Source: an optimization exercise on an open RTL-to-GDS flow (aim: small area, a short achievable clock period and few clock cycles). Production flows keep margins and buffers that such runs may drop.
Where RTL was checked, it was by simulation tests only, not by an equivalence proof against the original.
The series may have gaps, and a smaller design here may also do less where the tests do not look.
The RTL of run 2 was laid out without a check of its function.

`flow/config.mk`:
```
export PLATFORM = sky130hd
export DESIGN_NAME = mvm
export DESIGN_NICKNAME = mvm
export VERILOG_FILES = /design/flow/design.v
export SDC_FILE = /design/flow/constraint.sdc
export NUM_CORES = 4
export LEC_CHECK = 0
export CAP_MARGIN = 20
export CORE_MARGIN = 2
export CORE_UTILIZATION = 40
export SLEW_MARGIN = 20
```
`flow/run.sh`:
```
#!/bin/bash
# synth_recipe.tcl (not shown) runs the flow's synth.tcl, then flattens the netlist and writes it again
# the make line also repeats each setting of config.mk as NAME=value (left out here)
make -C /OpenROAD-flow-scripts/flow DESIGN_CONFIG=/design/flow/config.mk WORK_HOME=/design/flow/orfs CLKGATE_MAP_FILE= SYNTH_SCRIPT=/design/flow/synth_recipe.tcl finish
```
`flow/constraint.sdc`:
```
create_clock -name core_clock -period 5.5 [get_ports {clk}]
set_input_delay 1.1000 -clock core_clock [delete_from_list [all_inputs] [get_ports {clk}]]
set_output_delay 1.1000 -clock core_clock [all_outputs]
set_load 0.01 [all_outputs]
```
`flow/design.v`:
```
module mem # (
    parameter DATAW = 8,
    parameter DEPTH = 512,
    parameter ADDRW = $clog2(DEPTH)
)(
    input  clk,
    input  [DATAW-1:0] wdata,
    input  [ADDRW-1:0] waddr,
    input  wen,
    input  [ADDRW-1:0] raddr,
    output [DATAW-1:0] rdata
);
logic [DATAW-1:0] r_rdata;
logic [DATAW-1:0] mem_array [0:DEPTH-1];
always_ff @ (posedge clk) begin
    if (wen) begin
        mem_array[waddr] <= wdata;
    end
    r_rdata <= mem_array[raddr];
end
assign rdata = r_rdata;
endmodule
module ctrl # (
  parameter VEC_ADDRW  = 8,
  parameter MAT_ADDRW  = 9,
  parameter VEC_SIZEW  = VEC_ADDRW + 1,
  parameter MAT_SIZEW  = MAT_ADDRW + 1
)(
  input  logic                    clk,
  input  logic                    rst,
  input  logic                    start,
  input  logic [VEC_ADDRW-1:0]    vec_start_addr,
  input  logic [VEC_SIZEW-1:0]    vec_num_words,
  input  logic [MAT_ADDRW-1:0]    mat_start_addr,
  input  logic [MAT_SIZEW-1:0]    mat_num_rows_per_olane,
  output logic [VEC_ADDRW-1:0]    vec_raddr,
  output logic [MAT_ADDRW-1:0]    mat_raddr,
  output logic                    accum_first,
  output logic                    accum_last,
  output logic                    ovalid,
  output logic                    busy
);
typedef enum logic [1:0] {
 IDLE, COMPUTE 
} state_t;
state_t curr_state, next_state;
logic [VEC_SIZEW-1:0] chunk_counter;
logic [MAT_SIZEW-1:0] row_counter;
logic start_d;
    always_ff @(posedge clk) begin
        if (rst) begin                
            start_d <= 1'b0;
        end else begin                    
            start_d <= start;
        end
    end
wire start_pulse = start & ~start_d;
    logic [VEC_ADDRW-1:0]    r_vec_start_addr;
    logic [VEC_SIZEW-1:0]    r_vec_num_words;
    logic [MAT_ADDRW-1:0]    r_mat_start_addr;
    logic [MAT_SIZEW-1:0]    r_mat_num_rows_per_olane;
    always_ff @(posedge clk) begin
        if (rst) begin
            curr_state    <= IDLE;
            chunk_counter <= '0;
            row_counter   <= '0;
        end else begin
            curr_state <= next_state;            
            if (curr_state == IDLE && start_pulse) begin
                chunk_counter <= '0;
                row_counter   <= '0;                                                             
                r_vec_start_addr <= vec_start_addr;                
                r_vec_num_words <= vec_num_words;                  
                r_mat_start_addr <= mat_start_addr;                
                r_mat_num_rows_per_olane <= mat_num_rows_per_olane;
            end else if (curr_state == COMPUTE) begin
                if (chunk_counter < r_vec_num_words - 1) begin
                    chunk_counter <= chunk_counter + 1;
                end else begin
                    chunk_counter <= '0;
                    if (row_counter < r_mat_num_rows_per_olane - 1) begin
                        row_counter <= row_counter + 1;
                    end else begin
                        row_counter <= '0;
                    end
                end
            end
        end
    end
    always_comb begin
        case (curr_state)
            IDLE:
            next_state = start_pulse ? COMPUTE : IDLE;
            COMPUTE:
            next_state = (row_counter == r_mat_num_rows_per_olane - 1 && chunk_counter == r_vec_num_words   - 1) ? IDLE : COMPUTE;
            default: next_state = IDLE;
        endcase
    end
    always_comb begin
        busy        = (curr_state == COMPUTE);
        accum_first = (curr_state == COMPUTE && chunk_counter == 0);
        accum_last  = (curr_state == COMPUTE && chunk_counter == r_vec_num_words - 1);
        ovalid      = (chunk_counter == r_vec_num_words - 1 && row_counter   == r_mat_num_rows_per_olane - 1);
        vec_raddr   = (curr_state == COMPUTE) ? r_vec_start_addr + chunk_counter : '0;
        mat_raddr   = (curr_state == COMPUTE) ? r_mat_start_addr + row_counter * r_vec_num_words + chunk_counter : '0;
    end
endmodule
module dot8 # (
    parameter IWIDTH = 8,
    parameter OWIDTH = 32
)(
    input clk,
    input rst,
    input logic signed [8*IWIDTH-1:0] vec0,
    input signed [8*IWIDTH-1:0] vec1,
    input ivalid,
    output logic signed [OWIDTH-1:0] result,
    output logic ovalid
);
logic signed [IWIDTH-1:0] input_reg_a0, input_reg_a1, input_reg_a2, input_reg_a3, input_reg_a4, input_reg_a5, input_reg_a6, input_reg_a7;
logic signed [IWIDTH-1:0] input_reg_b0, input_reg_b1, input_reg_b2, input_reg_b3, input_reg_b4, input_reg_b5, input_reg_b6, input_reg_b7;
logic signed [(2*IWIDTH) - 1:0] mult_reg_0, mult_reg_1, mult_reg_2, mult_reg_3, mult_reg_4, mult_reg_5, mult_reg_6, mult_reg_7;
logic signed [(2*IWIDTH):0] add1_reg_0, add1_reg_1, add1_reg_2, add1_reg_3;
logic signed [(2*IWIDTH) + 1:0] add2_reg_0, add2_reg_1;
logic valid_0, valid_1, valid_2, valid_3;
always_ff @(posedge clk) begin
    if (rst) begin
        input_reg_a0 <= 0; input_reg_a1 <= 0; input_reg_a2 <= 0; input_reg_a3 <= 0; input_reg_a4 <= 0; input_reg_a5 <= 0; input_reg_a6 <= 0; input_reg_a7 <= 0;
        input_reg_b0 <= 0; input_reg_b1 <= 0; input_reg_b2 <= 0; input_reg_b3 <= 0; input_reg_b4 <= 0; input_reg_b5 <= 0; input_reg_b6 <= 0; input_reg_b7 <= 0;
        mult_reg_0 <= 0; mult_reg_1 <= 0; mult_reg_2 <= 0; mult_reg_3 <= 0;
        mult_reg_4 <= 0; mult_reg_5 <= 0; mult_reg_6 <= 0; mult_reg_7 <= 0;
        add1_reg_0 <= 0; add1_reg_1 <= 0; add1_reg_2 <= 0; add1_reg_3 <= 0;
        add2_reg_0 <= 0; add2_reg_1 <= 0;
        valid_0 <= 0; valid_1 <= 0; valid_2 <= 0; valid_3 <= 0;
        result <= 0;
        ovalid <= 1;
    end else begin
        input_reg_a0 <= vec0[IWIDTH-1:0]; input_reg_a1 <= vec0[(2*IWIDTH)-1:IWIDTH]; input_reg_a2 <= vec0[(3*IWIDTH)-1:2*IWIDTH]; input_reg_a3 <= vec0[(4*IWIDTH)-1:3*IWIDTH];
        input_reg_a4 <= vec0[(5*IWIDTH)-1:4*IWIDTH]; input_reg_a5 <= vec0[(6*IWIDTH)-1:5*IWIDTH]; input_reg_a6 <= vec0[(7*IWIDTH)-1:6*IWIDTH]; input_reg_a7 <= vec0[(8*IWIDTH)-1:7*IWIDTH];
        input_reg_b0 <= vec1[IWIDTH-1:0]; input_reg_b1 <= vec1[(2*IWIDTH)-1:IWIDTH]; input_reg_b2 <= vec1[(3*IWIDTH)-1:2*IWIDTH]; input_reg_b3 <= vec1[(4*IWIDTH)-1:3*IWIDTH];
        input_reg_b4 <= vec1[(5*IWIDTH)-1:4*IWIDTH]; input_reg_b5 <= vec1[(6*IWIDTH)-1:5*IWIDTH]; input_reg_b6 <= vec1[(7*IWIDTH)-1:6*IWIDTH]; input_reg_b7 <= vec1[(8*IWIDTH)-1:7*IWIDTH];
        valid_0 <= ivalid;                     
        mult_reg_0 <= input_reg_a0 * input_reg_b0; mult_reg_1 <= input_reg_a1 * input_reg_b1; mult_reg_2 <= input_reg_a2 * input_reg_b2; mult_reg_3 <= input_reg_a3 * input_reg_b3;
        mult_reg_4 <= input_reg_a4 * input_reg_b4; mult_reg_5 <= input_reg_a5 * input_reg_b5; mult_reg_6 <= input_reg_a6 * input_reg_b6; mult_reg_7 <= input_reg_a7 * input_reg_b7;        
        valid_1 <= valid_0;
        add1_reg_0 <= mult_reg_0 + mult_reg_1; add1_reg_1 <= mult_reg_2 + mult_reg_3; add1_reg_2 <= mult_reg_4 + mult_reg_5; add1_reg_3 <= mult_reg_6 + mult_reg_7;
        valid_2 <= valid_1;
        add2_reg_0 <= add1_reg_0 + add1_reg_1; add2_reg_1 <= add1_reg_2 + add1_reg_3;    
        valid_3 <= valid_2;
        result <= add2_reg_0 + add2_reg_1;
        ovalid <= valid_3;
   end
end
endmodule
module accum # (
    parameter DATAW = 32,
    parameter ACCUMW = 32
)(
    input  clk,
    input  rst,
    input  logic signed [DATAW-1:0] data,
    input  logic ivalid,
    input  logic first,
    input  logic last,
    output logic signed [ACCUMW-1:0] result,
    output logic ovalid
);
logic signed [ACCUMW-1:0] acc;
always_ff @(posedge clk) begin
    if (rst) begin
        ovalid <= 1'b0;
    end else begin
        if (ivalid) begin
            if (first) acc <= data;
            else       acc <= acc + data;
        end
        ovalid <= ivalid & last;
    end
end
assign result = acc;
endmodule
module mvm # (
    parameter IWIDTH = 8,
    parameter OWIDTH = 32,
    parameter MEM_DATAW = IWIDTH * 8,
    parameter VEC_MEM_DEPTH = 4,
    parameter VEC_ADDRW = $clog2(VEC_MEM_DEPTH),
    parameter MAT_MEM_DEPTH = 8,
    parameter MAT_ADDRW = $clog2(MAT_MEM_DEPTH),
    parameter NUM_OLANES = 4
)(
    input  logic                   clk,
    input  logic                   rst,
    input  logic [MEM_DATAW-1:0]   i_vec_wdata,
    input  logic [VEC_ADDRW-1:0]   i_vec_waddr,
    input  logic                   i_vec_wen,
    input  logic [MEM_DATAW-1:0]   i_mat_wdata,
    input  logic [MAT_ADDRW-1:0]   i_mat_waddr,
    input  logic [NUM_OLANES-1:0]  i_mat_wen,
    input  logic                   i_start,
    input  logic [VEC_ADDRW-1:0]   i_vec_start_addr,
    input  logic [VEC_ADDRW:0]     i_vec_num_words,
    input  logic [MAT_ADDRW-1:0]   i_mat_start_addr,
    input  logic [MAT_ADDRW:0]     i_mat_num_rows_per_olane,
    output logic                   o_busy,
    output logic [NUM_OLANES*OWIDTH-1:0] o_result,
    output logic                   o_valid
);
  logic [VEC_ADDRW-1:0]  cntrl_vec_raddr;
  logic [MEM_DATAW-1:0]  r_vec_data;
  mem #(
    .DATAW(MEM_DATAW),
    .DEPTH(VEC_MEM_DEPTH),
    .ADDRW(VEC_ADDRW)
  ) vec_mem_inst (
    .clk   (clk),
    .wdata (i_vec_wdata),
    .waddr (i_vec_waddr),
    .wen   (i_vec_wen),
    .raddr (cntrl_vec_raddr),
    .rdata (r_vec_data)
  );
  logic [MAT_ADDRW-1:0] cntrl_mat_raddr;
  logic                  cntrl_accum_first, cntrl_accum_last;
  logic                  cntrl_busy;
  logic                  cntrl_ovalid;
  ctrl #(
    .VEC_ADDRW(VEC_ADDRW),
    .MAT_ADDRW(MAT_ADDRW)
  ) ctrl_inst (
    .clk                    (clk),
    .rst                    (rst),
    .start                  (i_start),
    .vec_start_addr         (i_vec_start_addr),
    .vec_num_words          (i_vec_num_words),
    .mat_start_addr         (i_mat_start_addr),
    .mat_num_rows_per_olane (i_mat_num_rows_per_olane),
    .vec_raddr              (cntrl_vec_raddr),
    .mat_raddr              (cntrl_mat_raddr),
    .accum_first            (cntrl_accum_first),
    .accum_last             (cntrl_accum_last),
    .ovalid                 (cntrl_ovalid),
    .busy                   (cntrl_busy)
  );
  logic [6:1] busy_r;
  logic [6:1] first_r;
  logic [6:1] last_r;
  always_ff @(posedge clk) begin
    if (rst) begin
      busy_r <= 6'b0;
      first_r <= 6'b0;
      last_r <= 6'b0;
    end else begin
        busy_r[1]  <= cntrl_busy;
        first_r[1] <= cntrl_accum_first;
        last_r[1] <= cntrl_accum_last;
        busy_r[2]  <= busy_r[1];
        first_r[2] <= first_r[1];
        last_r [2] <= last_r [1];
        busy_r[3]  <= busy_r[2];
        first_r[3] <= first_r[2];
        last_r [3] <= last_r [2];
        busy_r[4]  <= busy_r[3];
        first_r[4] <= first_r[3];
        last_r [4] <= last_r [3];
        busy_r[5]  <= busy_r[4];
        first_r[5] <= first_r[4];
        last_r [5] <= last_r [4];
        busy_r[6]  <= busy_r[5];
        first_r[6] <= first_r[5];
        last_r [6] <= last_r [5];
    end
  end
  logic [MEM_DATAW-1:0] r_mat_data       [NUM_OLANES];
  logic [OWIDTH-1:0]    r_dot_result     [NUM_OLANES];
  logic                 r_dot_res_valid  [NUM_OLANES];
  logic [NUM_OLANES-1:0] r_accum_res_valid;
  genvar computation_num;
  generate
    for (computation_num = 0; computation_num < NUM_OLANES; computation_num = computation_num + 1) begin : OLANE
      mem #(
        .DATAW(MEM_DATAW),
        .DEPTH(MAT_MEM_DEPTH),
        .ADDRW(MAT_ADDRW)
      ) mat_mem_inst (
        .clk   (clk),
        .wdata (i_mat_wdata),
        .waddr (i_mat_waddr),
        .wen   (i_mat_wen[computation_num]),
        .raddr (cntrl_mat_raddr),
        .rdata (r_mat_data[computation_num])
      );
      dot8 #(
        .IWIDTH(IWIDTH),
        .OWIDTH(OWIDTH)
      ) dot8_inst (
        .clk    (clk),
        .rst    (rst),
        .vec0   (r_vec_data),
        .vec1   (r_mat_data[computation_num]),
        .ivalid (busy_r[1]),
        .result (r_dot_result[computation_num]),
        .ovalid (r_dot_res_valid[computation_num])
      );
      accum #(
        .DATAW(OWIDTH),
        .ACCUMW(OWIDTH)
      ) accum_inst (
        .clk    (clk),
        .rst    (rst),
        .data   (r_dot_result[computation_num]),
        .ivalid (r_dot_res_valid[computation_num]),
        .first  (first_r[6]),
        .last   (last_r[6]),
        .result (o_result[computation_num*OWIDTH +: OWIDTH]),
        .ovalid (r_accum_res_valid[computation_num])
      );
    end
  endgenerate
  assign o_busy  = cntrl_busy;
  assign o_valid  = &r_accum_res_valid;
endmodule
```
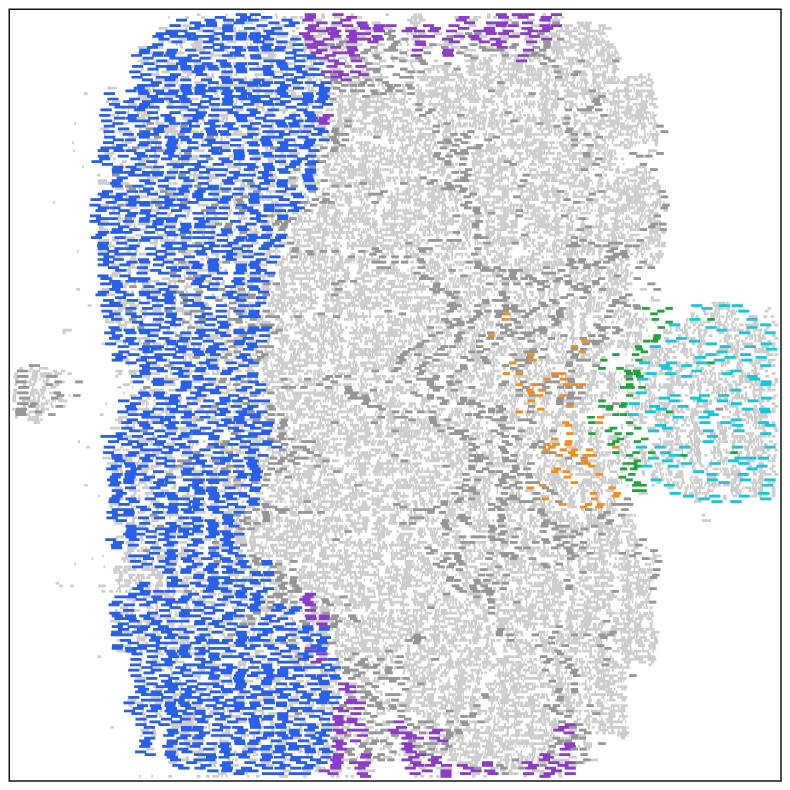
Run 1: sequential cells grouped by signal name
Scale: 1 px per um. Other sequential cells in the stronger gray, the rest of the logic in the fainter gray.
[OLANE.mat_mem_inst.mem_array] blue | placed flops: 2048 | where: a column on the left
[OLANE.accum_inst.acc] cyan | placed flops: 128 | where: east
[OLANE.dot8_inst.add2_reg_1] orange | placed flops: 72 | where: east
[vec_mem_inst.mem_array] purple | placed flops: 256
[OLANE.dot8_inst.result] green | placed flops: 76 | where: east
not colored: 1536
Seq/total area: 0.404
register area: 107000 um2
fin util: 0.452

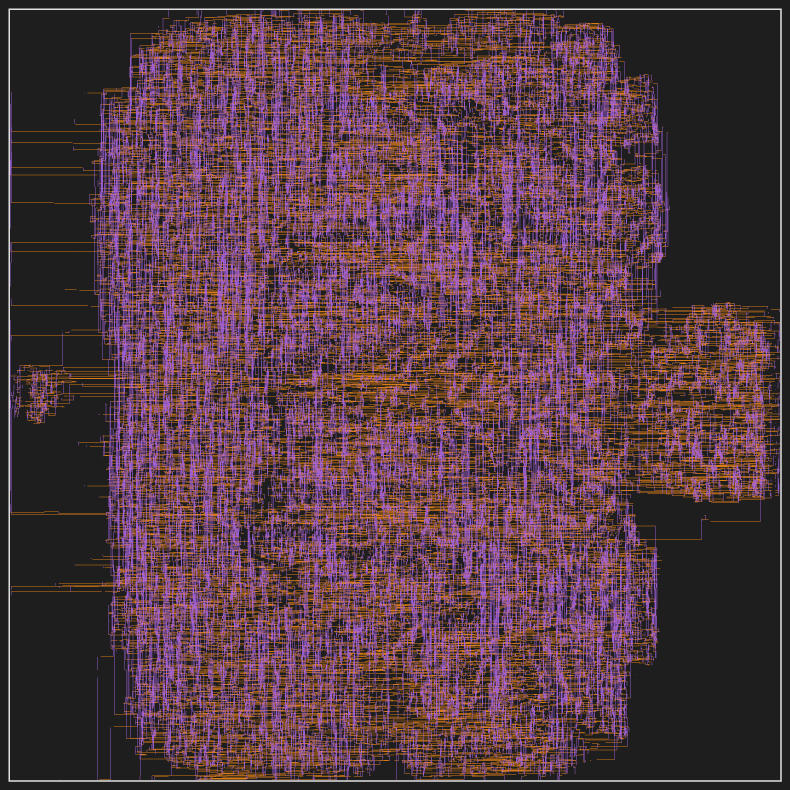
Run 1: wiring by layer
Scale: 1 px per um. Only two layers are drawn.
[M2] purple | wire length: 285 mm
[M1] orange | wire length: 290 mm
wirelength, routed: 630 mm
Routed wire per std cell: 22.1 um

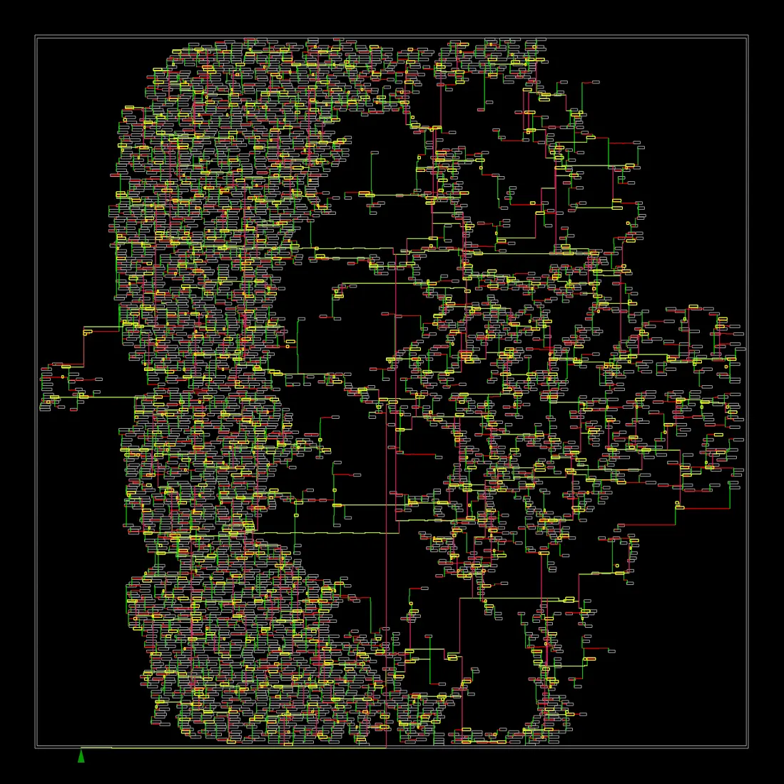
Run 1: the clock network
total CTS buffers: 438
sequential cells: 4116

==> summary.txt, run 1 <==
Clock network
  – PostCTS Resize Cnt: 0
  – Clock transition at path regs: 0.07 ns
  – Clock Tree Buf Depth: 4
  – H-tree depth: 5
  – Clk root buf: clkbuf_16
  – Clk Latency, worst-skew pair: 1.11 ns

Critical path
  – Critical Path RT: 6.37 ns
  – Worst reg2reg endpoint: OLANE[0].dot8_inst.mult_reg_7[15]
  – Flop-to-flop setup slack: 0.24 ns
  – FF-to-FF path depth: 20
  – CP Depth: 20
  – Worst setup SP type: flop
  – CP max stage delay: 0.55 ns
  – Reg-to-Reg Start: OLANE[3].dot8_inst.input_reg_a7[5]
  – Arrival time of the worst setup path: 6.13 ns
  – CP Cell Sequence: buf_12, and2_1, fa_1, inv_1, fa_1, inv_1, fa_1, inv_1, fa_1, inv_1, ha_1, inv_1, o21ai_0, a21oi_1, o21ai_0, a21oi_1, o21ai_0, a2111oi_0, o21ai_0, a21oi_1
  – Critical path origin: OLANE[3].dot8_inst.input_reg_a7[5]

Routing
  – WL met2: 285 mm
  – Wl on met1: 290 mm
  – Drt via density: 5.18
  – WL met3: 39.3 mm
  – DRC: 0

Die
  – Core ar.: 585000 um2
  – I/O pins: 283
  – Initial core utilization: 0.401
  – Row count: 281
  – Die H: 770 um
  – Die ar.: 593000 um2
  – Die Span X: 770 um

STA
  – Hold slack: 0.427 ns
  – Slew margin rel.: 0.197
  – Final min period: 5.26 ns
  – Worst-Margin Slew: 1.19 ns
  – Setup slack after layout: 0.239 ns
  – Max Transition Viols Final: 0
  – F_max: 190 MHz
  – Setup violators final: 0

Placed design
  – Pre-CTS WS: 0.149 ns
  – Dpl cells: 27685
  – Cell Area, Placed: 250000 um2
  – Gp weighted congestion: 0.877
  – I/O Buffers: 282

Cells and area
  – Non-clk bufs: 657
  – Area growth syn-to-layout: 12.7%
  – Largest registers: OLANE.mat_mem_inst.mem_array (2048), OLANE.mat_mem_inst.r_rdata (256), vec_mem_inst.mem_array (256)
  – Buffering overhead: 0.0266
  – Largest class: multi-input gates
  – Share of cells above drive strength 1: 0.0780
  – Multi-input gate share of total cell area: 0.432
  – Total Nets Final: 23823
  – N_diodes: 30
  – Max reg flops: 2048
  – Commonest non-fill, non-tap cell in the layout: inv_1
  – Inverters: 3012

Synth
  – Seq/Total Area, Yosys: 0.455
  – Synth Area in Simple Gates: 0.109
  – Synth top cells by count: 3012 x inv_1, 2444 x edfxtp_1, 1793 x fa_1, 1672 x dfxtp_1, 1534 x ha_1
  – Post-Synthesis Cells: 19931
  – Synth area leaders: edfxtp_1 31%, fa_1 15%, dfxtp_1 14%
  – Largest family of logic cells by synthesized area: adder cells
  – Syn Nets: 23411
  – Mux cell area share after synthesis: 0.0336
  – EDFF count, synth: 2444
  – Dominant synthesized flop cell: edfxtp_1
  – Cell with the most instances after synthesis: inv_1
  – Compound-Gate Fraction of Synth Area: 0.0823
  – Async SR Flop Fraction: 0

Hold path
  – Hold Path Cell Cnt: 1
  – Hold Crit Endpoint: OLANE[3].dot8_inst.input_reg_b0[4]
  – Hold WC Path Type: reg -> reg
  – HP Start: OLANE[3].mat_mem_inst.r_rdata[4]

Status
  – Status: timing/DRC/antenna clean

Global route
  – Met1 Resource Use GR: 0.308
  – Overflow after GRT: 0
  – GRT Util Overall: 0.210
  – Number of global-route vias before repair: 147758
  – GR Util met3: 0.0301
  – First-pass GRT wire length: 947 mm
  – GR peak layer: met2

Flow run
  – Max-Cap Viols: 0
Testbench counts for the RTL of run 1, summed over its fixed seeds: cycles 6,463.
--- run 2: outline of the changes from run 1 ---
flow/design.v: 322 -> 2079 lines; modules unchanged: 0
  mem: edited, 22 -> 21 lines
  ctrl: edited, 85 -> 70 lines
  dot8: edited, 47 -> 1885 lines
  fa: new, 10 lines
  ha: new, 9 lines
  mvm: edited, 141 -> 84 lines
  removed: accum
==> module ctrl as of run 2 <==
module ctrl (
  input  logic       clk,
  input  logic       rst,
  input  logic       start,
  input  logic [1:0] vec_start_addr,
  input  logic [2:0] vec_num_words,
  input  logic [2:0] mat_start_addr,
  input  logic [3:0] mat_num_rows_per_olane,
  output logic [3:0] vec_rsel,    
  output logic [7:0] mat_rsel,    
  output logic       issue,
  output logic       first,
  output logic       last,
  output logic       busy
);
  logic [3:0] vs;       
  logic [2:0] wm1;      
  logic [2:0] col;      
  logic [3:0] rows;     
  logic       act;
  wire accept  = start & ~busy;
  wire row_end = (col == wm1);
  wire job_end = row_end & (rows == 4'd0);
  logic       act_n;
  logic [2:0] col_n, wm1_n;
  logic [3:0] rows_n;
  always_comb begin
    act_n  = act;
    col_n  = col;
    rows_n = rows;
    wm1_n  = wm1;
    if (accept) begin
      act_n  = 1'b1;
      col_n  = 3'd0;
      rows_n = mat_num_rows_per_olane - 4'd1;
      wm1_n  = vec_num_words - 3'd1;
    end else if (act) begin
      if (row_end) begin
        col_n  = 3'd0;
        rows_n = rows - 4'd1;
        act_n  = ~job_end;
      end else begin
        col_n  = col + 3'd1;
      end
    end
  end
  always_ff @(posedge clk) begin
    if (rst) begin
      act  <= 1'b0;
      busy <= 1'b0;
    end else begin
      act  <= act_n;
      busy <= accept | (act_n & ~((col_n == wm1_n) & (rows_n == 4'd0)));
    end
    col  <= col_n;
    rows <= rows_n;
    wm1  <= wm1_n;
    if (accept) begin
      vs       <= 4'd1 << vec_start_addr;
      vec_rsel <= 4'd1 << vec_start_addr;
      mat_rsel <= 8'd1 << mat_start_addr;
    end else if (act) begin
      mat_rsel <= {mat_rsel[6:0], mat_rsel[7]};
      vec_rsel <= row_end ? vs : {vec_rsel[2:0], vec_rsel[3]};
    end
  end
  assign issue = act;
  assign first = (col == 3'd0);
  assign last  = row_end;
endmodule
==> module mem as of run 2 <==
module mem #(
  parameter DATAW = 64,
  parameter DEPTH = 8,
  parameter ADDRW = $clog2(DEPTH)
)(
  input  logic             clk,
  input  logic [DATAW-1:0] wdata,
  input  logic [ADDRW-1:0] waddr,
  input  logic             wen,
  input  logic [DEPTH-1:0] rsel,
  output logic [DATAW-1:0] rdata
);
  logic [DATAW-1:0] mem_array [0:DEPTH-1];
  always_ff @(posedge clk)
    if (wen) mem_array[waddr] <= wdata;
  always_comb begin
    rdata = '0;
    for (int i = 0; i < DEPTH; i++)
      rdata = rdata | (mem_array[i] & {DATAW{rsel[i]}});
  end
endmodule
==> module mvm as of run 2 <==
module mvm #(
  parameter IWIDTH = 8,
  parameter OWIDTH = 32,
  parameter MEM_DATAW = IWIDTH * 8,
  parameter VEC_MEM_DEPTH = 4,
  parameter VEC_ADDRW = $clog2(VEC_MEM_DEPTH),
  parameter MAT_MEM_DEPTH = 8,
  parameter MAT_ADDRW = $clog2(MAT_MEM_DEPTH),
  parameter NUM_OLANES = 4
)(
  input  logic                   clk,
  input  logic                   rst,
  input  logic [MEM_DATAW-1:0]   i_vec_wdata,
  input  logic [VEC_ADDRW-1:0]   i_vec_waddr,
  input  logic                   i_vec_wen,
  input  logic [MEM_DATAW-1:0]   i_mat_wdata,
  input  logic [MAT_ADDRW-1:0]   i_mat_waddr,
  input  logic [NUM_OLANES-1:0]  i_mat_wen,
  input  logic                   i_start,
  input  logic [VEC_ADDRW-1:0]   i_vec_start_addr,
  input  logic [VEC_ADDRW:0]     i_vec_num_words,
  input  logic [MAT_ADDRW-1:0]   i_mat_start_addr,
  input  logic [MAT_ADDRW:0]     i_mat_num_rows_per_olane,
  output logic                   o_busy,
  output logic [NUM_OLANES*OWIDTH-1:0] o_result,
  output logic                   o_valid
);
  logic [VEC_MEM_DEPTH-1:0] vec_rsel;
  logic [MAT_MEM_DEPTH-1:0] mat_rsel;
  logic issue, first, last;
  ctrl ctrl_inst (
    .clk(clk), .rst(rst), .start(i_start),
    .vec_start_addr(i_vec_start_addr), .vec_num_words(i_vec_num_words),
    .mat_start_addr(i_mat_start_addr), .mat_num_rows_per_olane(i_mat_num_rows_per_olane),
    .vec_rsel(vec_rsel), .mat_rsel(mat_rsel),
    .issue(issue), .first(first), .last(last), .busy(o_busy)
  );
  logic [4:1] v_r, first_r, last_r;
  always_ff @(posedge clk) begin
    if (rst) begin
      v_r     <= '0;
      o_valid <= 1'b0;
    end else begin
      v_r     <= {v_r[3:1], issue};
      o_valid <= v_r[4] & last_r[4];
    end
    first_r <= {first_r[3:1], first};
    last_r  <= {last_r[3:1], last};
  end
  logic [MEM_DATAW-1:0] vec_rd;
  logic [95:0]          vec_booth;
  mem #(.DATAW(MEM_DATAW), .DEPTH(VEC_MEM_DEPTH)) vec_mem_inst (
    .clk(clk), .wdata(i_vec_wdata), .waddr(i_vec_waddr), .wen(i_vec_wen),
    .rsel(vec_rsel), .rdata(vec_rd)
  );
  always_ff @(posedge clk) begin
    for (int e = 0; e < 8; e++) begin
      for (int d = 0; d < 4; d++) begin
        logic hi, mid, lo;
        hi  = vec_rd[8*e + 2*d + 1];
        mid = vec_rd[8*e + 2*d];
        lo  = (d == 0) ? 1'b0 : vec_rd[8*e + 2*d - 1];
        vec_booth[3*(4*e+d)]     <= mid ^ lo;
        vec_booth[3*(4*e+d) + 1] <= (hi & ~mid & ~lo) | (~hi & mid & lo);
        vec_booth[3*(4*e+d) + 2] <= hi;
      end
    end
  end
  genvar k;
  generate
    for (k = 0; k < NUM_OLANES; k = k + 1) begin : OLANE
      logic [MEM_DATAW-1:0] mat_rd, mat_data;
      mem #(.DATAW(MEM_DATAW), .DEPTH(MAT_MEM_DEPTH)) mat_mem_inst (
        .clk(clk), .wdata(i_mat_wdata), .waddr(i_mat_waddr), .wen(i_mat_wen[k]),
        .rsel(mat_rsel), .rdata(mat_rd)
      );
      always_ff @(posedge clk) mat_data <= mat_rd;
      dot8 dot8_inst (
        .clk(clk), .first(first_r[3]), .a(vec_booth), .b(mat_data),
        .result(o_result[k*OWIDTH +: OWIDTH])
      );
    end
  endgenerate
endmodule
==> module ha as of run 2 <==
module ha (
  input  logic a,
  input  logic b,
  output logic s,
  output logic co
);
  assign s  = a ^ b;
  assign co = a & b;
endmodule
==> module fa as of run 2 <==
module fa (
  input  logic a,
  input  logic b,
  input  logic c,
  output logic s,
  output logic co
);
  assign s  = a ^ b ^ c;
  assign co = (a & b) | (a & c) | (b & c);
endmodule
--- a/flow/config.mk
+++ b/flow/config.mk
@@ -6,6 +6,11 @@
 export NUM_CORES = 4
 export LEC_CHECK = 0
+export ABC_CLOCK_PERIOD_IN_PS = 2800
 export CAP_MARGIN = 20
 export CORE_MARGIN = 2
-export CORE_UTILIZATION = 40
+export CORE_UTILIZATION = 50
+export SETUP_SLACK_MARGIN = 2.6
 export SLEW_MARGIN = 20
+export SYNTH_HIERARCHICAL = 1
+export SYNTH_MINIMUM_KEEP_SIZE = 0
+export TNS_END_PERCENT = 10
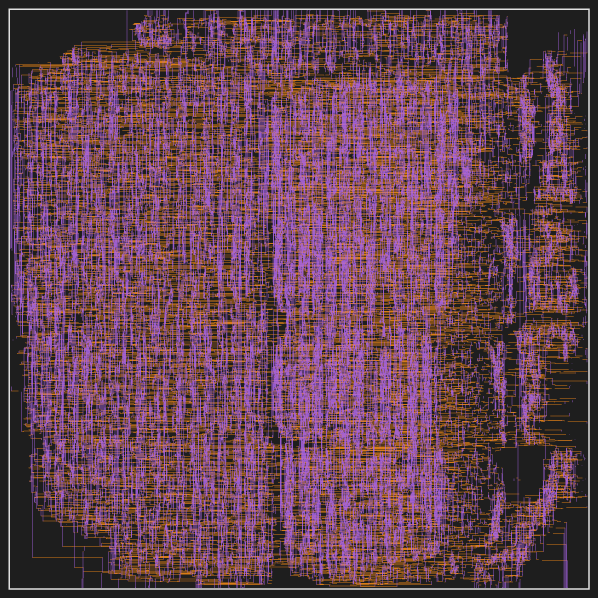
Run 2: wiring by layer
Scale: 1 px per um. Only two layers are drawn.
DR vias: 101067
Routed wire per std cell: 32.2 um

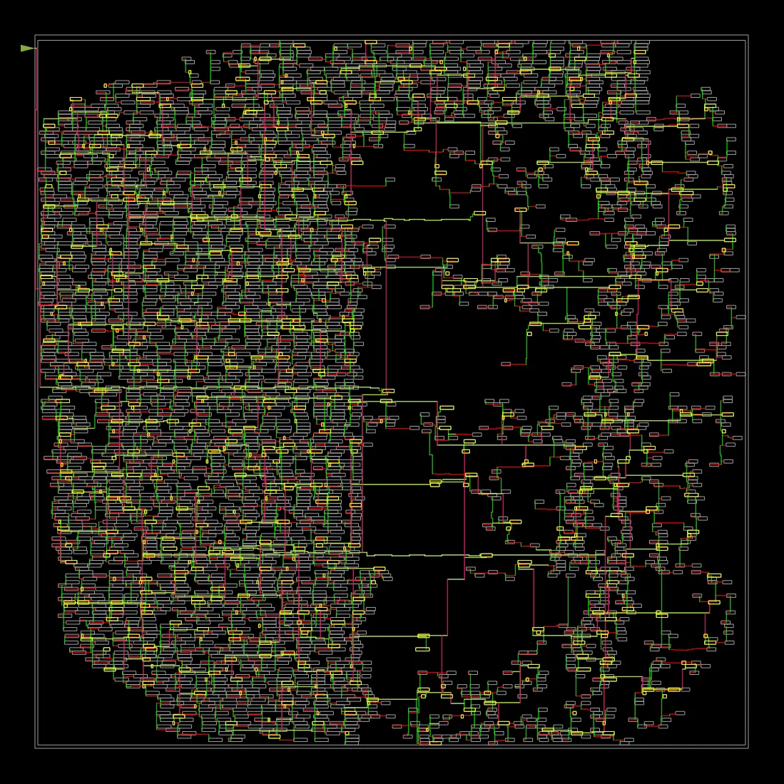
Run 2: the clock network
Clk Latency, worst-skew pair: 0.97 ns
Layout clock buffers: 497
sequential cells: 3516
CTS sink count: 3516
total CTS buffers: 362

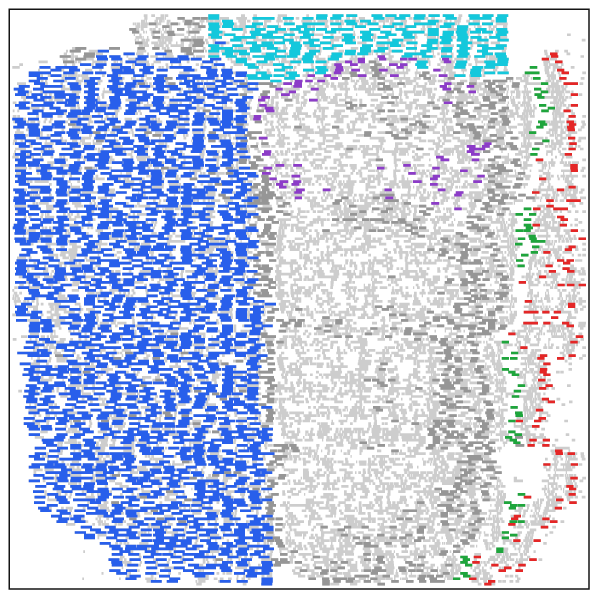
Run 2: sequential cells grouped by signal name
Scale: 1 px per um. Other sequential cells in the stronger gray, the rest of the logic in the fainter gray.
[vec_booth] purple | placed flops: 96
[vec_mem_inst.mem_array] cyan | placed flops: 256
[OLANE.mat_mem_inst.mem_array] blue | placed flops: 2048
[OLANE.dot8_inst.acc] red | placed flops: 128 | where: a column on the right
[OLANE.dot8_inst.dot] green | placed flops: 76 | where: a column on the right
Seq/total area: 0.512
fin util: 0.560
register area: 93800 um2

==> run 2 against run 1 <==
- die area is 44% lower
- flip-flop and latch count is 600 lower
- clock skew is 0.11 ns lower
- worst setup slack better by 2.1 ns
- first-iteration DRC count is 16% higher
- synthesized cell count is 42% lower
- non-clock buffer count is 158 lower
- utilization is 11 points higher
- critical endpoint is now OLANE[3].dot8_inst.r839
==> summary.txt, run 2 <==
Placed design
  – Dpl cells: 15550 (-44%)
  – I/O Buffers: 282 (unchanged)
  – Gp weighted congestion: 0.973 (+11%)
  – Pre-CTS WS: 1.38 ns (+1.23 ns)
  – Cell Area, Placed: 170000 um2 (-32%)

Critical path
  – Critical path origin: vec_booth[71]
  – CP Cell Sequence: buf_4, inv_2, xnor2_1, fa_1, fa_1, fa_1
  – Reg-to-Reg Start: vec_booth[71]
  – CP max stage delay: 0.61 ns (+0.06 ns)
  – Critical Path RT: 6.30 ns (-0.07 ns)
  – FF-to-FF path depth: 6 (-70%)
  – Worst setup SP type: flop
  – Arrival time of the worst setup path: 3.92 ns (-2.21 ns)
  – CP Depth: 6 (-70%)
  – Flop-to-flop setup slack: 2.38 ns (+2.14 ns)
  – Worst reg2reg endpoint: OLANE[3].dot8_inst.r839

Hold path
  – HP Start: OLANE[1].dot8_inst.r753
  – Hold Path Cell Cnt: 0 (-1)
  – Hold WC Path Type: reg -> reg
  – Hold Crit Endpoint: OLANE[1].dot8_inst.r1002

Routing
  – Wirelength, routed: 524 mm (-17%)
  – Pre-Repair DR Iteration Count: 10
  – Drt via density: 6.21 (+20%)
  – WL met3: 62.0 mm (+58%)
  – DRC: 0 (unchanged)
  – Wl on met1: 217 mm (-25%)
  – WL met2: 225 mm (-21%)

Synth
  – Synth area leaders: edfxtp_1 42%, dfxtp_1 15%, fa_1 14%
  – Largest family of logic cells by synthesized area: adder cells
  – Mux cell area share after synthesis: 0.000486 (-0.0331)
  – Synth top cells by count: 2320 x edfxtp_1, 2042 x a22oi_1, 1263 x xnor2_1, 1196 x dfxtp_1, 1148 x fa_1
  – Syn Nets: 13058 (-44%)
  – Area leader, netlist: edfxtp_1
  – Async SR Flop Fraction: 0 (unchanged)
  – Synth Area in Simple Gates: 0.0375 (-0.0712)
  – Cell with the most instances after synthesis: edfxtp_1
  – Seq/Total Area, Yosys: 0.568 (+0.113)
  – Post-Synthesis Cells: 11499 (-42%)
  – Yosys warns: 11
  – EDFF count, synth: 2320 (-5.1%)
  – Compound-Gate Fraction of Synth Area: 0.124 (+0.0422)
  – Dominant synthesized flop cell: edfxtp_1

Flow run
  – Max-Cap Viols: 0 (unchanged)

Cells and area
  – Multi-input gate count: 6758
  – Largest registers: OLANE.mat_mem_inst.mem_array (2048), OLANE.mat_data (256), vec_mem_inst.mem_array (256)
  – Multi-input gate share of total cell area: 0.356 (-0.0763)
  – Inverters: 459 (-85%)
  – Buffering overhead: 0.0279 (+0.00131)
  – Max reg flops: 2048 (unchanged)
  – Total Nets Final: 13155 (-45%)
  – Area growth syn-to-layout: 11.2%
  – Non-clk bufs: 499 (-24%)
  – Share of cells above drive strength 1: 0.0969 (+0.0190)
  – N_diodes: 19 (-37%)
  – Largest class: registers
  – Commonest non-fill, non-tap cell in the layout: edfxtp_1

STA
  – Worst-Margin Slew: 1.34 ns (+0.154 ns)
  – Slew margin rel.: 0.105 (-0.0925)
  – F_max: 320 MHz (+69%)
  – Final min period: 3.12 ns (-2.14 ns)
  – Max Transition Viols Final: 0 (unchanged)
  – Setup violators final: 0 (unchanged)
  – Hold slack: 0.326 ns (-0.101 ns)

Global route
  – Overflow after GRT: 0 (unchanged)
  – Antenna violations before repair: 57
  – Met1 Resource Use GR: 0.442 (+0.134)
  – GR peak layer: met2
  – GR Util met3: 0.0908 (+0.0607)
  – First-pass GRT wire length: 738 mm (-22%)
  – GRT Util Overall: 0.309 (+0.0992)
  – Number of global-route vias before repair: 100024 (-32%)

Clock network
  – H-tree depth: 5 (unchanged)
  – Clock Tree Buf Depth: 4 (unchanged)
  – Clk root buf: clkbuf_16
  – Clock transition at path regs: 0.06 ns (about the same)

Die
  – Die H: 578 um (-25%)
  – Row count: 210 (-25%)
  – I/O pins: 283 (unchanged)
  – Die ar.: 334000 um2 (-44%)
  – Num tapcells: 4346
  – Die Span X: 578 um (-25%)
  – Initial core utilization: 0.503 (+0.102)
  – Core ar.: 328000 um2 (-44%)

Status
  – Status: timing/DRC/antenna clean
==> run 3: changes to the inputs <==
--- a/flow/design.v
+++ b/flow/design.v
@@ -66,4 +66,6 @@
     end
   end
+  wire next_final = row_end ? ((wm1 == 3'd0) & (rows == 4'd1))
+                            : ((col + 3'd1 == wm1) & (rows == 4'd0));
   always_ff @(posedge clk) begin
     if (rst) begin
@@ -72,5 +74,5 @@
     end else begin
       act  <= act_n;
-      busy <= accept | (act_n & ~((col_n == wm1_n) & (rows_n == 4'd0)));
+      busy <= accept | (act & ~job_end & ~next_final);
     end
     col  <= col_n;
@@ -2021,4 +2023,17 @@
   output logic                   o_valid
 );
+  logic [MEM_DATAW-1:0]  vec_wdata, mat_wdata;
+  logic [VEC_ADDRW-1:0]  vec_waddr;
+  logic [MAT_ADDRW-1:0]  mat_waddr;
+  logic                  vec_wen;
+  logic [NUM_OLANES-1:0] mat_wen;
+  always_ff @(posedge clk) begin
+    vec_wdata <= i_vec_wdata;
+    vec_waddr <= i_vec_waddr;
+    vec_wen   <= i_vec_wen;
+    mat_wdata <= i_mat_wdata;
+    mat_waddr <= i_mat_waddr;
+    mat_wen   <= i_mat_wen;
+  end
   logic [VEC_MEM_DEPTH-1:0] vec_rsel;
   logic [MAT_MEM_DEPTH-1:0] mat_rsel;
@@ -2046,5 +2061,5 @@
   logic [95:0]          vec_booth;
   mem #(.DATAW(MEM_DATAW), .DEPTH(VEC_MEM_DEPTH)) vec_mem_inst (
-    .clk(clk), .wdata(i_vec_wdata), .waddr(i_vec_waddr), .wen(i_vec_wen),
+    .clk(clk), .wdata(vec_wdata), .waddr(vec_waddr), .wen(vec_wen),
     .rsel(vec_rsel), .rdata(vec_rd)
   );
@@ -2067,5 +2082,5 @@
       logic [MEM_DATAW-1:0] mat_rd, mat_data;
       mem #(.DATAW(MEM_DATAW), .DEPTH(MAT_MEM_DEPTH)) mat_mem_inst (
-        .clk(clk), .wdata(i_mat_wdata), .waddr(i_mat_waddr), .wen(i_mat_wen[k]),
+        .clk(clk), .wdata(mat_wdata), .waddr(mat_waddr), .wen(mat_wen[k]),
         .rsel(mat_rsel), .rdata(mat_rd)
       );
--- a/flow/config.mk
+++ b/flow/config.mk
@@ -10,7 +10,7 @@
 export CORE_MARGIN = 2
 export CORE_UTILIZATION = 50
-export SETUP_SLACK_MARGIN = 2.6
+export SETUP_SLACK_MARGIN = 2.75
 export SLEW_MARGIN = 20
 export SYNTH_HIERARCHICAL = 1
 export SYNTH_MINIMUM_KEEP_SIZE = 0
-export TNS_END_PERCENT = 10
+export TNS_END_PERCENT = 100
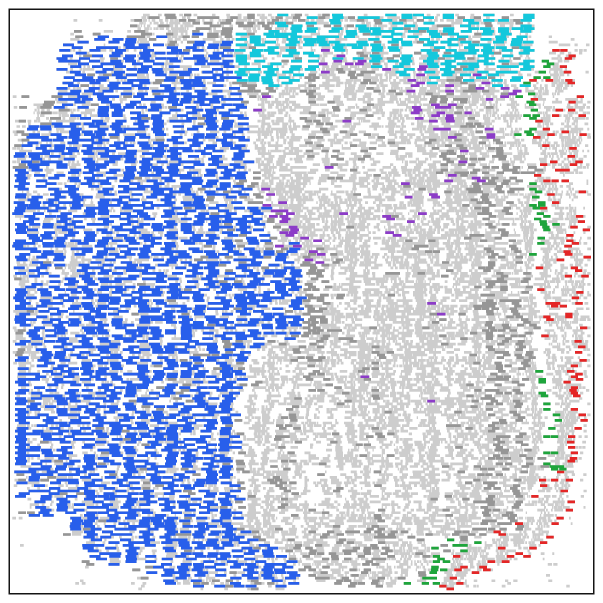
Run 3: sequential cells grouped by signal name
Scale: 1 px per um. Other sequential cells in the stronger gray, the rest of the logic in the fainter gray.
register area: 97200 um2
Seq/total area: 0.488

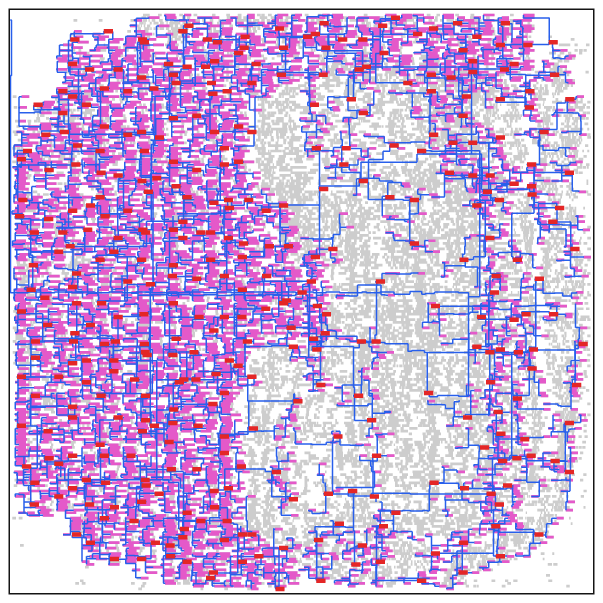
Run 3: clock network drawn from the DEF
Scale: 1 px per um.
[clock wires] blue | length: 42.4 mm
[flip-flops] magenta | count: 3654
[clock-net drivers] red | count: 374
routed clock nets: 375
Clock Skew: 0.0829 ns

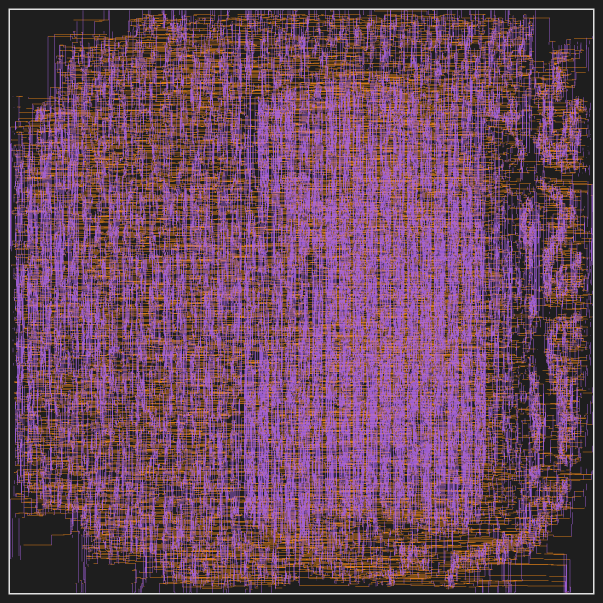
Run 3: wiring by layer
Scale: 1 px per um. Only two layers are drawn.
[M2] purple | wire length: 275 mm
[M1] orange | wire length: 237 mm
DR vias: 110701
GRT Util Overall: 0.362

==> run 3 against run 2 <==
- still clean
- die area grew 1.6%
- wire length increased by 24%
- utilization up 3.7 points
- critical path type unchanged
- largest cell class unchanged
- highest routed layer unchanged
==> summary.txt, run 3 <==
STA
  – Setup TNS: 0 ns
  – Setup slack after layout: 2.54 ns
  – Worst-Margin Slew: 1.12 ns (-0.227 ns)
  – RSZ-0062 raised after global routing: true
  – Fin crit share: 0.539
  – F_max: 337 MHz (+5.3%)
  – Final min period: 2.96 ns (-0.157 ns)
  – Hold slack: 0.325 ns (-0.00143 ns)
  – Final hold viol count: 0
  – Slew margin rel.: 0.254 (+0.149)
  – Setup violators final: 0 (unchanged)
  – Max Transition Viols Final: 0 (unchanged)

Synth
  – Area leader, netlist: edfxtp_1
  – Post-Synth Adder-Cell Area: 0.156
  – Yosys warns: 11 (unchanged)
  – Async SR Flop Fraction: 0 (unchanged)
  – Mux cell area share after synthesis: 0.000537 (+0.0000518)
  – #FFs+latches synth: 3654
  – Compound-Gate Fraction of Synth Area: 0.122 (-0.00252)
  – Post-Synthesis Cells: 11620 (+1.1%)
  – EDFF count, synth: 2327 (+0.30%)
  – Cell variety after synth: 73
  – Synth Area in Simple Gates: 0.0368 (-0.000698)
  – Cell with the most instances after synthesis: edfxtp_1
  – Synth area leaders: edfxtp_1 42%, dfxtp_1 16%, fa_1 14%
  – XOR/XNOR Fraction of Synth Area: 0.0706
  – Largest family of logic cells by synthesized area: adder cells
  – Synth Cell Area: 168000 um2
  – Mean Syn Cell Area: 14.4 um2
  – Synth top area share: 0.417
  – Synth top cells by count: 2327 x edfxtp_1, 2042 x a22oi_1, 1327 x dfxtp_1, 1265 x xnor2_1, 1148 x fa_1
  – Syn Nets: 13179 (+0.93%)
  – Seq/Total Area, Yosys: 0.575 (+0.00768)
  – Dominant synthesized flop cell: edfxtp_1

Cells and area
  – Inverters: 460 (+0.22%)
  – Sequential cells: 3654 (+3.9%)
  – Multi-input gate area: 69300 um2
  – N_diodes: 81 (+62)
  – Fin util: 0.597 (+0.0369)
  – Largest class: registers
  – Non-Filler Instances: 16989
  – Largest registers: OLANE.mat_mem_inst.mem_array (2048), OLANE.mat_data (256), vec_mem_inst.mem_array (256)
  – Buffering overhead: 0.0627 (+0.0348)
  – Layout clock buffers: 532 (+7.0%)
  – Multi-input gate share of total cell area: 0.348 (-0.00802)
  – Most frequent cells in the layout: 2327 x edfxtp_1, 1770 x a22oi_1, 1078 x xnor2_1, 1000 x dfxtp_1, 861 x fa_1
  – Filler cells: 25490
  – Max reg flops: 2048 (unchanged)
  – Most flops, register: OLANE.mat_mem_inst.mem_array
  – Multi-input gate count: 6741 (-0.25%)
  – Commonest non-fill, non-tap cell in the layout: edfxtp_1
  – Final Cell Area: 199000 um2
  – Non-clk bufs: 963 (+93%)
  – Total Nets Final: 13753 (+4.5%)
  – Area growth syn-to-layout: 18.8%
  – Share of cells above drive strength 1: 0.216 (+0.119)
  – Clock Network Area Fraction: 0.0635

Hold path
  – Hold Crit Endpoint: first_r[2]
  – Hold Path Cell Cnt: 0 (unchanged)
  – Hold WC Path Type: reg -> reg
  – HP Start: first_r[1]

Clock network
  – Clk Latency, worst-skew pair: 1.05 ns (+0.08 ns)
  – Clock Tree Buf Depth: 4 (unchanged)
  – CTS tree: yes
  – CTS sink count: 3654 (+3.9%)
  – Clk root buf: clkbuf_16
  – H-tree depth: 5 (unchanged)
  – PostCTS Resize Cnt: 932
  – Post-CTS Setup Inserts: 233
  – Clock transition at path regs: 0.06 ns (about the same)
  – Total CTS buffers: 374 (+3.3%)
  – Hold Buf Count CTS: 0

Critical path
  – Slowest cell on the critical path: dfxtp_4
  – Most frequent CP cell: fa_2
  – Critical path origin: vec_booth[5]
  – CP Cell Sequence: inv_2, xnor2_1, fa_1, fa_2, fa_2
  – Family with the most delay on the worst path: adder cells
  – Crit path kind: reg -> reg
  – Worst-path fanout max: 9
  – Flop-to-flop setup slack: 2.54 ns (+0.16 ns)
  – CP max stage delay: 0.61 ns (about the same)
  – Worst setup SP type: flop
  – CP endpoint kind: flop
  – CP Depth: 5 (-1)
  – Buf+Inv Stages, Crit Path: 1
  – Critical Path RT: 6.38 ns (+0.08 ns)
  – Worst reg2reg endpoint: OLANE[0].dot8_inst.r785
  – Reg-to-Reg Start: vec_booth[5]
  – CP Capture Point: OLANE[0].dot8_inst.r785
  – Arrival time of the worst setup path: 3.85 ns (-0.07 ns)
  – FF-to-FF path depth: 5 (-1)

Global route
  – Met2 Usage GRT: 0.528
  – Met1 Resource Use GR: 0.467 (+0.0254)
  – GR peak layer: met2
  – GR Util met3: 0.128 (+0.0370)
  – Largest net degree at the start of global routing: 116
  – Number of global-route vias before repair: 106807 (+6.8%)
  – Overflow after GRT: 0 (unchanged)
  – First-pass GRT wire length: 853 mm (+16%)
  – Antenna violations before repair: 102 (+79%)

Routing
  – Wl on met1: 237 mm (+8.9%)
  – Drt via density: 6.52 (+4.8%)
  – DRC: 0 (unchanged)
  – Iter 0 DRT Violations: 14994
  – DR top layer: met5
  – Pre-Repair DR Iteration Count: 10 (unchanged)
  – DRT antenna net count: 0
  – Wirelength, routed: 651 mm (+24%)
  – WL met3: 84.5 mm (+36%)
  – Routed wire per std cell: 38.3 um (+19%)
  – WL met2: 275 mm (+22%)

Placed design
  – I/O Buffers: 282 (unchanged)
  – Dpl cells: 15748 (+1.3%)
  – Pre-CTS WS: 1.87 ns (+0.486 ns)
  – Hpwl dp: 399 mm
  – Cell Area, Placed: 174000 um2 (+1.9%)
  – Gp weighted congestion: 1.02 (+5.3%)

Die
  – I/O pins: 283 (unchanged)
  – Die Span X: 583 um (+0.82%)
  – Die ar.: 340000 um2 (+1.6%)
  – Die H: 583 um (+0.82%)
  – Initial core utilization: 0.502 (-0.000948)
  – Num tapcells: 4387 (+0.94%)
  – Row count: 212 (+0.95%)
  – Core ar.: 334000 um2 (+1.8%)

Flow run
  – Max-Cap Viols: 0 (unchanged)

Status
  – Status: timing/DRC/antenna clean
Testbench counts for the RTL of run 3, summed over its fixed seeds: cycles 5,436.
==> run 4: changes to the inputs <==
--- a/flow/design.v
+++ b/flow/design.v
@@ -2059,10 +2059,10 @@
   end
   logic [MEM_DATAW-1:0] vec_rd;
-  logic [95:0]          vec_booth;
   mem #(.DATAW(MEM_DATAW), .DEPTH(VEC_MEM_DEPTH)) vec_mem_inst (
     .clk(clk), .wdata(vec_wdata), .waddr(vec_waddr), .wen(vec_wen),
     .rsel(vec_rsel), .rdata(vec_rd)
   );
-  always_ff @(posedge clk) begin
+  logic [95:0] vec_enc;
+  always_comb begin
     for (int e = 0; e < 8; e++) begin
       for (int d = 0; d < 4; d++) begin
@@ -2071,10 +2071,17 @@
         mid = vec_rd[8*e + 2*d];
         lo  = (d == 0) ? 1'b0 : vec_rd[8*e + 2*d - 1];
-        vec_booth[3*(4*e+d)]     <= mid ^ lo;
-        vec_booth[3*(4*e+d) + 1] <= (hi & ~mid & ~lo) | (~hi & mid & lo);
-        vec_booth[3*(4*e+d) + 2] <= hi;
+        vec_enc[3*(4*e+d)]     = mid ^ lo;
+        vec_enc[3*(4*e+d) + 1] = (hi & ~mid & ~lo) | (~hi & mid & lo);
+        vec_enc[3*(4*e+d) + 2] = hi;
       end
     end
   end
+  logic [95:0] vec_booth [2];
+  genvar p;
+  generate
+    for (p = 0; p < 2; p = p + 1) begin : VPAIR
+      vreg #(.W(96)) booth_reg_inst (.clk(clk), .d(vec_enc), .q(vec_booth[p]));
+    end
+  endgenerate
   genvar k;
   generate
@@ -2087,5 +2094,5 @@
       always_ff @(posedge clk) mat_data <= mat_rd;
       dot8 dot8_inst (
-        .clk(clk), .first(first_r[3]), .a(vec_booth), .b(mat_data),
+        .clk(clk), .first(first_r[3]), .a(vec_booth[k/2]), .b(mat_data),
         .result(o_result[k*OWIDTH +: OWIDTH])
       );
@@ -2093,2 +2100,11 @@
   endgenerate
 endmodule
+module vreg #(
+  parameter W = 1
+)(
+  input  logic         clk,
+  input  logic [W-1:0] d,
+  output logic [W-1:0] q
+);
+  always_ff @(posedge clk) q <= d;
+endmodule
==> flow/flow/run.sh (new file) <==
#!/bin/bash
# The standard layout, with plain buffers (sky130_fd_sc_hd__buf_4, which the
# resizer may resize) on the ports instead of the resizer's default pick,
# a delay cell. Everything else is standard.sh unchanged.
set -euo pipefail
bash standard.sh "BUFFER_PORTS_ARGS=-buffer_cell sky130_fd_sc_hd__buf_4" finish > standard.log 2>&1
==> flow/standard.sh (new file) <==
#!/bin/bash
# synth_recipe.tcl (not shown) runs the flow's synth.tcl, then flattens the netlist and writes it again
# the make line also repeats each setting of config.mk as NAME=value (left out here)
make -C /OpenROAD-flow-scripts/flow DESIGN_CONFIG=/design/flow/config.mk WORK_HOME=/design/flow/orfs CLKGATE_MAP_FILE= SYNTH_SCRIPT=/design/flow/synth_recipe.tcl "${@:-finish}"
removed: flow/run.sh
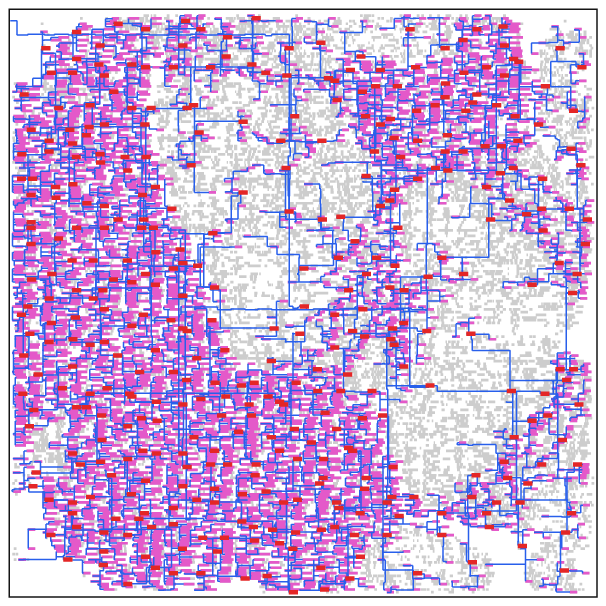
Run 4: clock network drawn from the DEF
Scale: 1 px per um.
[clock wires] blue | length: 43.5 mm
[clock-net drivers] red | count: 390
[flip-flops] magenta | count: 3750
flops lie: spread over the die
routed clock nets: 391
Clk Latency, worst-skew pair: 1.00 ns
Clock Skew: 0.0715 ns

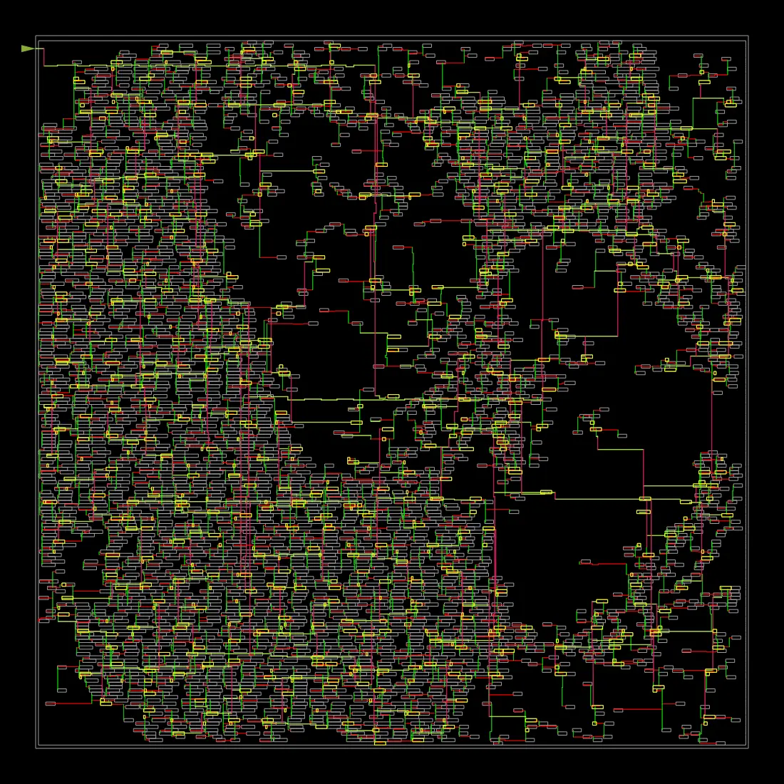
Run 4: the clock network
sequential cells: 3750
Layout clock buffers: 519
CTS sink count: 3750

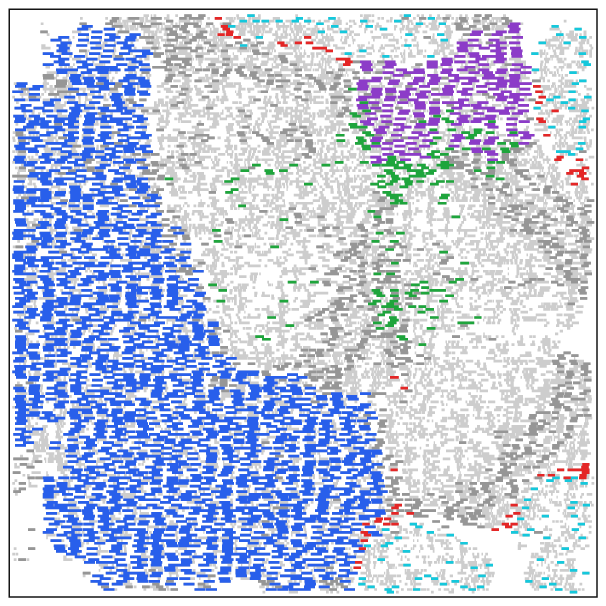
Run 4: sequential cells grouped by signal name
Scale: 1 px per um. Other sequential cells in the stronger gray, the rest of the logic in the fainter gray.
[OLANE.dot8_inst.dot] red | placed flops: 76
[OLANE.mat_mem_inst.mem_array] blue | placed flops: 2048
[OLANE.dot8_inst.acc] cyan | placed flops: 128
[vec_mem_inst.mem_array] purple | placed flops: 256 | where: north-east
[VPAIR.booth_reg_inst.q] green | placed flops: 192
fin util: 0.567
register area: 99300 um2
Seq/total area: 0.519

==> run 4 against run 3 <==
- still clean on timing, DRC and antenna
- area after synthesis grew 1.1%
- die area is 1.1% higher
- clock-buffer cell count decreased by 13
- synthesized cell count up 0.83%
- via count is 6.1% lower
- wire length fell by 12%
- non-clock buffer count decreased by 399
- register-to-register slack improved by 0.14 ns
- final cell count fell by 0.74%
- critical path type unchanged
==> summary.txt, run 4 <==
Placed design
  – Cell Area, Placed: 175000 um2 (+0.57%)
  – I/O Buffers: 282 (unchanged)

Critical path
  – CP Cell Sequence: inv_2, xnor2_1, fa_1, fa_1, fa_1
  – Most frequent CP cell: fa_1
  – Critical path origin: VPAIR[0].booth_reg_inst.q[8]
  – Worst reg2reg endpoint: OLANE[1].dot8_inst.r785
  – Worst-path fanout max: 9 (unchanged)
  – CP max stage delay: 0.67 ns (+0.06 ns)
  – Flop-to-flop setup slack: 2.68 ns (+0.14 ns)
  – Worst setup SP type: flop
  – CP Capture Point: OLANE[1].dot8_inst.r785
  – Arrival time of the worst setup path: 3.64 ns (-0.21 ns)

Synth
  – Syn Nets: 13275 (+0.73%)
  – Mux cell area share after synthesis: 0.000531 (-0.00000609)
  – Largest family of logic cells by synthesized area: adder cells
  – Seq/Total Area, Yosys: 0.580 (+0.00481)
  – Post-Synthesis Cells: 11716 (+0.83%)
  – Mean Syn Cell Area: 14.5 um2 (+0.32%)
  – Cell with the most instances after synthesis: edfxtp_1
  – Post-Synth Adder-Cell Area: 0.155 (-0.00177)
  – Area leader, netlist: edfxtp_1
  – Yosys warns: 13 (+2)
  – Compound-Gate Fraction of Synth Area: 0.121 (-0.00138)
  – Synth top area share: 0.412 (-0.00473)
  – #FFs+latches synth: 3750 (+2.6%)

Clock network
  – PostCTS Resize Cnt: 458 (-51%)
  – Clk root buf: clkbuf_16
  – Clock Tree Buf Depth: 4 (unchanged)
  – Clock transition at path regs: 0.06 ns (about the same)
  – CTS tree: yes
  – H-tree depth: 5 (unchanged)

Cells and area
  – Commonest non-fill, non-tap cell in the layout: edfxtp_1
  – Most frequent cells in the layout: 2327 x edfxtp_1, 2036 x a22oi_1, 1227 x xnor2_1, 1117 x fa_1, 1005 x dfxtp_1
  – Filler cells: 26778 (+5.1%)
  – Non-clk bufs: 564 (-41%)
  – Buffering overhead: 0.0263 (-0.0363)
  – Inverters: 460 (unchanged)
  – Final Cell Area: 191000 um2 (-3.9%)
  – Largest registers: OLANE.mat_mem_inst.mem_array (2048), OLANE.mat_data (256), vec_mem_inst.mem_array (256)
  – Multi-input gate area: 66200 um2 (-4.5%)

Global route
  – Antenna violations before repair: 91 (-11%)
  – Overflow after GRT: 0 (unchanged)

Routing
  – Drt via density: 6.16 (-5.4%)
  – Iter 0 DRT Violations: 12476 (-17%)
  – WL met2: 260 mm (-5.2%)
  – WL met3: 55.3 mm (-34%)
  – Pre-Repair DR Iteration Count: 7 (-3)
  – DRC: 0 (unchanged)
  – Wl on met1: 230 mm (-2.9%)
  – DR vias: 103958 (-6.1%)

STA
  – Slew margin rel.: 0.216 (-0.0373)
  – F_max: 354 MHz (+5.1%)
  – Final hold viol count: 0 (unchanged)
  – Setup TNS: 0 ns (unchanged)

Die
  – Initial core utilization: 0.503 (+0.000576)
  – Die Span X: 586 um (+0.57%)
  – Core ar.: 337000 um2 (+1.0%)
  – I/O pins: 283 (unchanged)

Status
  – Status: timing/DRC/antenna clean

Hold path
  – Hold Path Cell Cnt: 1 (+1)

Flow run
  – Max-Cap Viols: 0 (unchanged)
Testbench counts for the RTL of run 4, summed over its fixed seeds: cycles 5,436.
==> run 5: changes to the inputs <==
--- a/flow/design.v
+++ b/flow/design.v
@@ -36,4 +36,6 @@
 );
   logic [3:0] vs;       
+  logic [3:0] vsel;     
+  logic [7:0] msel;     
   logic [2:0] wm1;      
   logic [2:0] col;      
@@ -43,7 +45,28 @@
   wire row_end = (col == wm1);
   wire job_end = row_end & (rows == 4'd0);
+  wire [3:0] s_vsel = 4'd1 << vec_start_addr;
+  wire [7:0] s_msel = 8'd1 << mat_start_addr;
+  wire [2:0] s_wm1  = vec_num_words - 3'd1;
+  wire [3:0] s_rm1  = mat_num_rows_per_olane - 4'd1;
+  wire       s_rend = (s_wm1 == 3'd0);
+  always_comb begin
+    if (accept) begin
+      issue    = 1'b1;
+      vec_rsel = s_vsel;
+      mat_rsel = s_msel;
+      first    = 1'b1;
+      last     = s_rend;
+    end else begin
+      issue    = act;
+      vec_rsel = vsel;
+      mat_rsel = msel;
+      first    = (col == 3'd0);
+      last     = row_end;
+    end
+  end
   logic       act_n;
   logic [2:0] col_n, wm1_n;
-  logic [3:0] rows_n;
+  logic [3:0] rows_n, vs_n, vsel_n;
+  logic [7:0] msel_n;
   always_comb begin
     act_n  = act;
@@ -51,21 +74,35 @@
     rows_n = rows;
     wm1_n  = wm1;
+    vs_n   = vs;
+    vsel_n = vsel;
+    msel_n = msel;
     if (accept) begin
-      act_n  = 1'b1;
-      col_n  = 3'd0;
-      rows_n = mat_num_rows_per_olane - 4'd1;
-      wm1_n  = vec_num_words - 3'd1;
+      wm1_n  = s_wm1;
+      vs_n   = s_vsel;
+      msel_n = {s_msel[6:0], s_msel[7]};
+      if (s_rend) begin
+        col_n  = 3'd0;
+        rows_n = s_rm1 - 4'd1;
+        act_n  = (s_rm1 != 4'd0);
+        vsel_n = s_vsel;
+      end else begin
+        col_n  = 3'd1;
+        rows_n = s_rm1;
+        act_n  = 1'b1;
+        vsel_n = {s_vsel[2:0], s_vsel[3]};
+      end
     end else if (act) begin
+      msel_n = {msel[6:0], msel[7]};
       if (row_end) begin
         col_n  = 3'd0;
         rows_n = rows - 4'd1;
         act_n  = ~job_end;
+        vsel_n = vs;
       end else begin
         col_n  = col + 3'd1;
+        vsel_n = {vsel[2:0], vsel[3]};
       end
     end
   end
-  wire next_final = row_end ? ((wm1 == 3'd0) & (rows == 4'd1))
-                            : ((col + 3'd1 == wm1) & (rows == 4'd0));
   always_ff @(posedge clk) begin
     if (rst) begin
@@ -74,21 +111,13 @@
     end else begin
       act  <= act_n;
-      busy <= accept | (act & ~job_end & ~next_final);
+      busy <= accept | act_n;
     end
     col  <= col_n;
     rows <= rows_n;
     wm1  <= wm1_n;
-    if (accept) begin
-      vs       <= 4'd1 << vec_start_addr;
-      vec_rsel <= 4'd1 << vec_start_addr;
-      mat_rsel <= 8'd1 << mat_start_addr;
-    end else if (act) begin
-      mat_rsel <= {mat_rsel[6:0], mat_rsel[7]};
-      vec_rsel <= row_end ? vs : {vec_rsel[2:0], vec_rsel[3]};
-    end
+    vs   <= vs_n;
+    vsel <= vsel_n;
+    msel <= msel_n;
   end
-  assign issue = act;
-  assign first = (col == 3'd0);
-  assign last  = row_end;
 endmodule
 module dot8 (
@@ -2023,17 +2052,4 @@
   output logic                   o_valid
 );
-  logic [MEM_DATAW-1:0]  vec_wdata, mat_wdata;
-  logic [VEC_ADDRW-1:0]  vec_waddr;
-  logic [MAT_ADDRW-1:0]  mat_waddr;
-  logic                  vec_wen;
-  logic [NUM_OLANES-1:0] mat_wen;
-  always_ff @(posedge clk) begin
-    vec_wdata <= i_vec_wdata;
-    vec_waddr <= i_vec_waddr;
-    vec_wen   <= i_vec_wen;
-    mat_wdata <= i_mat_wdata;
-    mat_waddr <= i_mat_waddr;
-    mat_wen   <= i_mat_wen;
-  end
   logic [VEC_MEM_DEPTH-1:0] vec_rsel;
   logic [MAT_MEM_DEPTH-1:0] mat_rsel;
@@ -2060,5 +2076,5 @@
   logic [MEM_DATAW-1:0] vec_rd;
   mem #(.DATAW(MEM_DATAW), .DEPTH(VEC_MEM_DEPTH)) vec_mem_inst (
-    .clk(clk), .wdata(vec_wdata), .waddr(vec_waddr), .wen(vec_wen),
+    .clk(clk), .wdata(i_vec_wdata), .waddr(i_vec_waddr), .wen(i_vec_wen),
     .rsel(vec_rsel), .rdata(vec_rd)
   );
@@ -2089,5 +2105,5 @@
       logic [MEM_DATAW-1:0] mat_rd, mat_data;
       mem #(.DATAW(MEM_DATAW), .DEPTH(MAT_MEM_DEPTH)) mat_mem_inst (
-        .clk(clk), .wdata(mat_wdata), .waddr(mat_waddr), .wen(mat_wen[k]),
+        .clk(clk), .wdata(i_mat_wdata), .waddr(i_mat_waddr), .wen(i_mat_wen[k]),
         .rsel(mat_rsel), .rdata(mat_rd)
       );
--- a/flow/config.mk
+++ b/flow/config.mk
@@ -10,4 +10,6 @@
 export CORE_MARGIN = 2
 export CORE_UTILIZATION = 50
+export CTS_CLUSTER_DIAMETER = 60
+export CTS_CLUSTER_SIZE = 30
 export SETUP_SLACK_MARGIN = 2.75
 export SLEW_MARGIN = 20
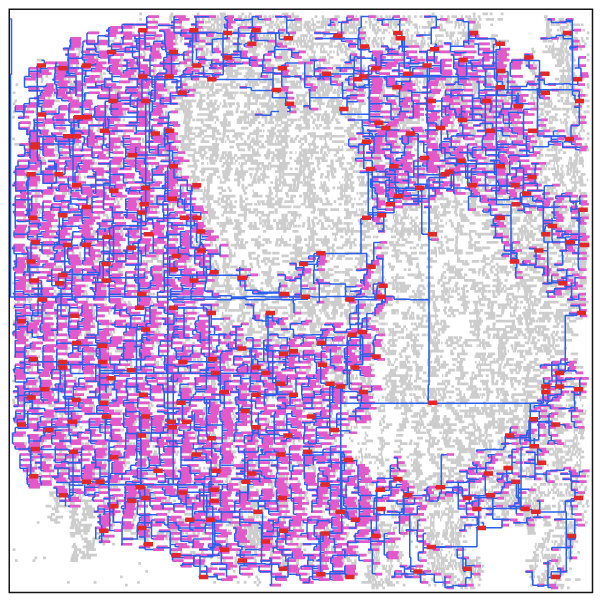
Run 5: clock network drawn from the DEF
Scale: 1 px per um.
[flip-flops] magenta | count: 3612
[clock-net drivers] red | count: 272
[clock wires] blue | length: 38.4 mm
routed clock nets: 273
Clock Skew: 0.112 ns
Clk Latency, worst-skew pair: 0.98 ns

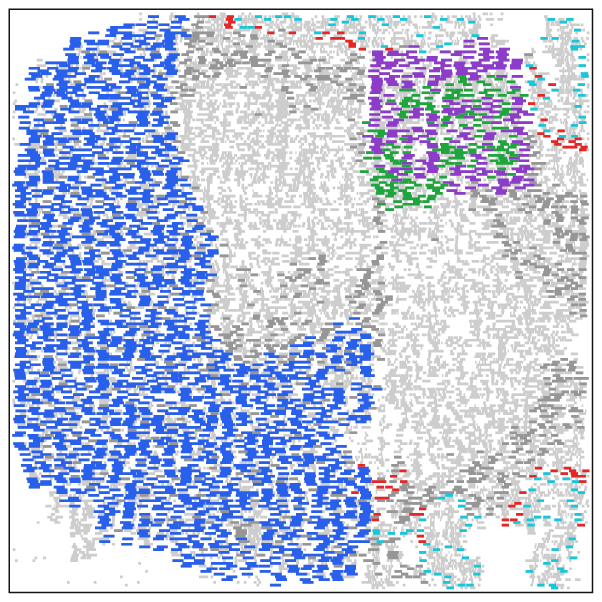
Run 5: sequential cells grouped by signal name
Scale: 1 px per um. Other sequential cells in the stronger gray, the rest of the logic in the fainter gray.
[vec_mem_inst.mem_array] purple | placed flops: 256 | where: north-east
[OLANE.dot8_inst.acc] cyan | placed flops: 128
[OLANE.mat_mem_inst.mem_array] blue | placed flops: 2048
[VPAIR.booth_reg_inst.q] green | placed flops: 192 | where: north-east
[OLANE.dot8_inst.dot] red | placed flops: 76
not colored: 912
register area: 97000 um2
Seq/total area: 0.513

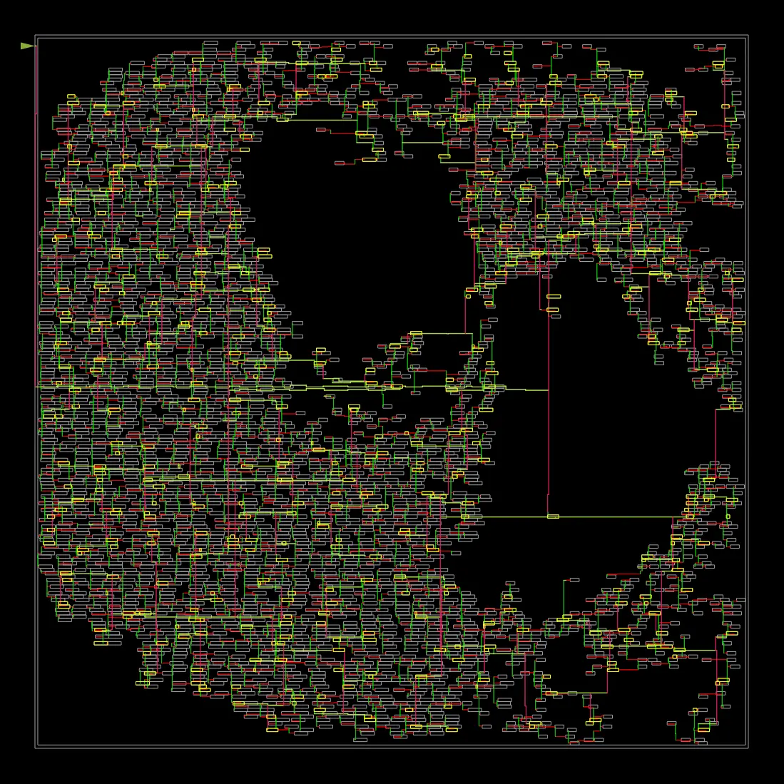
Run 5: the clock network
sequential cells: 3612
total CTS buffers: 272

==> run 5 against run 4 <==
- sequential share of layout area shrank 0.66 points
- maximum frequency shrank 3.4%
- area after synthesis shrank 1.5%
- die area shrank 1.5%
- register-to-register slack lost 0.099 ns
- worst hold slack gained 0.12 ns
- synthesized cell count shrank 1.0%
- clock-buffer cell count shrank 228
- final cell count shrank 2.5%
- first-iteration DRC count grew 16%
- critical endpoint is now OLANE[0].dot8_inst.r823
==> summary.txt, run 5 <==
Die
  – I/O pins: 283 (unchanged)
  – Die Span X: 582 um (-0.76%)
  – Core ar.: 333000 um2 (-1.3%)
  – Initial core utilization: 0.502 (-0.00133)

Critical path
  – Worst reg2reg endpoint: OLANE[0].dot8_inst.r823
  – Critical Path RT: 6.25 ns
  – Crit path kind: reg -> reg
  – Critical path origin: OLANE[0].mat_data[36]
  – Flop-to-flop setup slack: 2.58 ns (-0.10 ns)
  – Worst setup SP type: flop
  – CP max stage delay: 0.68 ns (about the same)
  – Most frequent CP cell: fa_2
  – Arrival time of the worst setup path: 3.67 ns (+0.03 ns)
  – CP Capture Point: OLANE[0].dot8_inst.r823
  – Worst-path fanout max: 8 (-1)
  – Reg-to-Reg Start: OLANE[0].mat_data[36]
  – CP Cell Sequence: buf_4, a22oi_2, xnor2_2, fa_2, fa_2, fa_2

Cells and area
  – Buffering overhead: 0.0400 (+0.0137)
  – Filler cells: 26178 (-2.2%)
  – Area growth syn-to-layout: 13.4%
  – Non-clk bufs: 698 (+24%)
  – Final Cell Area: 189000 um2 (-1.0%)
  – Inverters: 464 (+0.87%)
  – Largest class: registers
  – Multi-input gate area: 67400 um2 (+1.7%)
  – Most frequent cells in the layout: 2330 x edfxtp_1, 1941 x a22oi_1, 1197 x xnor2_1, 1054 x fa_1, 832 x dfxtp_1
  – Largest registers: OLANE.mat_mem_inst.mem_array (2048), OLANE.mat_data (256), vec_mem_inst.mem_array (256)
  – Layout clock buffers: 291 (-44%)
  – Fin util: 0.569 (+0.00132)
  – Commonest non-fill, non-tap cell in the layout: edfxtp_1

Synth
  – Yosys warns: 13 (unchanged)
  – Compound-Gate Fraction of Synth Area: 0.123 (+0.00196)
  – Largest family of logic cells by synthesized area: adder cells
  – Synth top area share: 0.419 (+0.00689)
  – #FFs+latches synth: 3612 (-3.7%)
  – Syn Nets: 13157 (-0.89%)
  – Mean Syn Cell Area: 14.4 um2 (-0.49%)
  – Mux cell area share after synthesis: 0.00105 (+0.000518)
  – Area leader, netlist: edfxtp_1
  – Synth area leaders: edfxtp_1 42%, dfxtp_1 15%, fa_1 14%
  – Seq/Total Area, Yosys: 0.573 (-0.00743)
  – Post-Synth Adder-Cell Area: 0.157 (+0.00261)
  – Post-Synthesis Cells: 11595 (-1.0%)
  – Synth top cells by count: 2330 x edfxtp_1, 2042 x a22oi_1, 1282 x dfxtp_1, 1265 x xnor2_1, 1148 x fa_1
  – Cell with the most instances after synthesis: edfxtp_1

Hold path
  – Hold Crit Endpoint: last_r[2]
  – Hold Path Cell Cnt: 0 (-1)

STA
  – Final hold viol count: 0 (unchanged)
  – Max Transition Viols Final: 0
  – Setup slack after layout: 2.58 ns
  – Slew margin rel.: 0.177 (-0.0393)
  – Setup TNS: 0 ns (unchanged)
  – F_max: 342 MHz (-3.4%)

Routing
  – Pre-Repair DR Iteration Count: 10 (+3)
  – WL met2: 264 mm (+1.4%)
  – WL met3: 62.9 mm (+14%)
  – DR vias: 105230 (+1.2%)
  – Wl on met1: 229 mm (-0.34%)
  – DRC: 0 (unchanged)
  – Iter 0 DRT Violations: 14508 (+16%)
  – Drt via density: 6.40 (+3.9%)
  – DR top layer: met5

Clock network
  – Clock Tree Buf Depth: 4 (unchanged)
  – H-tree depth: 5 (unchanged)
  – Clock transition at path regs: 0.09 ns (+0.03 ns)
  – CTS tree: yes
  – Clk root buf: clkbuf_16
  – CTS sink count: 3612 (-3.7%)
  – PostCTS Resize Cnt: 801 (+75%)

Flow run
  – Max-Cap Viols: 0 (unchanged)

Global route
  – Overflow after GRT: 0 (unchanged)
  – Met1 Resource Use GR: 0.464
  – Antenna violations before repair: 33 (-64%)

Placed design
  – Gp weighted congestion: 1.02
  – Cell Area, Placed: 172000 um2 (-1.3%)
  – I/O Buffers: 282 (unchanged)

Status
  – Status: timing/DRC/antenna clean
Testbench counts for the RTL of run 5, summed over its fixed seeds: cycles 5,340.
==> run 6: changes to the inputs <==
--- a/flow/config.mk
+++ b/flow/config.mk
@@ -10,6 +10,4 @@
 export CORE_MARGIN = 2
 export CORE_UTILIZATION = 50
-export CTS_CLUSTER_DIAMETER = 60
-export CTS_CLUSTER_SIZE = 30
 export SETUP_SLACK_MARGIN = 2.75
 export SLEW_MARGIN = 20
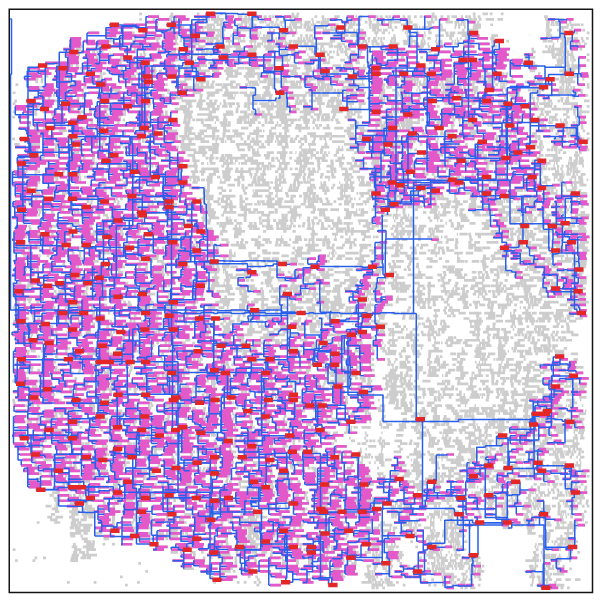
Run 6: clock network drawn from the DEF
Scale: 1 px per um.
Clock Skew: 0.0739 ns
Clk Latency, worst-skew pair: 1.00 ns

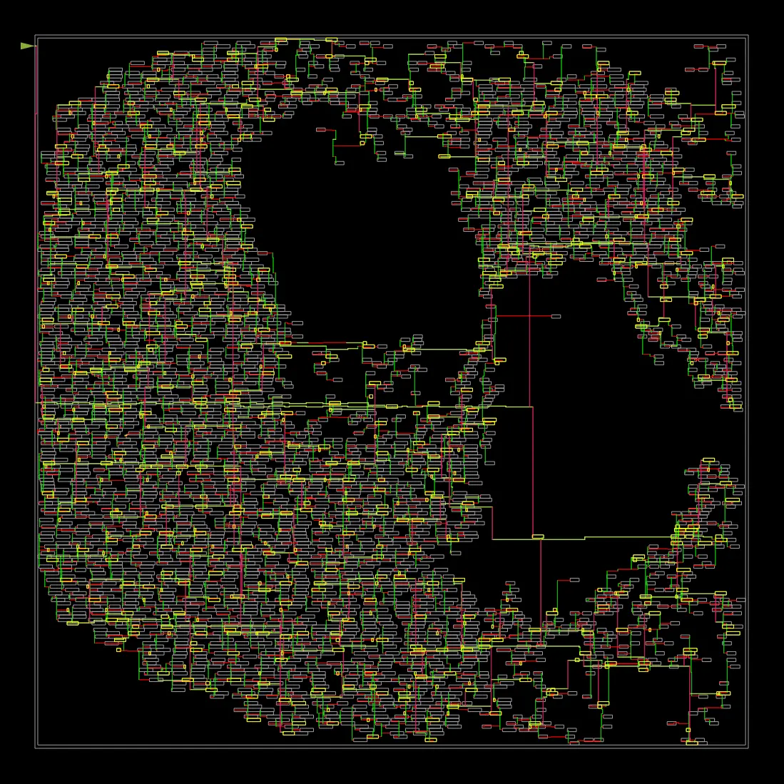
Run 6: the clock network
Layout clock buffers: 492
total CTS buffers: 364

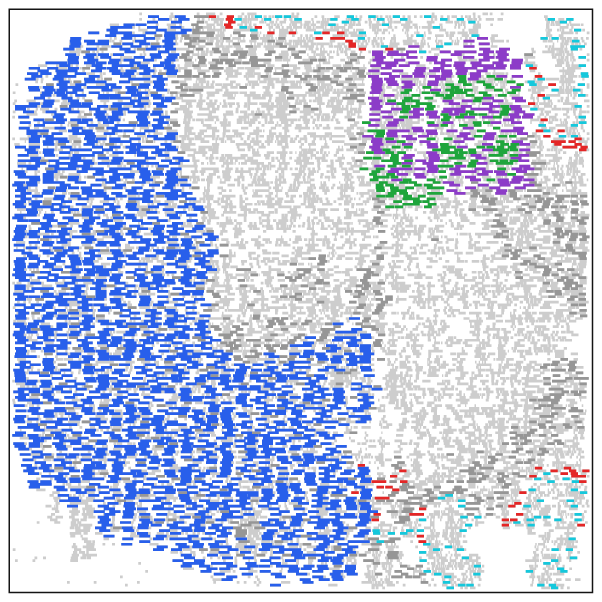
Run 6: sequential cells grouped by signal name
Scale: 1 px per um. Other sequential cells in the stronger gray, the rest of the logic in the fainter gray.
[OLANE.dot8_inst.acc] cyan | placed flops: 128
[OLANE.mat_mem_inst.mem_array] blue | placed flops: 2048
[vec_mem_inst.mem_array] purple | placed flops: 256 | where: north-east
[OLANE.dot8_inst.dot] red | placed flops: 76
[VPAIR.booth_reg_inst.q] green | placed flops: 192 | where: north-east
fin util: 0.570
Seq/total area: 0.511

==> run 6 against run 5 <==
- critical endpoint is now OLANE[2].dot8_inst.dot[14]
- still clean
- maximum frequency up 2.7%
- final cell count is 0.67% higher
- via count is 0.55% lower
- synthesized cell count stayed put
- clock skew decreased by 0.038 ns
- non-clock buffer count shrank 69
- wire length is 1.3% lower
==> summary.txt, run 6 <==
Critical path
  – Critical Path RT: 6.36 ns (+0.11 ns)
  – Worst setup SP type: flop
  – Reg-to-Reg Start: OLANE[2].dot8_inst.r1009
  – Arrival time of the worst setup path: 3.70 ns (+0.03 ns)
  – Critical path origin: OLANE[2].dot8_inst.r1009
  – Crit path kind: reg -> reg
  – Worst reg2reg endpoint: OLANE[2].dot8_inst.dot[14]

STA
  – Max Transition Viols Final: 0 (unchanged)
  – Final hold viol count: 0 (unchanged)
  – F_max: 352 MHz (+2.7%)
  – Setup TNS: 0 ns (unchanged)
  – Slew margin rel.: 0.169 (-0.00829)
  – Setup slack after layout: 2.66 ns (+0.0764 ns)

Synth
  – Area leader, netlist: edfxtp_1
  – Compound-Gate Fraction of Synth Area: 0.123 (unchanged)
  – #FFs+latches synth: 3612 (unchanged)
  – Mux cell area share after synthesis: 0.00105 (unchanged)
  – Seq/Total Area, Yosys: 0.573 (unchanged)
  – Largest family of logic cells by synthesized area: adder cells
  – Yosys warns: 13 (unchanged)
  – Synth top cells by count: 2330 x edfxtp_1, 2042 x a22oi_1, 1282 x dfxtp_1, 1265 x xnor2_1, 1148 x fa_1
  – Synth top area share: 0.419 (unchanged)
  – Synth area leaders: edfxtp_1 42%, dfxtp_1 15%, fa_1 14%
  – Mean Syn Cell Area: 14.4 um2 (unchanged)
  – Post-Synth Adder-Cell Area: 0.157 (unchanged)
  – Post-Synthesis Cells: 11595 (unchanged)

Global route
  – Met1 Resource Use GR: 0.459 (-0.00536)
  – Overflow after GRT: 0 (unchanged)
  – Antenna violations before repair: 26 (-21%)

Die
  – Die Span X: 582 um (unchanged)
  – Core ar.: 333000 um2 (unchanged)
  – I/O pins: 283 (unchanged)

Clock network
  – PostCTS Resize Cnt: 756 (-5.6%)
  – CTS sink count: 3612 (unchanged)
  – CTS tree: yes
  – Clk root buf: clkbuf_16

Cells and area
  – Final Cell Area: 190000 um2 (+0.31%)
  – Multi-input gate area: 66700 um2 (-0.93%)
  – Commonest non-fill, non-tap cell in the layout: edfxtp_1
  – Largest registers: OLANE.mat_mem_inst.mem_array (2048), OLANE.mat_data (256), vec_mem_inst.mem_array (256)
  – Non-clk bufs: 629 (-9.9%)
  – Largest class: registers
  – Buffering overhead: 0.0339 (-0.00612)

Routing
  – DR top layer: met5
  – WL met3: 63.3 mm (+0.62%)
  – Drt via density: 6.32 (-1.2%)
  – Pre-Repair DR Iteration Count: 6 (-4)
  – DRC: 0 (unchanged)

Placed design
  – Cell Area, Placed: 172000 um2 (unchanged)
  – I/O Buffers: 282 (unchanged)

Hold path
  – Hold Crit Endpoint: OLANE[3].dot8_inst.r1002
  – Hold Path Cell Cnt: 0 (unchanged)

Status
  – Status: timing/DRC/antenna clean
==> run 7: changes to the inputs <==
--- a/flow/config.mk
+++ b/flow/config.mk
@@ -9,5 +9,6 @@
 export CAP_MARGIN = 20
 export CORE_MARGIN = 2
-export CORE_UTILIZATION = 50
+export CORE_UTILIZATION = 60
+export PLACE_DENSITY = 0.7
 export SETUP_SLACK_MARGIN = 2.75
 export SLEW_MARGIN = 20
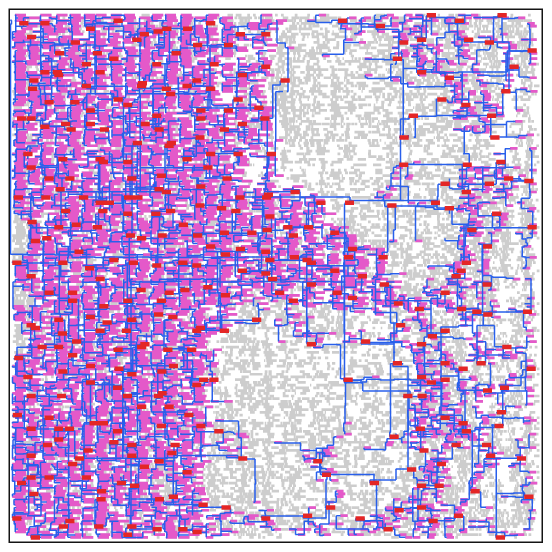
Run 7: clock network drawn from the DEF
Scale: 1 px per um.
[clock wires] blue | length: 39.6 mm
[flip-flops] magenta | count: 3612
[clock-net drivers] red | count: 363
flops lie: spread over the die
Clk Latency, worst-skew pair: 0.99 ns

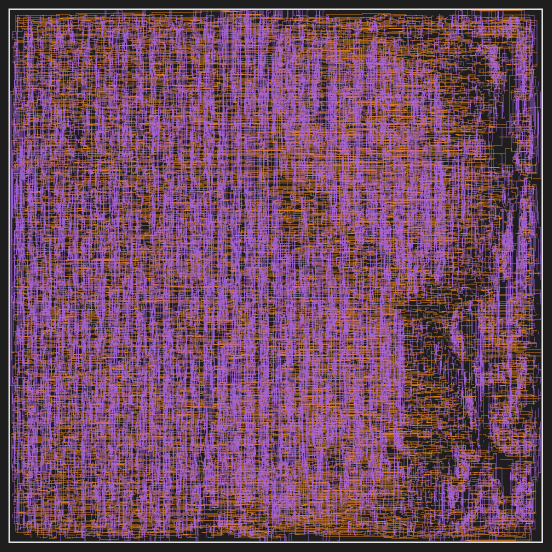
Run 7: wiring by layer
Scale: 1 px per um. Only two layers are drawn.
DR vias: 105041
wirelength, routed: 565 mm
Routed wire per std cell: 35.7 um

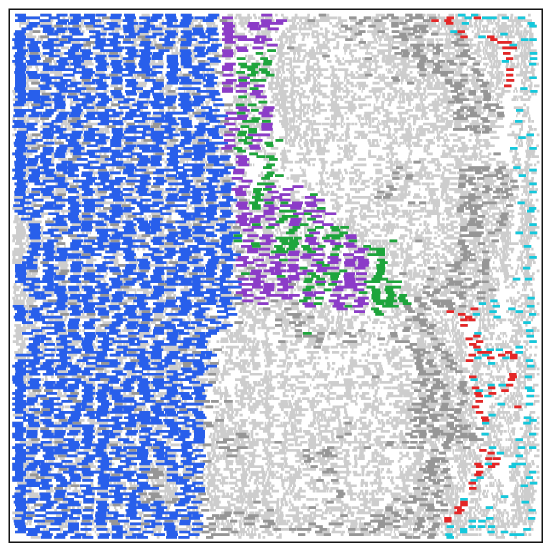
Run 7: sequential cells grouped by signal name
Scale: 1 px per um. Other sequential cells in the stronger gray, the rest of the logic in the fainter gray.
[vec_mem_inst.mem_array] purple | placed flops: 256
[VPAIR.booth_reg_inst.q] green | placed flops: 192
[OLANE.mat_mem_inst.mem_array] blue | placed flops: 2048
[OLANE.dot8_inst.dot] red | placed flops: 76 | where: a column on the right
[OLANE.dot8_inst.acc] cyan | placed flops: 128 | where: a column on the right
fin util: 0.683
register area: 97000 um2
Seq/total area: 0.513

==> run 7 against run 6 <==
- wire length fell by 3.7%
- first-iteration DRC count rose by 12%
- critical path depth fell by 4
- design area fell by 0.41%
- final cell count fell by 4.3%
- clock skew rose by 0.061 ns
- still clean on timing, DRC and antenna
- worst setup slack got worse by 0.14 ns
- sequential share of layout area rose by 0.25 points
- maximum frequency fell by 4.8%
- area after synthesis did not move
- highest routed layer unchanged
==> summary.txt, run 7 <==
Status
  – Status: timing/DRC/antenna clean

Critical path
  – Arrival time of the worst setup path: 3.72 ns (+0.02 ns)
  – Family with the most delay on the worst path: adder cells
  – Flop-to-flop setup slack: 2.51 ns
  – FF-to-FF path depth: 7
  – Critical path origin: VPAIR[0].booth_reg_inst.q[52]
  – CP Cell Sequence: buf_6, buf_6, a22oi_2, xnor2_2, fa_2, fa_2, fa_2
  – CP Capture Point: OLANE[1].dot8_inst.r804
  – Worst setup SP type: flop
  – Crit path kind: reg -> reg
  – Reg-to-Reg Start: VPAIR[0].booth_reg_inst.q[52]
  – CP endpoint kind: flop
  – Worst-path fanout max: 5
  – CP Depth: 7
  – Worst reg2reg endpoint: OLANE[1].dot8_inst.r804
  – CP max stage delay: 0.66 ns
  – Buf+Inv Stages, Crit Path: 2
  – Critical Path RT: 6.23 ns (-0.13 ns)
  – Slowest cell on the critical path: fa_2

STA
  – Hold slack: 0.311 ns
  – Final hold viol count: 0 (unchanged)
  – Setup TNS: 0 ns (unchanged)
  – Max Transition Viols Final: 0 (unchanged)
  – Setup violators final: 0
  – Final min period: 2.99 ns
  – RSZ-0062 raised after global routing: true
  – Clock Skew: 0.135 ns (+0.0607 ns)
  – Worst-Margin Slew: 1.12 ns
  – Slew margin rel.: 0.253 (+0.0839)
  – Setup slack after layout: 2.51 ns (-0.143 ns)
  – F_max: 335 MHz (-4.8%)

Clock network
  – PostCTS Resize Cnt: 909 (+20%)
  – Clk root buf: clkbuf_16
  – Clock transition at path regs: 0.06 ns
  – CTS tree: yes
  – Post-CTS Setup Inserts: 92
  – H-tree depth: 5
  – Total CTS buffers: 363 (-0.27%)
  – CTS sink count: 3612 (unchanged)
  – Hold Buf Count CTS: 0

Global route
  – Largest net degree at the start of global routing: 123
  – Met1 Resource Use GR: 0.531 (+0.0725)
  – GR Util met3: 0.120
  – Number of global-route vias before repair: 103315
  – Met2 Usage GRT: 0.573
  – Antenna violations before repair: 47 (+81%)
  – GR peak layer: met2
  – GRT Util Overall: 0.390
  – Overflow after GRT: 0 (unchanged)

Cells and area
  – Multi-input gate count: 6763
  – Non-Filler Instances: 15839
  – Total Nets Final: 13367
  – Commonest non-fill, non-tap cell in the layout: edfxtp_1
  – Sequential cells: 3612
  – Final Cell Area: 189000 um2 (-0.41%)
  – Largest class: registers
  – Clock Network Area Fraction: 0.0639
  – N_diodes: 20
  – Filler cells: 18786
  – Largest registers: OLANE.mat_mem_inst.mem_array (2048), OLANE.mat_data (256), vec_mem_inst.mem_array (256)
  – Share of cells above drive strength 1: 0.189
  – Max reg flops: 2048
  – Area growth syn-to-layout: 13.2%
  – Most frequent cells in the layout: 2330 x edfxtp_1, 1931 x a22oi_1, 1183 x xnor2_1, 1004 x fa_1, 832 x dfxtp_1
  – Most flops, register: OLANE.mat_mem_inst.mem_array
  – Non-clk bufs: 602 (-4.3%)
  – Buffering overhead: 0.0311 (-0.00279)
  – Layout clock buffers: 512 (+4.1%)
  – Multi-input gate area: 67600 um2 (+1.3%)

Synth
  – Seq/Total Area, Yosys: 0.573 (unchanged)
  – Synth top cells by count: 2330 x edfxtp_1, 2042 x a22oi_1, 1282 x dfxtp_1, 1265 x xnor2_1, 1148 x fa_1
  – Synth Area in Simple Gates: 0.0369
  – Post-Synthesis Cells: 11595 (unchanged)
  – Synth area leaders: edfxtp_1 42%, dfxtp_1 15%, fa_1 14%
  – Mean Syn Cell Area: 14.4 um2 (unchanged)
  – Dominant synthesized flop cell: edfxtp_1
  – Synth top area share: 0.419 (unchanged)
  – Async SR Flop Fraction: 0
  – Post-Synth Adder-Cell Area: 0.157 (unchanged)
  – Largest family of logic cells by synthesized area: adder cells
  – EDFF count, synth: 2330
  – Syn Nets: 13157
  – Synth Cell Area: 167000 um2
  – Mux cell area share after synthesis: 0.00105 (unchanged)
  – Cell variety after synth: 76
  – Compound-Gate Fraction of Synth Area: 0.123 (unchanged)
  – Yosys warns: 13 (unchanged)
  – Area leader, netlist: edfxtp_1
  – XOR/XNOR Fraction of Synth Area: 0.0709
  – #FFs+latches synth: 3612 (unchanged)
  – Cell with the most instances after synthesis: edfxtp_1

Routing
  – Pre-Repair DR Iteration Count: 6 (unchanged)
  – Drt via density: 6.63 (+4.9%)
  – Iter 0 DRT Violations: 15089
  – WL met3: 74.8 mm (+18%)
  – DR top layer: met5
  – WL met2: 247 mm
  – Wl on met1: 211 mm
  – DRC: 0 (unchanged)

Die
  – Core ar.: 277000 um2 (-17%)
  – Die ar.: 283000 um2
  – Initial core utilization: 0.603
  – Num tapcells: 3705
  – Die H: 532 um
  – I/O pins: 283 (unchanged)
  – Die Span X: 532 um (-8.7%)

Placed design
  – Pre-CTS WS: 1.67 ns
  – Dpl cells: 14949
  – Hpwl dp: 390 mm
  – Cell Area, Placed: 171000 um2 (-0.86%)
  – Gp weighted congestion: 1.02
  – I/O Buffers: 282 (unchanged)

Flow run
  – Max-Cap Viols: 0

Hold path
  – Hold WC Path Type: reg -> reg
  – Hold Path Cell Cnt: 0 (unchanged)
  – Hold Crit Endpoint: OLANE[2].dot8_inst.r1003
==> run 8: changes to the inputs <==
--- a/flow/config.mk
+++ b/flow/config.mk
@@ -9,7 +9,6 @@
 export CAP_MARGIN = 20
 export CORE_MARGIN = 2
-export CORE_UTILIZATION = 60
-export PLACE_DENSITY = 0.7
-export SETUP_SLACK_MARGIN = 2.75
+export CORE_UTILIZATION = 50
+export SETUP_SLACK_MARGIN = 2.6
 export SLEW_MARGIN = 20
 export SYNTH_HIERARCHICAL = 1
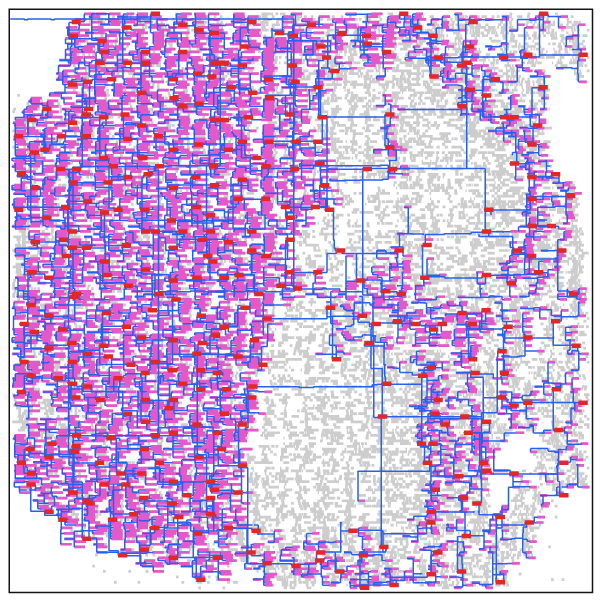
Run 8: clock network drawn from the DEF
Scale: 1 px per um.
[clock wires] blue | length: 41.5 mm
[flip-flops] magenta | count: 3612
[clock-net drivers] red | count: 371
flops lie: spread over the die
routed clock nets: 372
Clk Latency, worst-skew pair: 0.97 ns
Clock Skew: 0.0675 ns

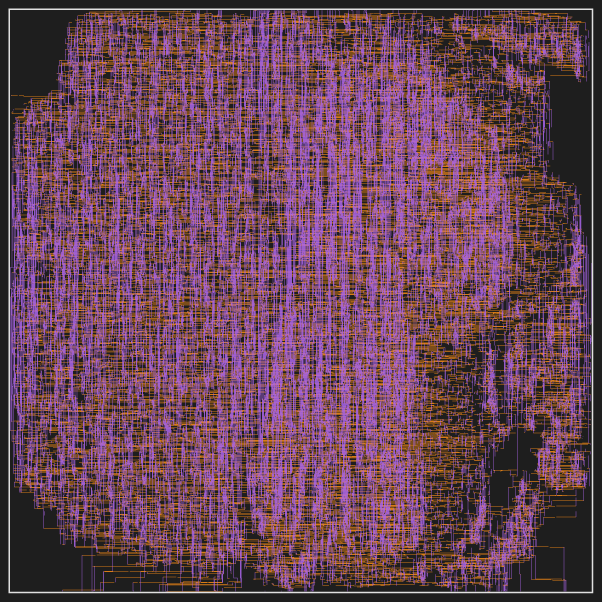
Run 8: wiring by layer
Scale: 1 px per um. Only two layers are drawn.
[M2] purple | wire length: 248 mm
[M1] orange | wire length: 227 mm
GRT Util Overall: 0.324
Routed wire per std cell: 34.1 um

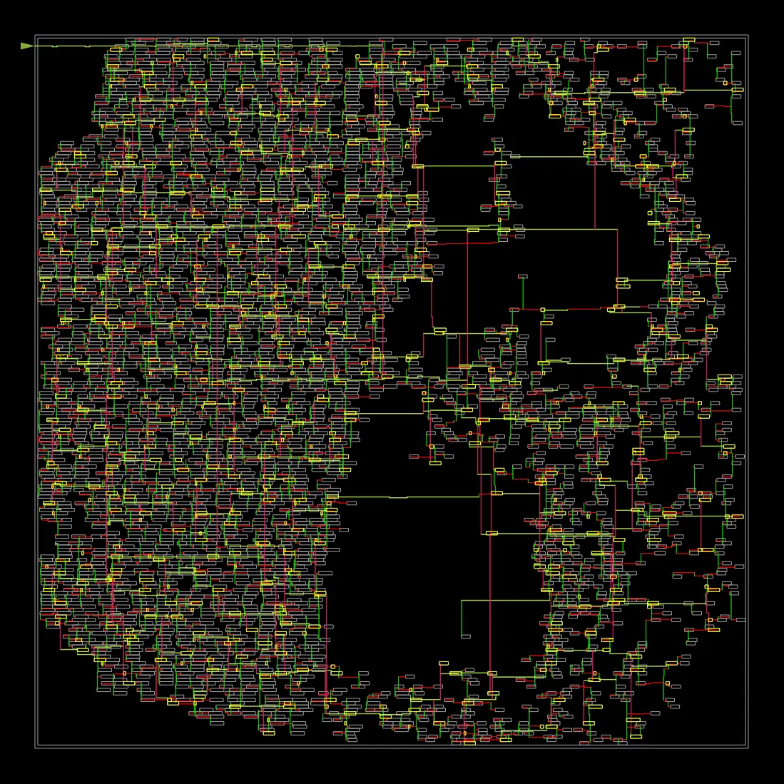
Run 8: the clock network
total CTS buffers: 371
Layout clock buffers: 534
CTS sink count: 3612

==> run 8 against run 7 <==
- utilization is 12 points lower
- worst hold slack better by 0.013 ns
- clock skew is 0.067 ns lower
- register-to-register slack better by 0.03 ns
- via count is 2.2% lower
- wire length is 1.2% lower
- first-iteration DRC count is 9.4% lower
- final cell count is 3.4% higher
==> summary.txt, run 8 <==
Cells and area
  – Non-Filler Instances: 16379 (+3.4%)
  – Largest registers: OLANE.mat_mem_inst.mem_array (2048), OLANE.mat_data (256), vec_mem_inst.mem_array (256)
  – Multi-input gate count: 6752 (-0.16%)
  – Clock Network Area Fraction: 0.0666 (+0.00274)
  – Multi-input gate area: 65700 um2 (-2.9%)
  – Fin util: 0.558 (-0.125)
  – Seq/total area: 0.519 (+0.00600)
  – Share of cells above drive strength 1: 0.145 (-0.0436)
  – Most frequent cells in the layout: 2330 x edfxtp_1, 2042 x a22oi_1, 1257 x xnor2_1, 1139 x fa_1, 872 x dfxtp_1
  – Most flops, register: OLANE.mat_mem_inst.mem_array
  – N_diodes: 16 (-20%)
  – Max reg flops: 2048 (unchanged)
  – Commonest non-fill, non-tap cell in the layout: edfxtp_1
  – Final Cell Area: 186000 um2 (-1.7%)
  – Total Nets Final: 13218 (-1.1%)
  – Buffering overhead: 0.0218 (-0.00932)
  – Sequential cells: 3612 (unchanged)

Global route
  – Largest net degree at the start of global routing: 98 (-20%)
  – Met1 Resource Use GR: 0.456 (-0.0754)
  – Number of global-route vias before repair: 101669 (-1.6%)
  – Met2 Usage GRT: 0.488 (-0.0847)
  – GR Util met3: 0.0734 (-0.0466)
  – GR peak layer: met2
  – Antenna violations before repair: 40 (-15%)

Synth
  – Cell variety after synth: 76 (unchanged)
  – Area leader, netlist: edfxtp_1
  – XOR/XNOR Fraction of Synth Area: 0.0709 (unchanged)
  – Largest family of logic cells by synthesized area: adder cells
  – Mean Syn Cell Area: 14.4 um2 (unchanged)
  – Cell with the most instances after synthesis: edfxtp_1
  – Post-Synthesis Cells: 11595 (unchanged)
  – Yosys warns: 13 (unchanged)
  – Post-Synth Adder-Cell Area: 0.157 (unchanged)
  – EDFF count, synth: 2330 (unchanged)
  – Synth top cells by count: 2330 x edfxtp_1, 2042 x a22oi_1, 1282 x dfxtp_1, 1265 x xnor2_1, 1148 x fa_1
  – Synth Area in Simple Gates: 0.0369 (unchanged)
  – Synth top area share: 0.419 (unchanged)
  – Mux cell area share after synthesis: 0.00105 (unchanged)
  – Seq/Total Area, Yosys: 0.573 (unchanged)
  – Synth Cell Area: 167000 um2 (unchanged)
  – Synth area leaders: edfxtp_1 42%, dfxtp_1 15%, fa_1 14%
  – Syn Nets: 13157 (unchanged)
  – Dominant synthesized flop cell: edfxtp_1

Critical path
  – CP Cell Sequence: o21ai_0, xnor2_1, fa_1, fa_1, fa_1
  – Worst setup SP type: flop
  – Buf+Inv Stages, Crit Path: 0 (-2)
  – Worst-path fanout max: 8 (+3)
  – CP Depth: 5 (-2)
  – Critical path origin: OLANE[2].mat_data[31]
  – CP max stage delay: 0.83 ns (+0.17 ns)
  – Critical Path RT: 6.29 ns (+0.06 ns)
  – Crit path kind: reg -> reg
  – Family with the most delay on the worst path: adder cells
  – CP Capture Point: OLANE[2].dot8_inst.r839
  – Worst reg2reg endpoint: OLANE[2].dot8_inst.r839
  – FF-to-FF path depth: 5 (-2)
  – Flop-to-flop setup slack: 2.54 ns (+0.03 ns)

STA
  – Setup TNS: 0 ns (unchanged)
  – Final hold viol count: 0 (unchanged)
  – Setup violators final: 0 (unchanged)
  – Setup slack after layout: 2.54 ns (+0.0308 ns)
  – F_max: 338 MHz (+1.0%)
  – Worst-Margin Slew: 1.14 ns (+0.0192 ns)
  – RSZ-0062 raised after global routing: true
  – Slew margin rel.: 0.240 (-0.0128)
  – Max Transition Viols Final: 0 (unchanged)
  – Hold slack: 0.324 ns (+0.0132 ns)
  – Final min period: 2.96 ns (-0.0308 ns)

Die
  – Die ar.: 339000 um2 (+20%)
  – Initial core utilization: 0.502 (-0.102)
  – Die Span X: 582 um (+9.5%)
  – Core ar.: 333000 um2 (+20%)
  – I/O pins: 283 (unchanged)
  – Num tapcells: 4387 (+18%)

Placed design
  – Hpwl dp: 403 mm (+3.4%)
  – Gp weighted congestion: 0.979 (-4.4%)
  – Dpl cells: 15662 (+4.8%)
  – Pre-CTS WS: 1.91 ns (+0.243 ns)
  – I/O Buffers: 282 (unchanged)
  – Cell Area, Placed: 172000 um2 (+0.78%)

Clock network
  – Clk root buf: clkbuf_16
  – Hold Buf Count CTS: 0 (unchanged)
  – H-tree depth: 5 (unchanged)
  – PostCTS Resize Cnt: 423 (-53%)
  – CTS tree: yes
  – Post-CTS Setup Inserts: 3 (-97%)

Routing
  – Wl on met1: 227 mm (+7.8%)
  – WL met3: 57.6 mm (-23%)
  – Drt via density: 6.27 (-5.4%)
  – Iter 0 DRT Violations: 13667 (-9.4%)
  – WL met2: 248 mm (+0.65%)
  – DR vias: 102772 (-2.2%)
  – DRC: 0 (unchanged)
  – Pre-Repair DR Iteration Count: 9 (+3)

Hold path
  – Hold Crit Endpoint: OLANE[0].dot8_inst.r1002
  – Hold Path Cell Cnt: 0 (unchanged)

Flow run
  – Max-Cap Viols: 0 (unchanged)

Status
  – Status: timing/DRC/antenna clean
==> run 9: changes to the inputs <==
--- a/flow/config.mk
+++ b/flow/config.mk
@@ -10,5 +10,5 @@
 export CORE_MARGIN = 2
 export CORE_UTILIZATION = 50
-export SETUP_SLACK_MARGIN = 2.6
+export SETUP_SLACK_MARGIN = 2.9
 export SLEW_MARGIN = 20
 export SYNTH_HIERARCHICAL = 1
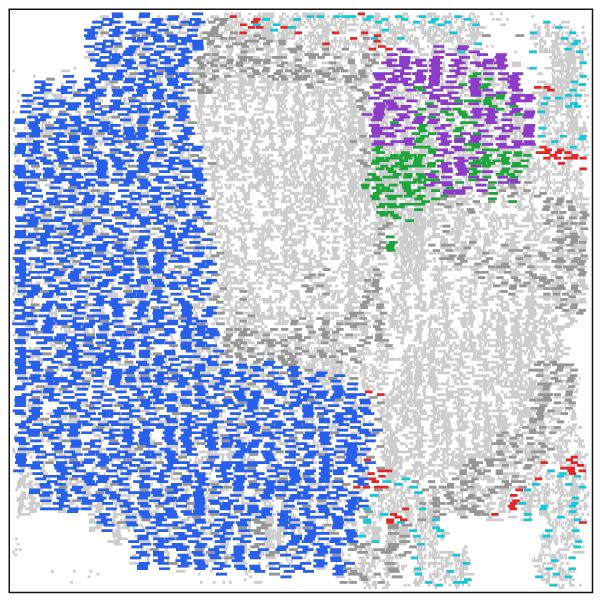
Run 9: sequential cells grouped by signal name
Scale: 1 px per um. Other sequential cells in the stronger gray, the rest of the logic in the fainter gray.
register area: 97300 um2

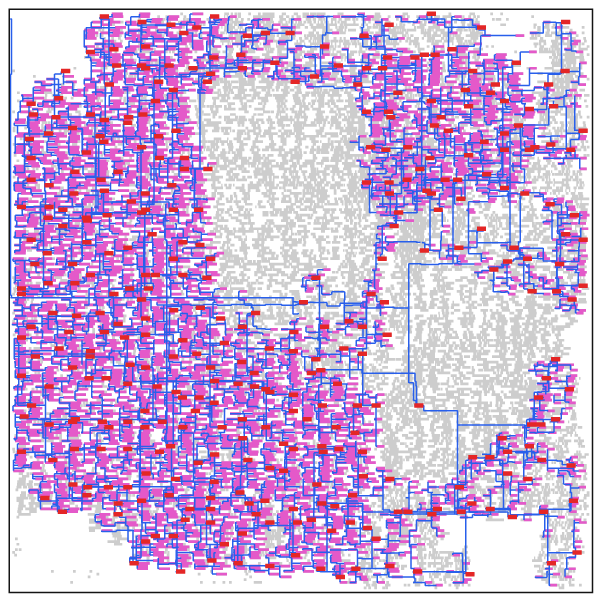
Run 9: clock network drawn from the DEF
Scale: 1 px per um.
[clock-net drivers] red | count: 370
[clock wires] blue | length: 41.0 mm
[flip-flops] magenta | count: 3612
routed clock nets: 371
flops lie: spread over the die
Clock Skew: 0.104 ns
Clk Latency, worst-skew pair: 1.00 ns

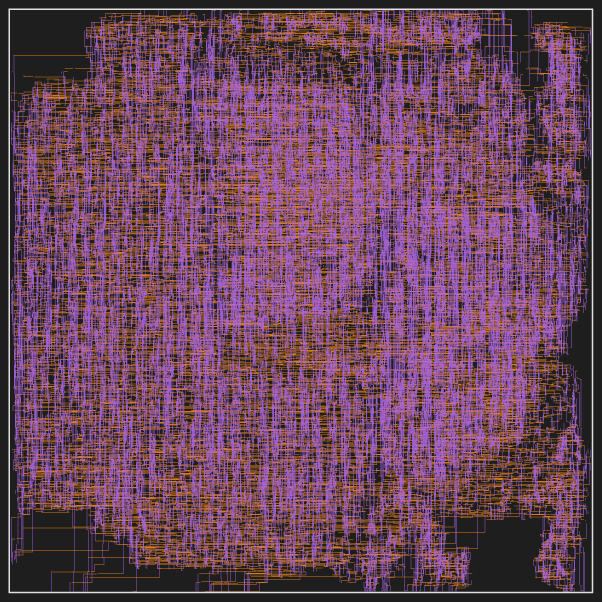
Run 9: wiring by layer
Scale: 1 px per um. Only two layers are drawn.
[M1] orange | wire length: 226 mm
[M2] purple | wire length: 266 mm
DR vias: 106894
Routed wire per std cell: 35.3 um
wirelength, routed: 598 mm
GRT Util Overall: 0.341

==> run 9 against run 8 <==
- largest cell class unchanged
- area after synthesis unchanged
- clock skew up 0.036 ns
- final cell count up 3.3%
- utilization up 4.4 points
==> summary.txt, run 9 <==
Critical path
  – Worst reg2reg endpoint: OLANE[0].dot8_inst.r851
  – Worst-path fanout max: 6 (-2)
  – FF-to-FF path depth: 7 (+2)
  – Family with the most delay on the worst path: adder cells
  – CP Capture Point: OLANE[0].dot8_inst.r851
  – Critical path origin: VPAIR[0].booth_reg_inst.q[22]
  – Flop-to-flop setup slack: 2.66 ns (+0.12 ns)

Cells and area
  – Layout clock buffers: 516 (-3.4%)
  – Most frequent cells in the layout: 2330 x edfxtp_1, 1651 x a22oi_1, 1021 x xnor2_1, 825 x fa_1, 779 x dfxtp_1
  – Fin util: 0.602 (+0.0438)
  – Sequential cells: 3612 (unchanged)
  – Largest registers: OLANE.mat_mem_inst.mem_array (2048), OLANE.mat_data (256), vec_mem_inst.mem_array (256)
  – Clock Network Area Fraction: 0.0611 (-0.00555)
  – N_diodes: 16 (unchanged)
  – Multi-input gate area: 72400 um2 (+10%)
  – Multi-input gate count: 6762 (+0.15%)
  – Buffering overhead: 0.0557 (+0.0339)

Placed design
  – Gp weighted congestion: 0.996 (+1.7%)
  – Cell Area, Placed: 172000 um2 (+0.12%)

Synth
  – Area leader, netlist: edfxtp_1
  – Post-Synthesis Cells: 11595 (unchanged)
  – Largest family of logic cells by synthesized area: adder cells
  – Post-Synth Adder-Cell Area: 0.157 (unchanged)
  – Synth top area share: 0.419 (unchanged)
  – Synth Area in Simple Gates: 0.0369 (unchanged)
  – Mux cell area share after synthesis: 0.00105 (unchanged)
  – Cell with the most instances after synthesis: edfxtp_1
  – Synth top cells by count: 2330 x edfxtp_1, 2042 x a22oi_1, 1282 x dfxtp_1, 1265 x xnor2_1, 1148 x fa_1
  – EDFF count, synth: 2330 (unchanged)
  – Cell variety after synth: 76 (unchanged)
  – Synth area leaders: edfxtp_1 42%, dfxtp_1 15%, fa_1 14%

Global route
  – Met2 Usage GRT: 0.517 (+0.0291)
  – Met1 Resource Use GR: 0.449 (-0.00676)
  – Antenna violations before repair: 27 (-33%)
  – Number of global-route vias before repair: 106480 (+4.7%)
  – Largest net degree at the start of global routing: 83 (-15%)
  – GR peak layer: met2

Clock network
  – PostCTS Resize Cnt: 1563 (+270%)
  – Total CTS buffers: 370 (-0.27%)
  – Clk root buf: clkbuf_16
  – Hold Buf Count CTS: 0 (unchanged)
  – CTS sink count: 3612 (unchanged)

Die
  – Num tapcells: 4387 (unchanged)
  – Die Span X: 582 um (unchanged)
  – Initial core utilization: 0.502 (unchanged)
  – Core ar.: 333000 um2 (unchanged)

Hold path
  – Hold Path Cell Cnt: 0 (unchanged)

Routing
  – Drt via density: 6.32 (+0.66%)
  – Wl on met1: 226 mm (-0.39%)
  – WL met2: 266 mm (+7.3%)
  – DRC: 0 (unchanged)

STA
  – Setup slack after layout: 2.66 ns (+0.121 ns)
  – RSZ-0062 raised after global routing: true
  – Slew margin rel.: 0.231 (-0.00918)
  – Max Transition Viols Final: 0 (unchanged)

Status
  – Status: timing/DRC/antenna clean
==> run 10: changes to the inputs <==
--- a/flow/config.mk
+++ b/flow/config.mk
@@ -10,5 +10,6 @@
 export CORE_MARGIN = 2
 export CORE_UTILIZATION = 50
-export SETUP_SLACK_MARGIN = 2.9
+export CTS_BUF_LIST = sky130_fd_sc_hd__clkbuf_8
+export SETUP_SLACK_MARGIN = 2.75
 export SLEW_MARGIN = 20
 export SYNTH_HIERARCHICAL = 1
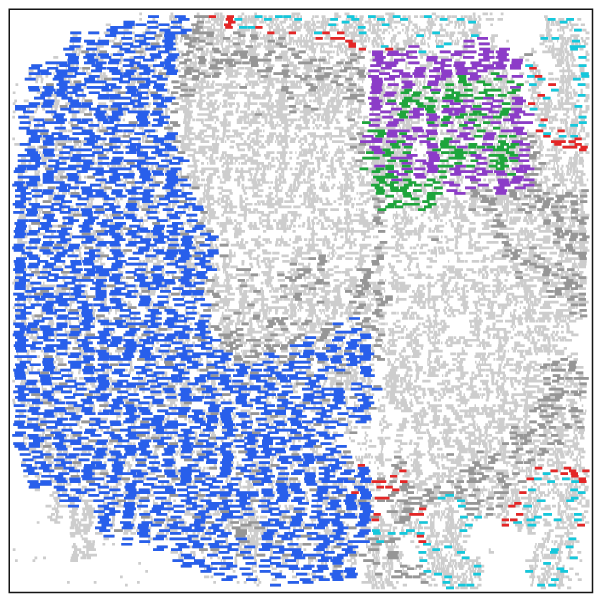
Run 10: sequential cells grouped by signal name
Scale: 1 px per um. Other sequential cells in the stronger gray, the rest of the logic in the fainter gray.
fin util: 0.573
Seq/total area: 0.509

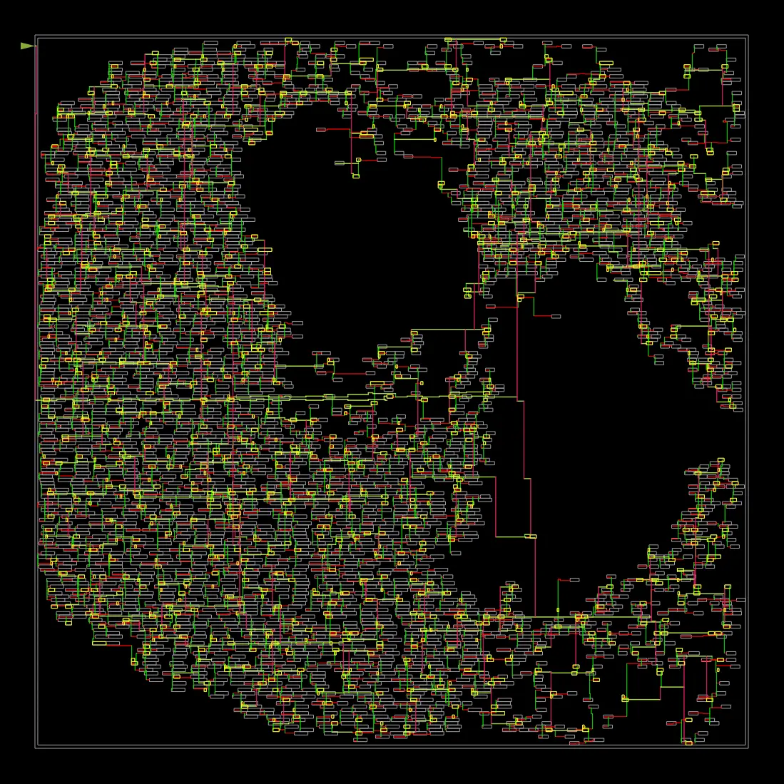
Run 10: the clock network
Clk Latency, worst-skew pair: 1.22 ns
Layout clock buffers: 677
Clock Skew: 0.0985 ns

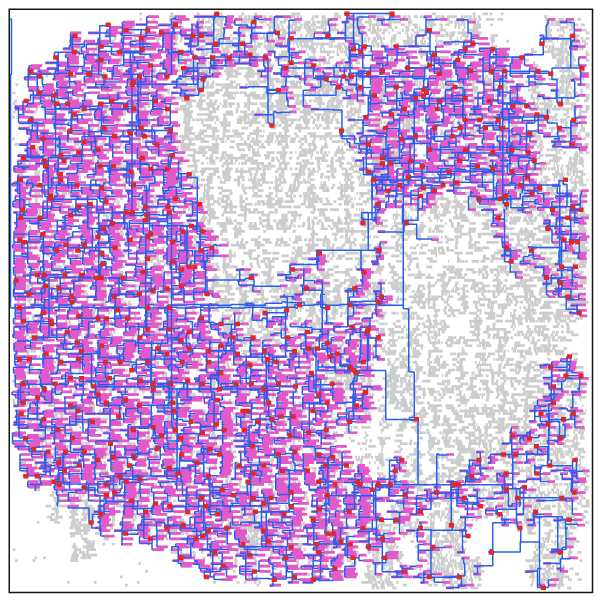
Run 10: clock network drawn from the DEF
Scale: 1 px per um.
[clock wires] blue | length: 43.8 mm
[clock-net drivers] red | count: 588
[flip-flops] magenta | count: 3612
flops lie: spread over the die

==> run 10 against run 9 <==
- maximum frequency hardly changed
- clock skew is 0.0054 ns lower
- flip-flop and latch count did not move
- worst hold slack worse by 0.24 ns
- highest routed layer unchanged
- still clean on timing, DRC and antenna
- area after synthesis unchanged
- via count decreased by 0.57%
- critical path depth fell by 1
- clock-buffer cell count grew 161
==> summary.txt, run 10 <==
Cells and area
  – Most frequent cells in the layout: 2330 x edfxtp_1, 1983 x a22oi_1, 1209 x xnor2_1, 1080 x fa_1, 711 x dfxtp_1
  – Largest registers: OLANE.mat_mem_inst.mem_array (2048), OLANE.mat_data (256), vec_mem_inst.mem_array (256)
  – Clock Network Area Fraction: 0.0630 (+0.00188)
  – Multi-input gate area: 67100 um2 (-7.3%)
  – N_diodes: 26 (+10)
  – Sequential cells: 3612 (unchanged)
  – Multi-input gate count: 6760 (-0.030%)
  – Register area: 97100 um2 (-0.19%)

STA
  – Max Transition Viols Final: 0 (unchanged)
  – Setup slack after layout: 2.66 ns (-0.00220 ns)
  – RSZ-0062 raised after global routing: true
  – Slew margin rel.: 0.122 (-0.109)

Synth
  – Synth area leaders: edfxtp_1 42%, dfxtp_1 15%, fa_1 14%
  – Largest family of logic cells by synthesized area: adder cells
  – Synth top cells by count: 2330 x edfxtp_1, 2042 x a22oi_1, 1282 x dfxtp_1, 1265 x xnor2_1, 1148 x fa_1
  – Synth Area in Simple Gates: 0.0369 (unchanged)
  – EDFF count, synth: 2330 (unchanged)
  – Cell with the most instances after synthesis: edfxtp_1
  – Area leader, netlist: edfxtp_1
  – Cell variety after synth: 76 (unchanged)
  – Mux cell area share after synthesis: 0.00105 (unchanged)
  – Post-Synthesis Cells: 11595 (unchanged)
  – Post-Synth Adder-Cell Area: 0.157 (unchanged)

Placed design
  – Gp weighted congestion: 1.02 (+2.2%)
  – Cell Area, Placed: 172000 um2 (about the same)

Die
  – Die Span X: 582 um (unchanged)
  – Core ar.: 333000 um2 (unchanged)
  – Initial core utilization: 0.502 (unchanged)
  – Num tapcells: 4387 (unchanged)

Critical path
  – FF-to-FF path depth: 6 (-1)
  – Worst reg2reg endpoint: OLANE[0].dot8_inst.r814
  – Critical path origin: OLANE[0].mat_data[42]
  – Worst-path fanout max: 7 (+1)
  – Flop-to-flop setup slack: 2.66 ns (about the same)
  – CP Capture Point: OLANE[0].dot8_inst.r814

Global route
  – Largest net degree at the start of global routing: 87 (+4.8%)
  – GR peak layer: met2
  – GRT Util Overall: 0.342 (+0.000634)
  – Met2 Usage GRT: 0.518 (+0.00127)

Status
  – Status: timing/DRC/antenna clean

Clock network
  – Total CTS buffers: 588 (+59%)
  – PostCTS Resize Cnt: 1050 (-33%)
  – Hold Buf Count CTS: 8 (+8)
  – Clk root buf: clkbuf_8

Routing
  – Drt via density: 6.25 (-0.96%)
  – DRC: 0 (unchanged)
  – WL met2: 264 mm (-0.79%)
  – Wirelength, routed: 593 mm (-0.80%)
  – Routed wire per std cell: 34.9 um (-1.2%)

Hold path
  – Hold Path Cell Cnt: 1 (+1)

## Gallery

The clock network.
Plate I
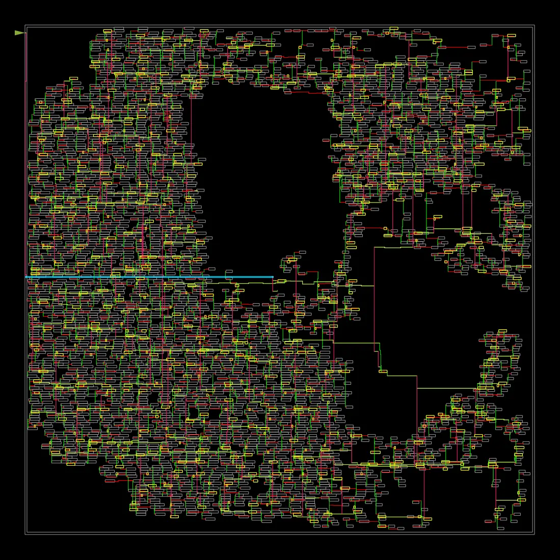
Plate II
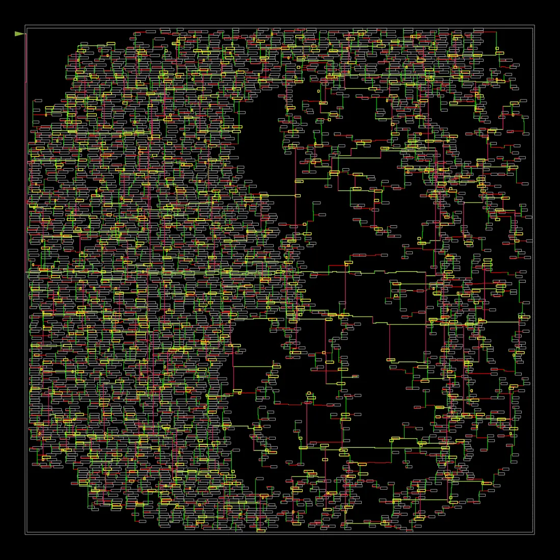
Plate III
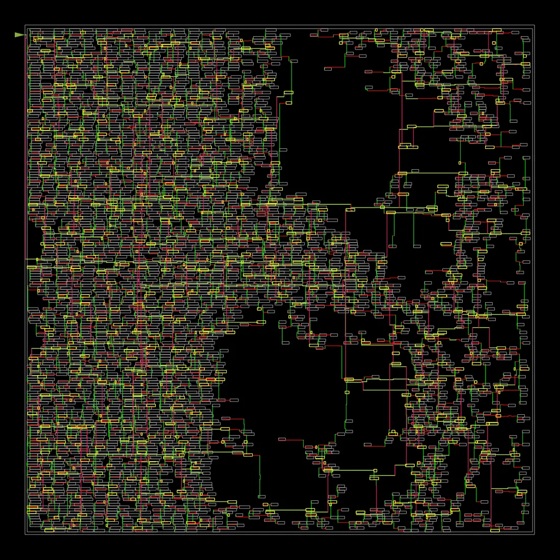
- Plate III = run 7
- Plate I = run 9
- Plate II = run 3

[separate check: timing with driven ports]
The results above use ideal ports. As a check the final layouts listed here were re-extracted and re-timed, cells and wires unchanged.
Step 1: set_driving_cell puts a clkbuf_16 on clk and a buf_2 on each other input, an assumption about the parent block.
Step 2 adds t to the input delays and takes it off the output delays; t is the mean of the earliest and latest rising clock arrival at the registers after step 1. Input paths then give back, and output paths get back, about the clock's delay inside the block.
Slacks: no drivers / after step 1 / after step 2; pairs: no drivers / after step 1.
| run | t, ns | setup WS [ns] | hold slack, ns | cell pins on the clock port's net |
|---|---|---|---|---|
| run 1 | 1.151 | 0.239 / 0.239 / 0.239 | 0.427 / 0.422 / 0.427 | 1 |
| run 2 | 1.056 | 2.378 / 2.378 / 1.474 | 0.326 / 0.326 / 0.326 | 1 |
| run 3 | 1.118 | 2.535 / 2.535 / 2.272 | 0.325 / 0.325 / 0.325 | 1 |
| run 4 | 1.085 | 2.678 / 2.678 / 2.678 | 0.213 / 0.119 / 0.325 | 1 |
| run 5 | 1.028 | 2.579 / 2.579 / 1.914 | 0.330 / 0.304 / 0.330 | 1 |
| run 6 | 1.065 | 2.656 / 2.656 / 1.738 | 0.326 / 0.285 / 0.326 | 1 |
| run 7 | 1.036 | 2.513 / 2.513 / 1.987 | 0.311 / 0.242 / 0.311 | 1 |
| run 8 | 1.051 | 2.544 / 2.544 / 1.815 | 0.324 / 0.276 / 0.324 | 1 |
| run 9 | 1.073 | 2.664 / 2.664 / 2.011 | 0.325 / 0.256 / 0.325 | 1 |
| run 10 | 1.278 | 2.662 / 2.626 / 1.702 | 0.090 / 0.044 / 0.325 | 1 |
After both steps setup and hold are still met in every run listed. The setup slack of run 10, which loses most, moves by -0.036 ns with the drivers and by -0.960 ns with both steps.
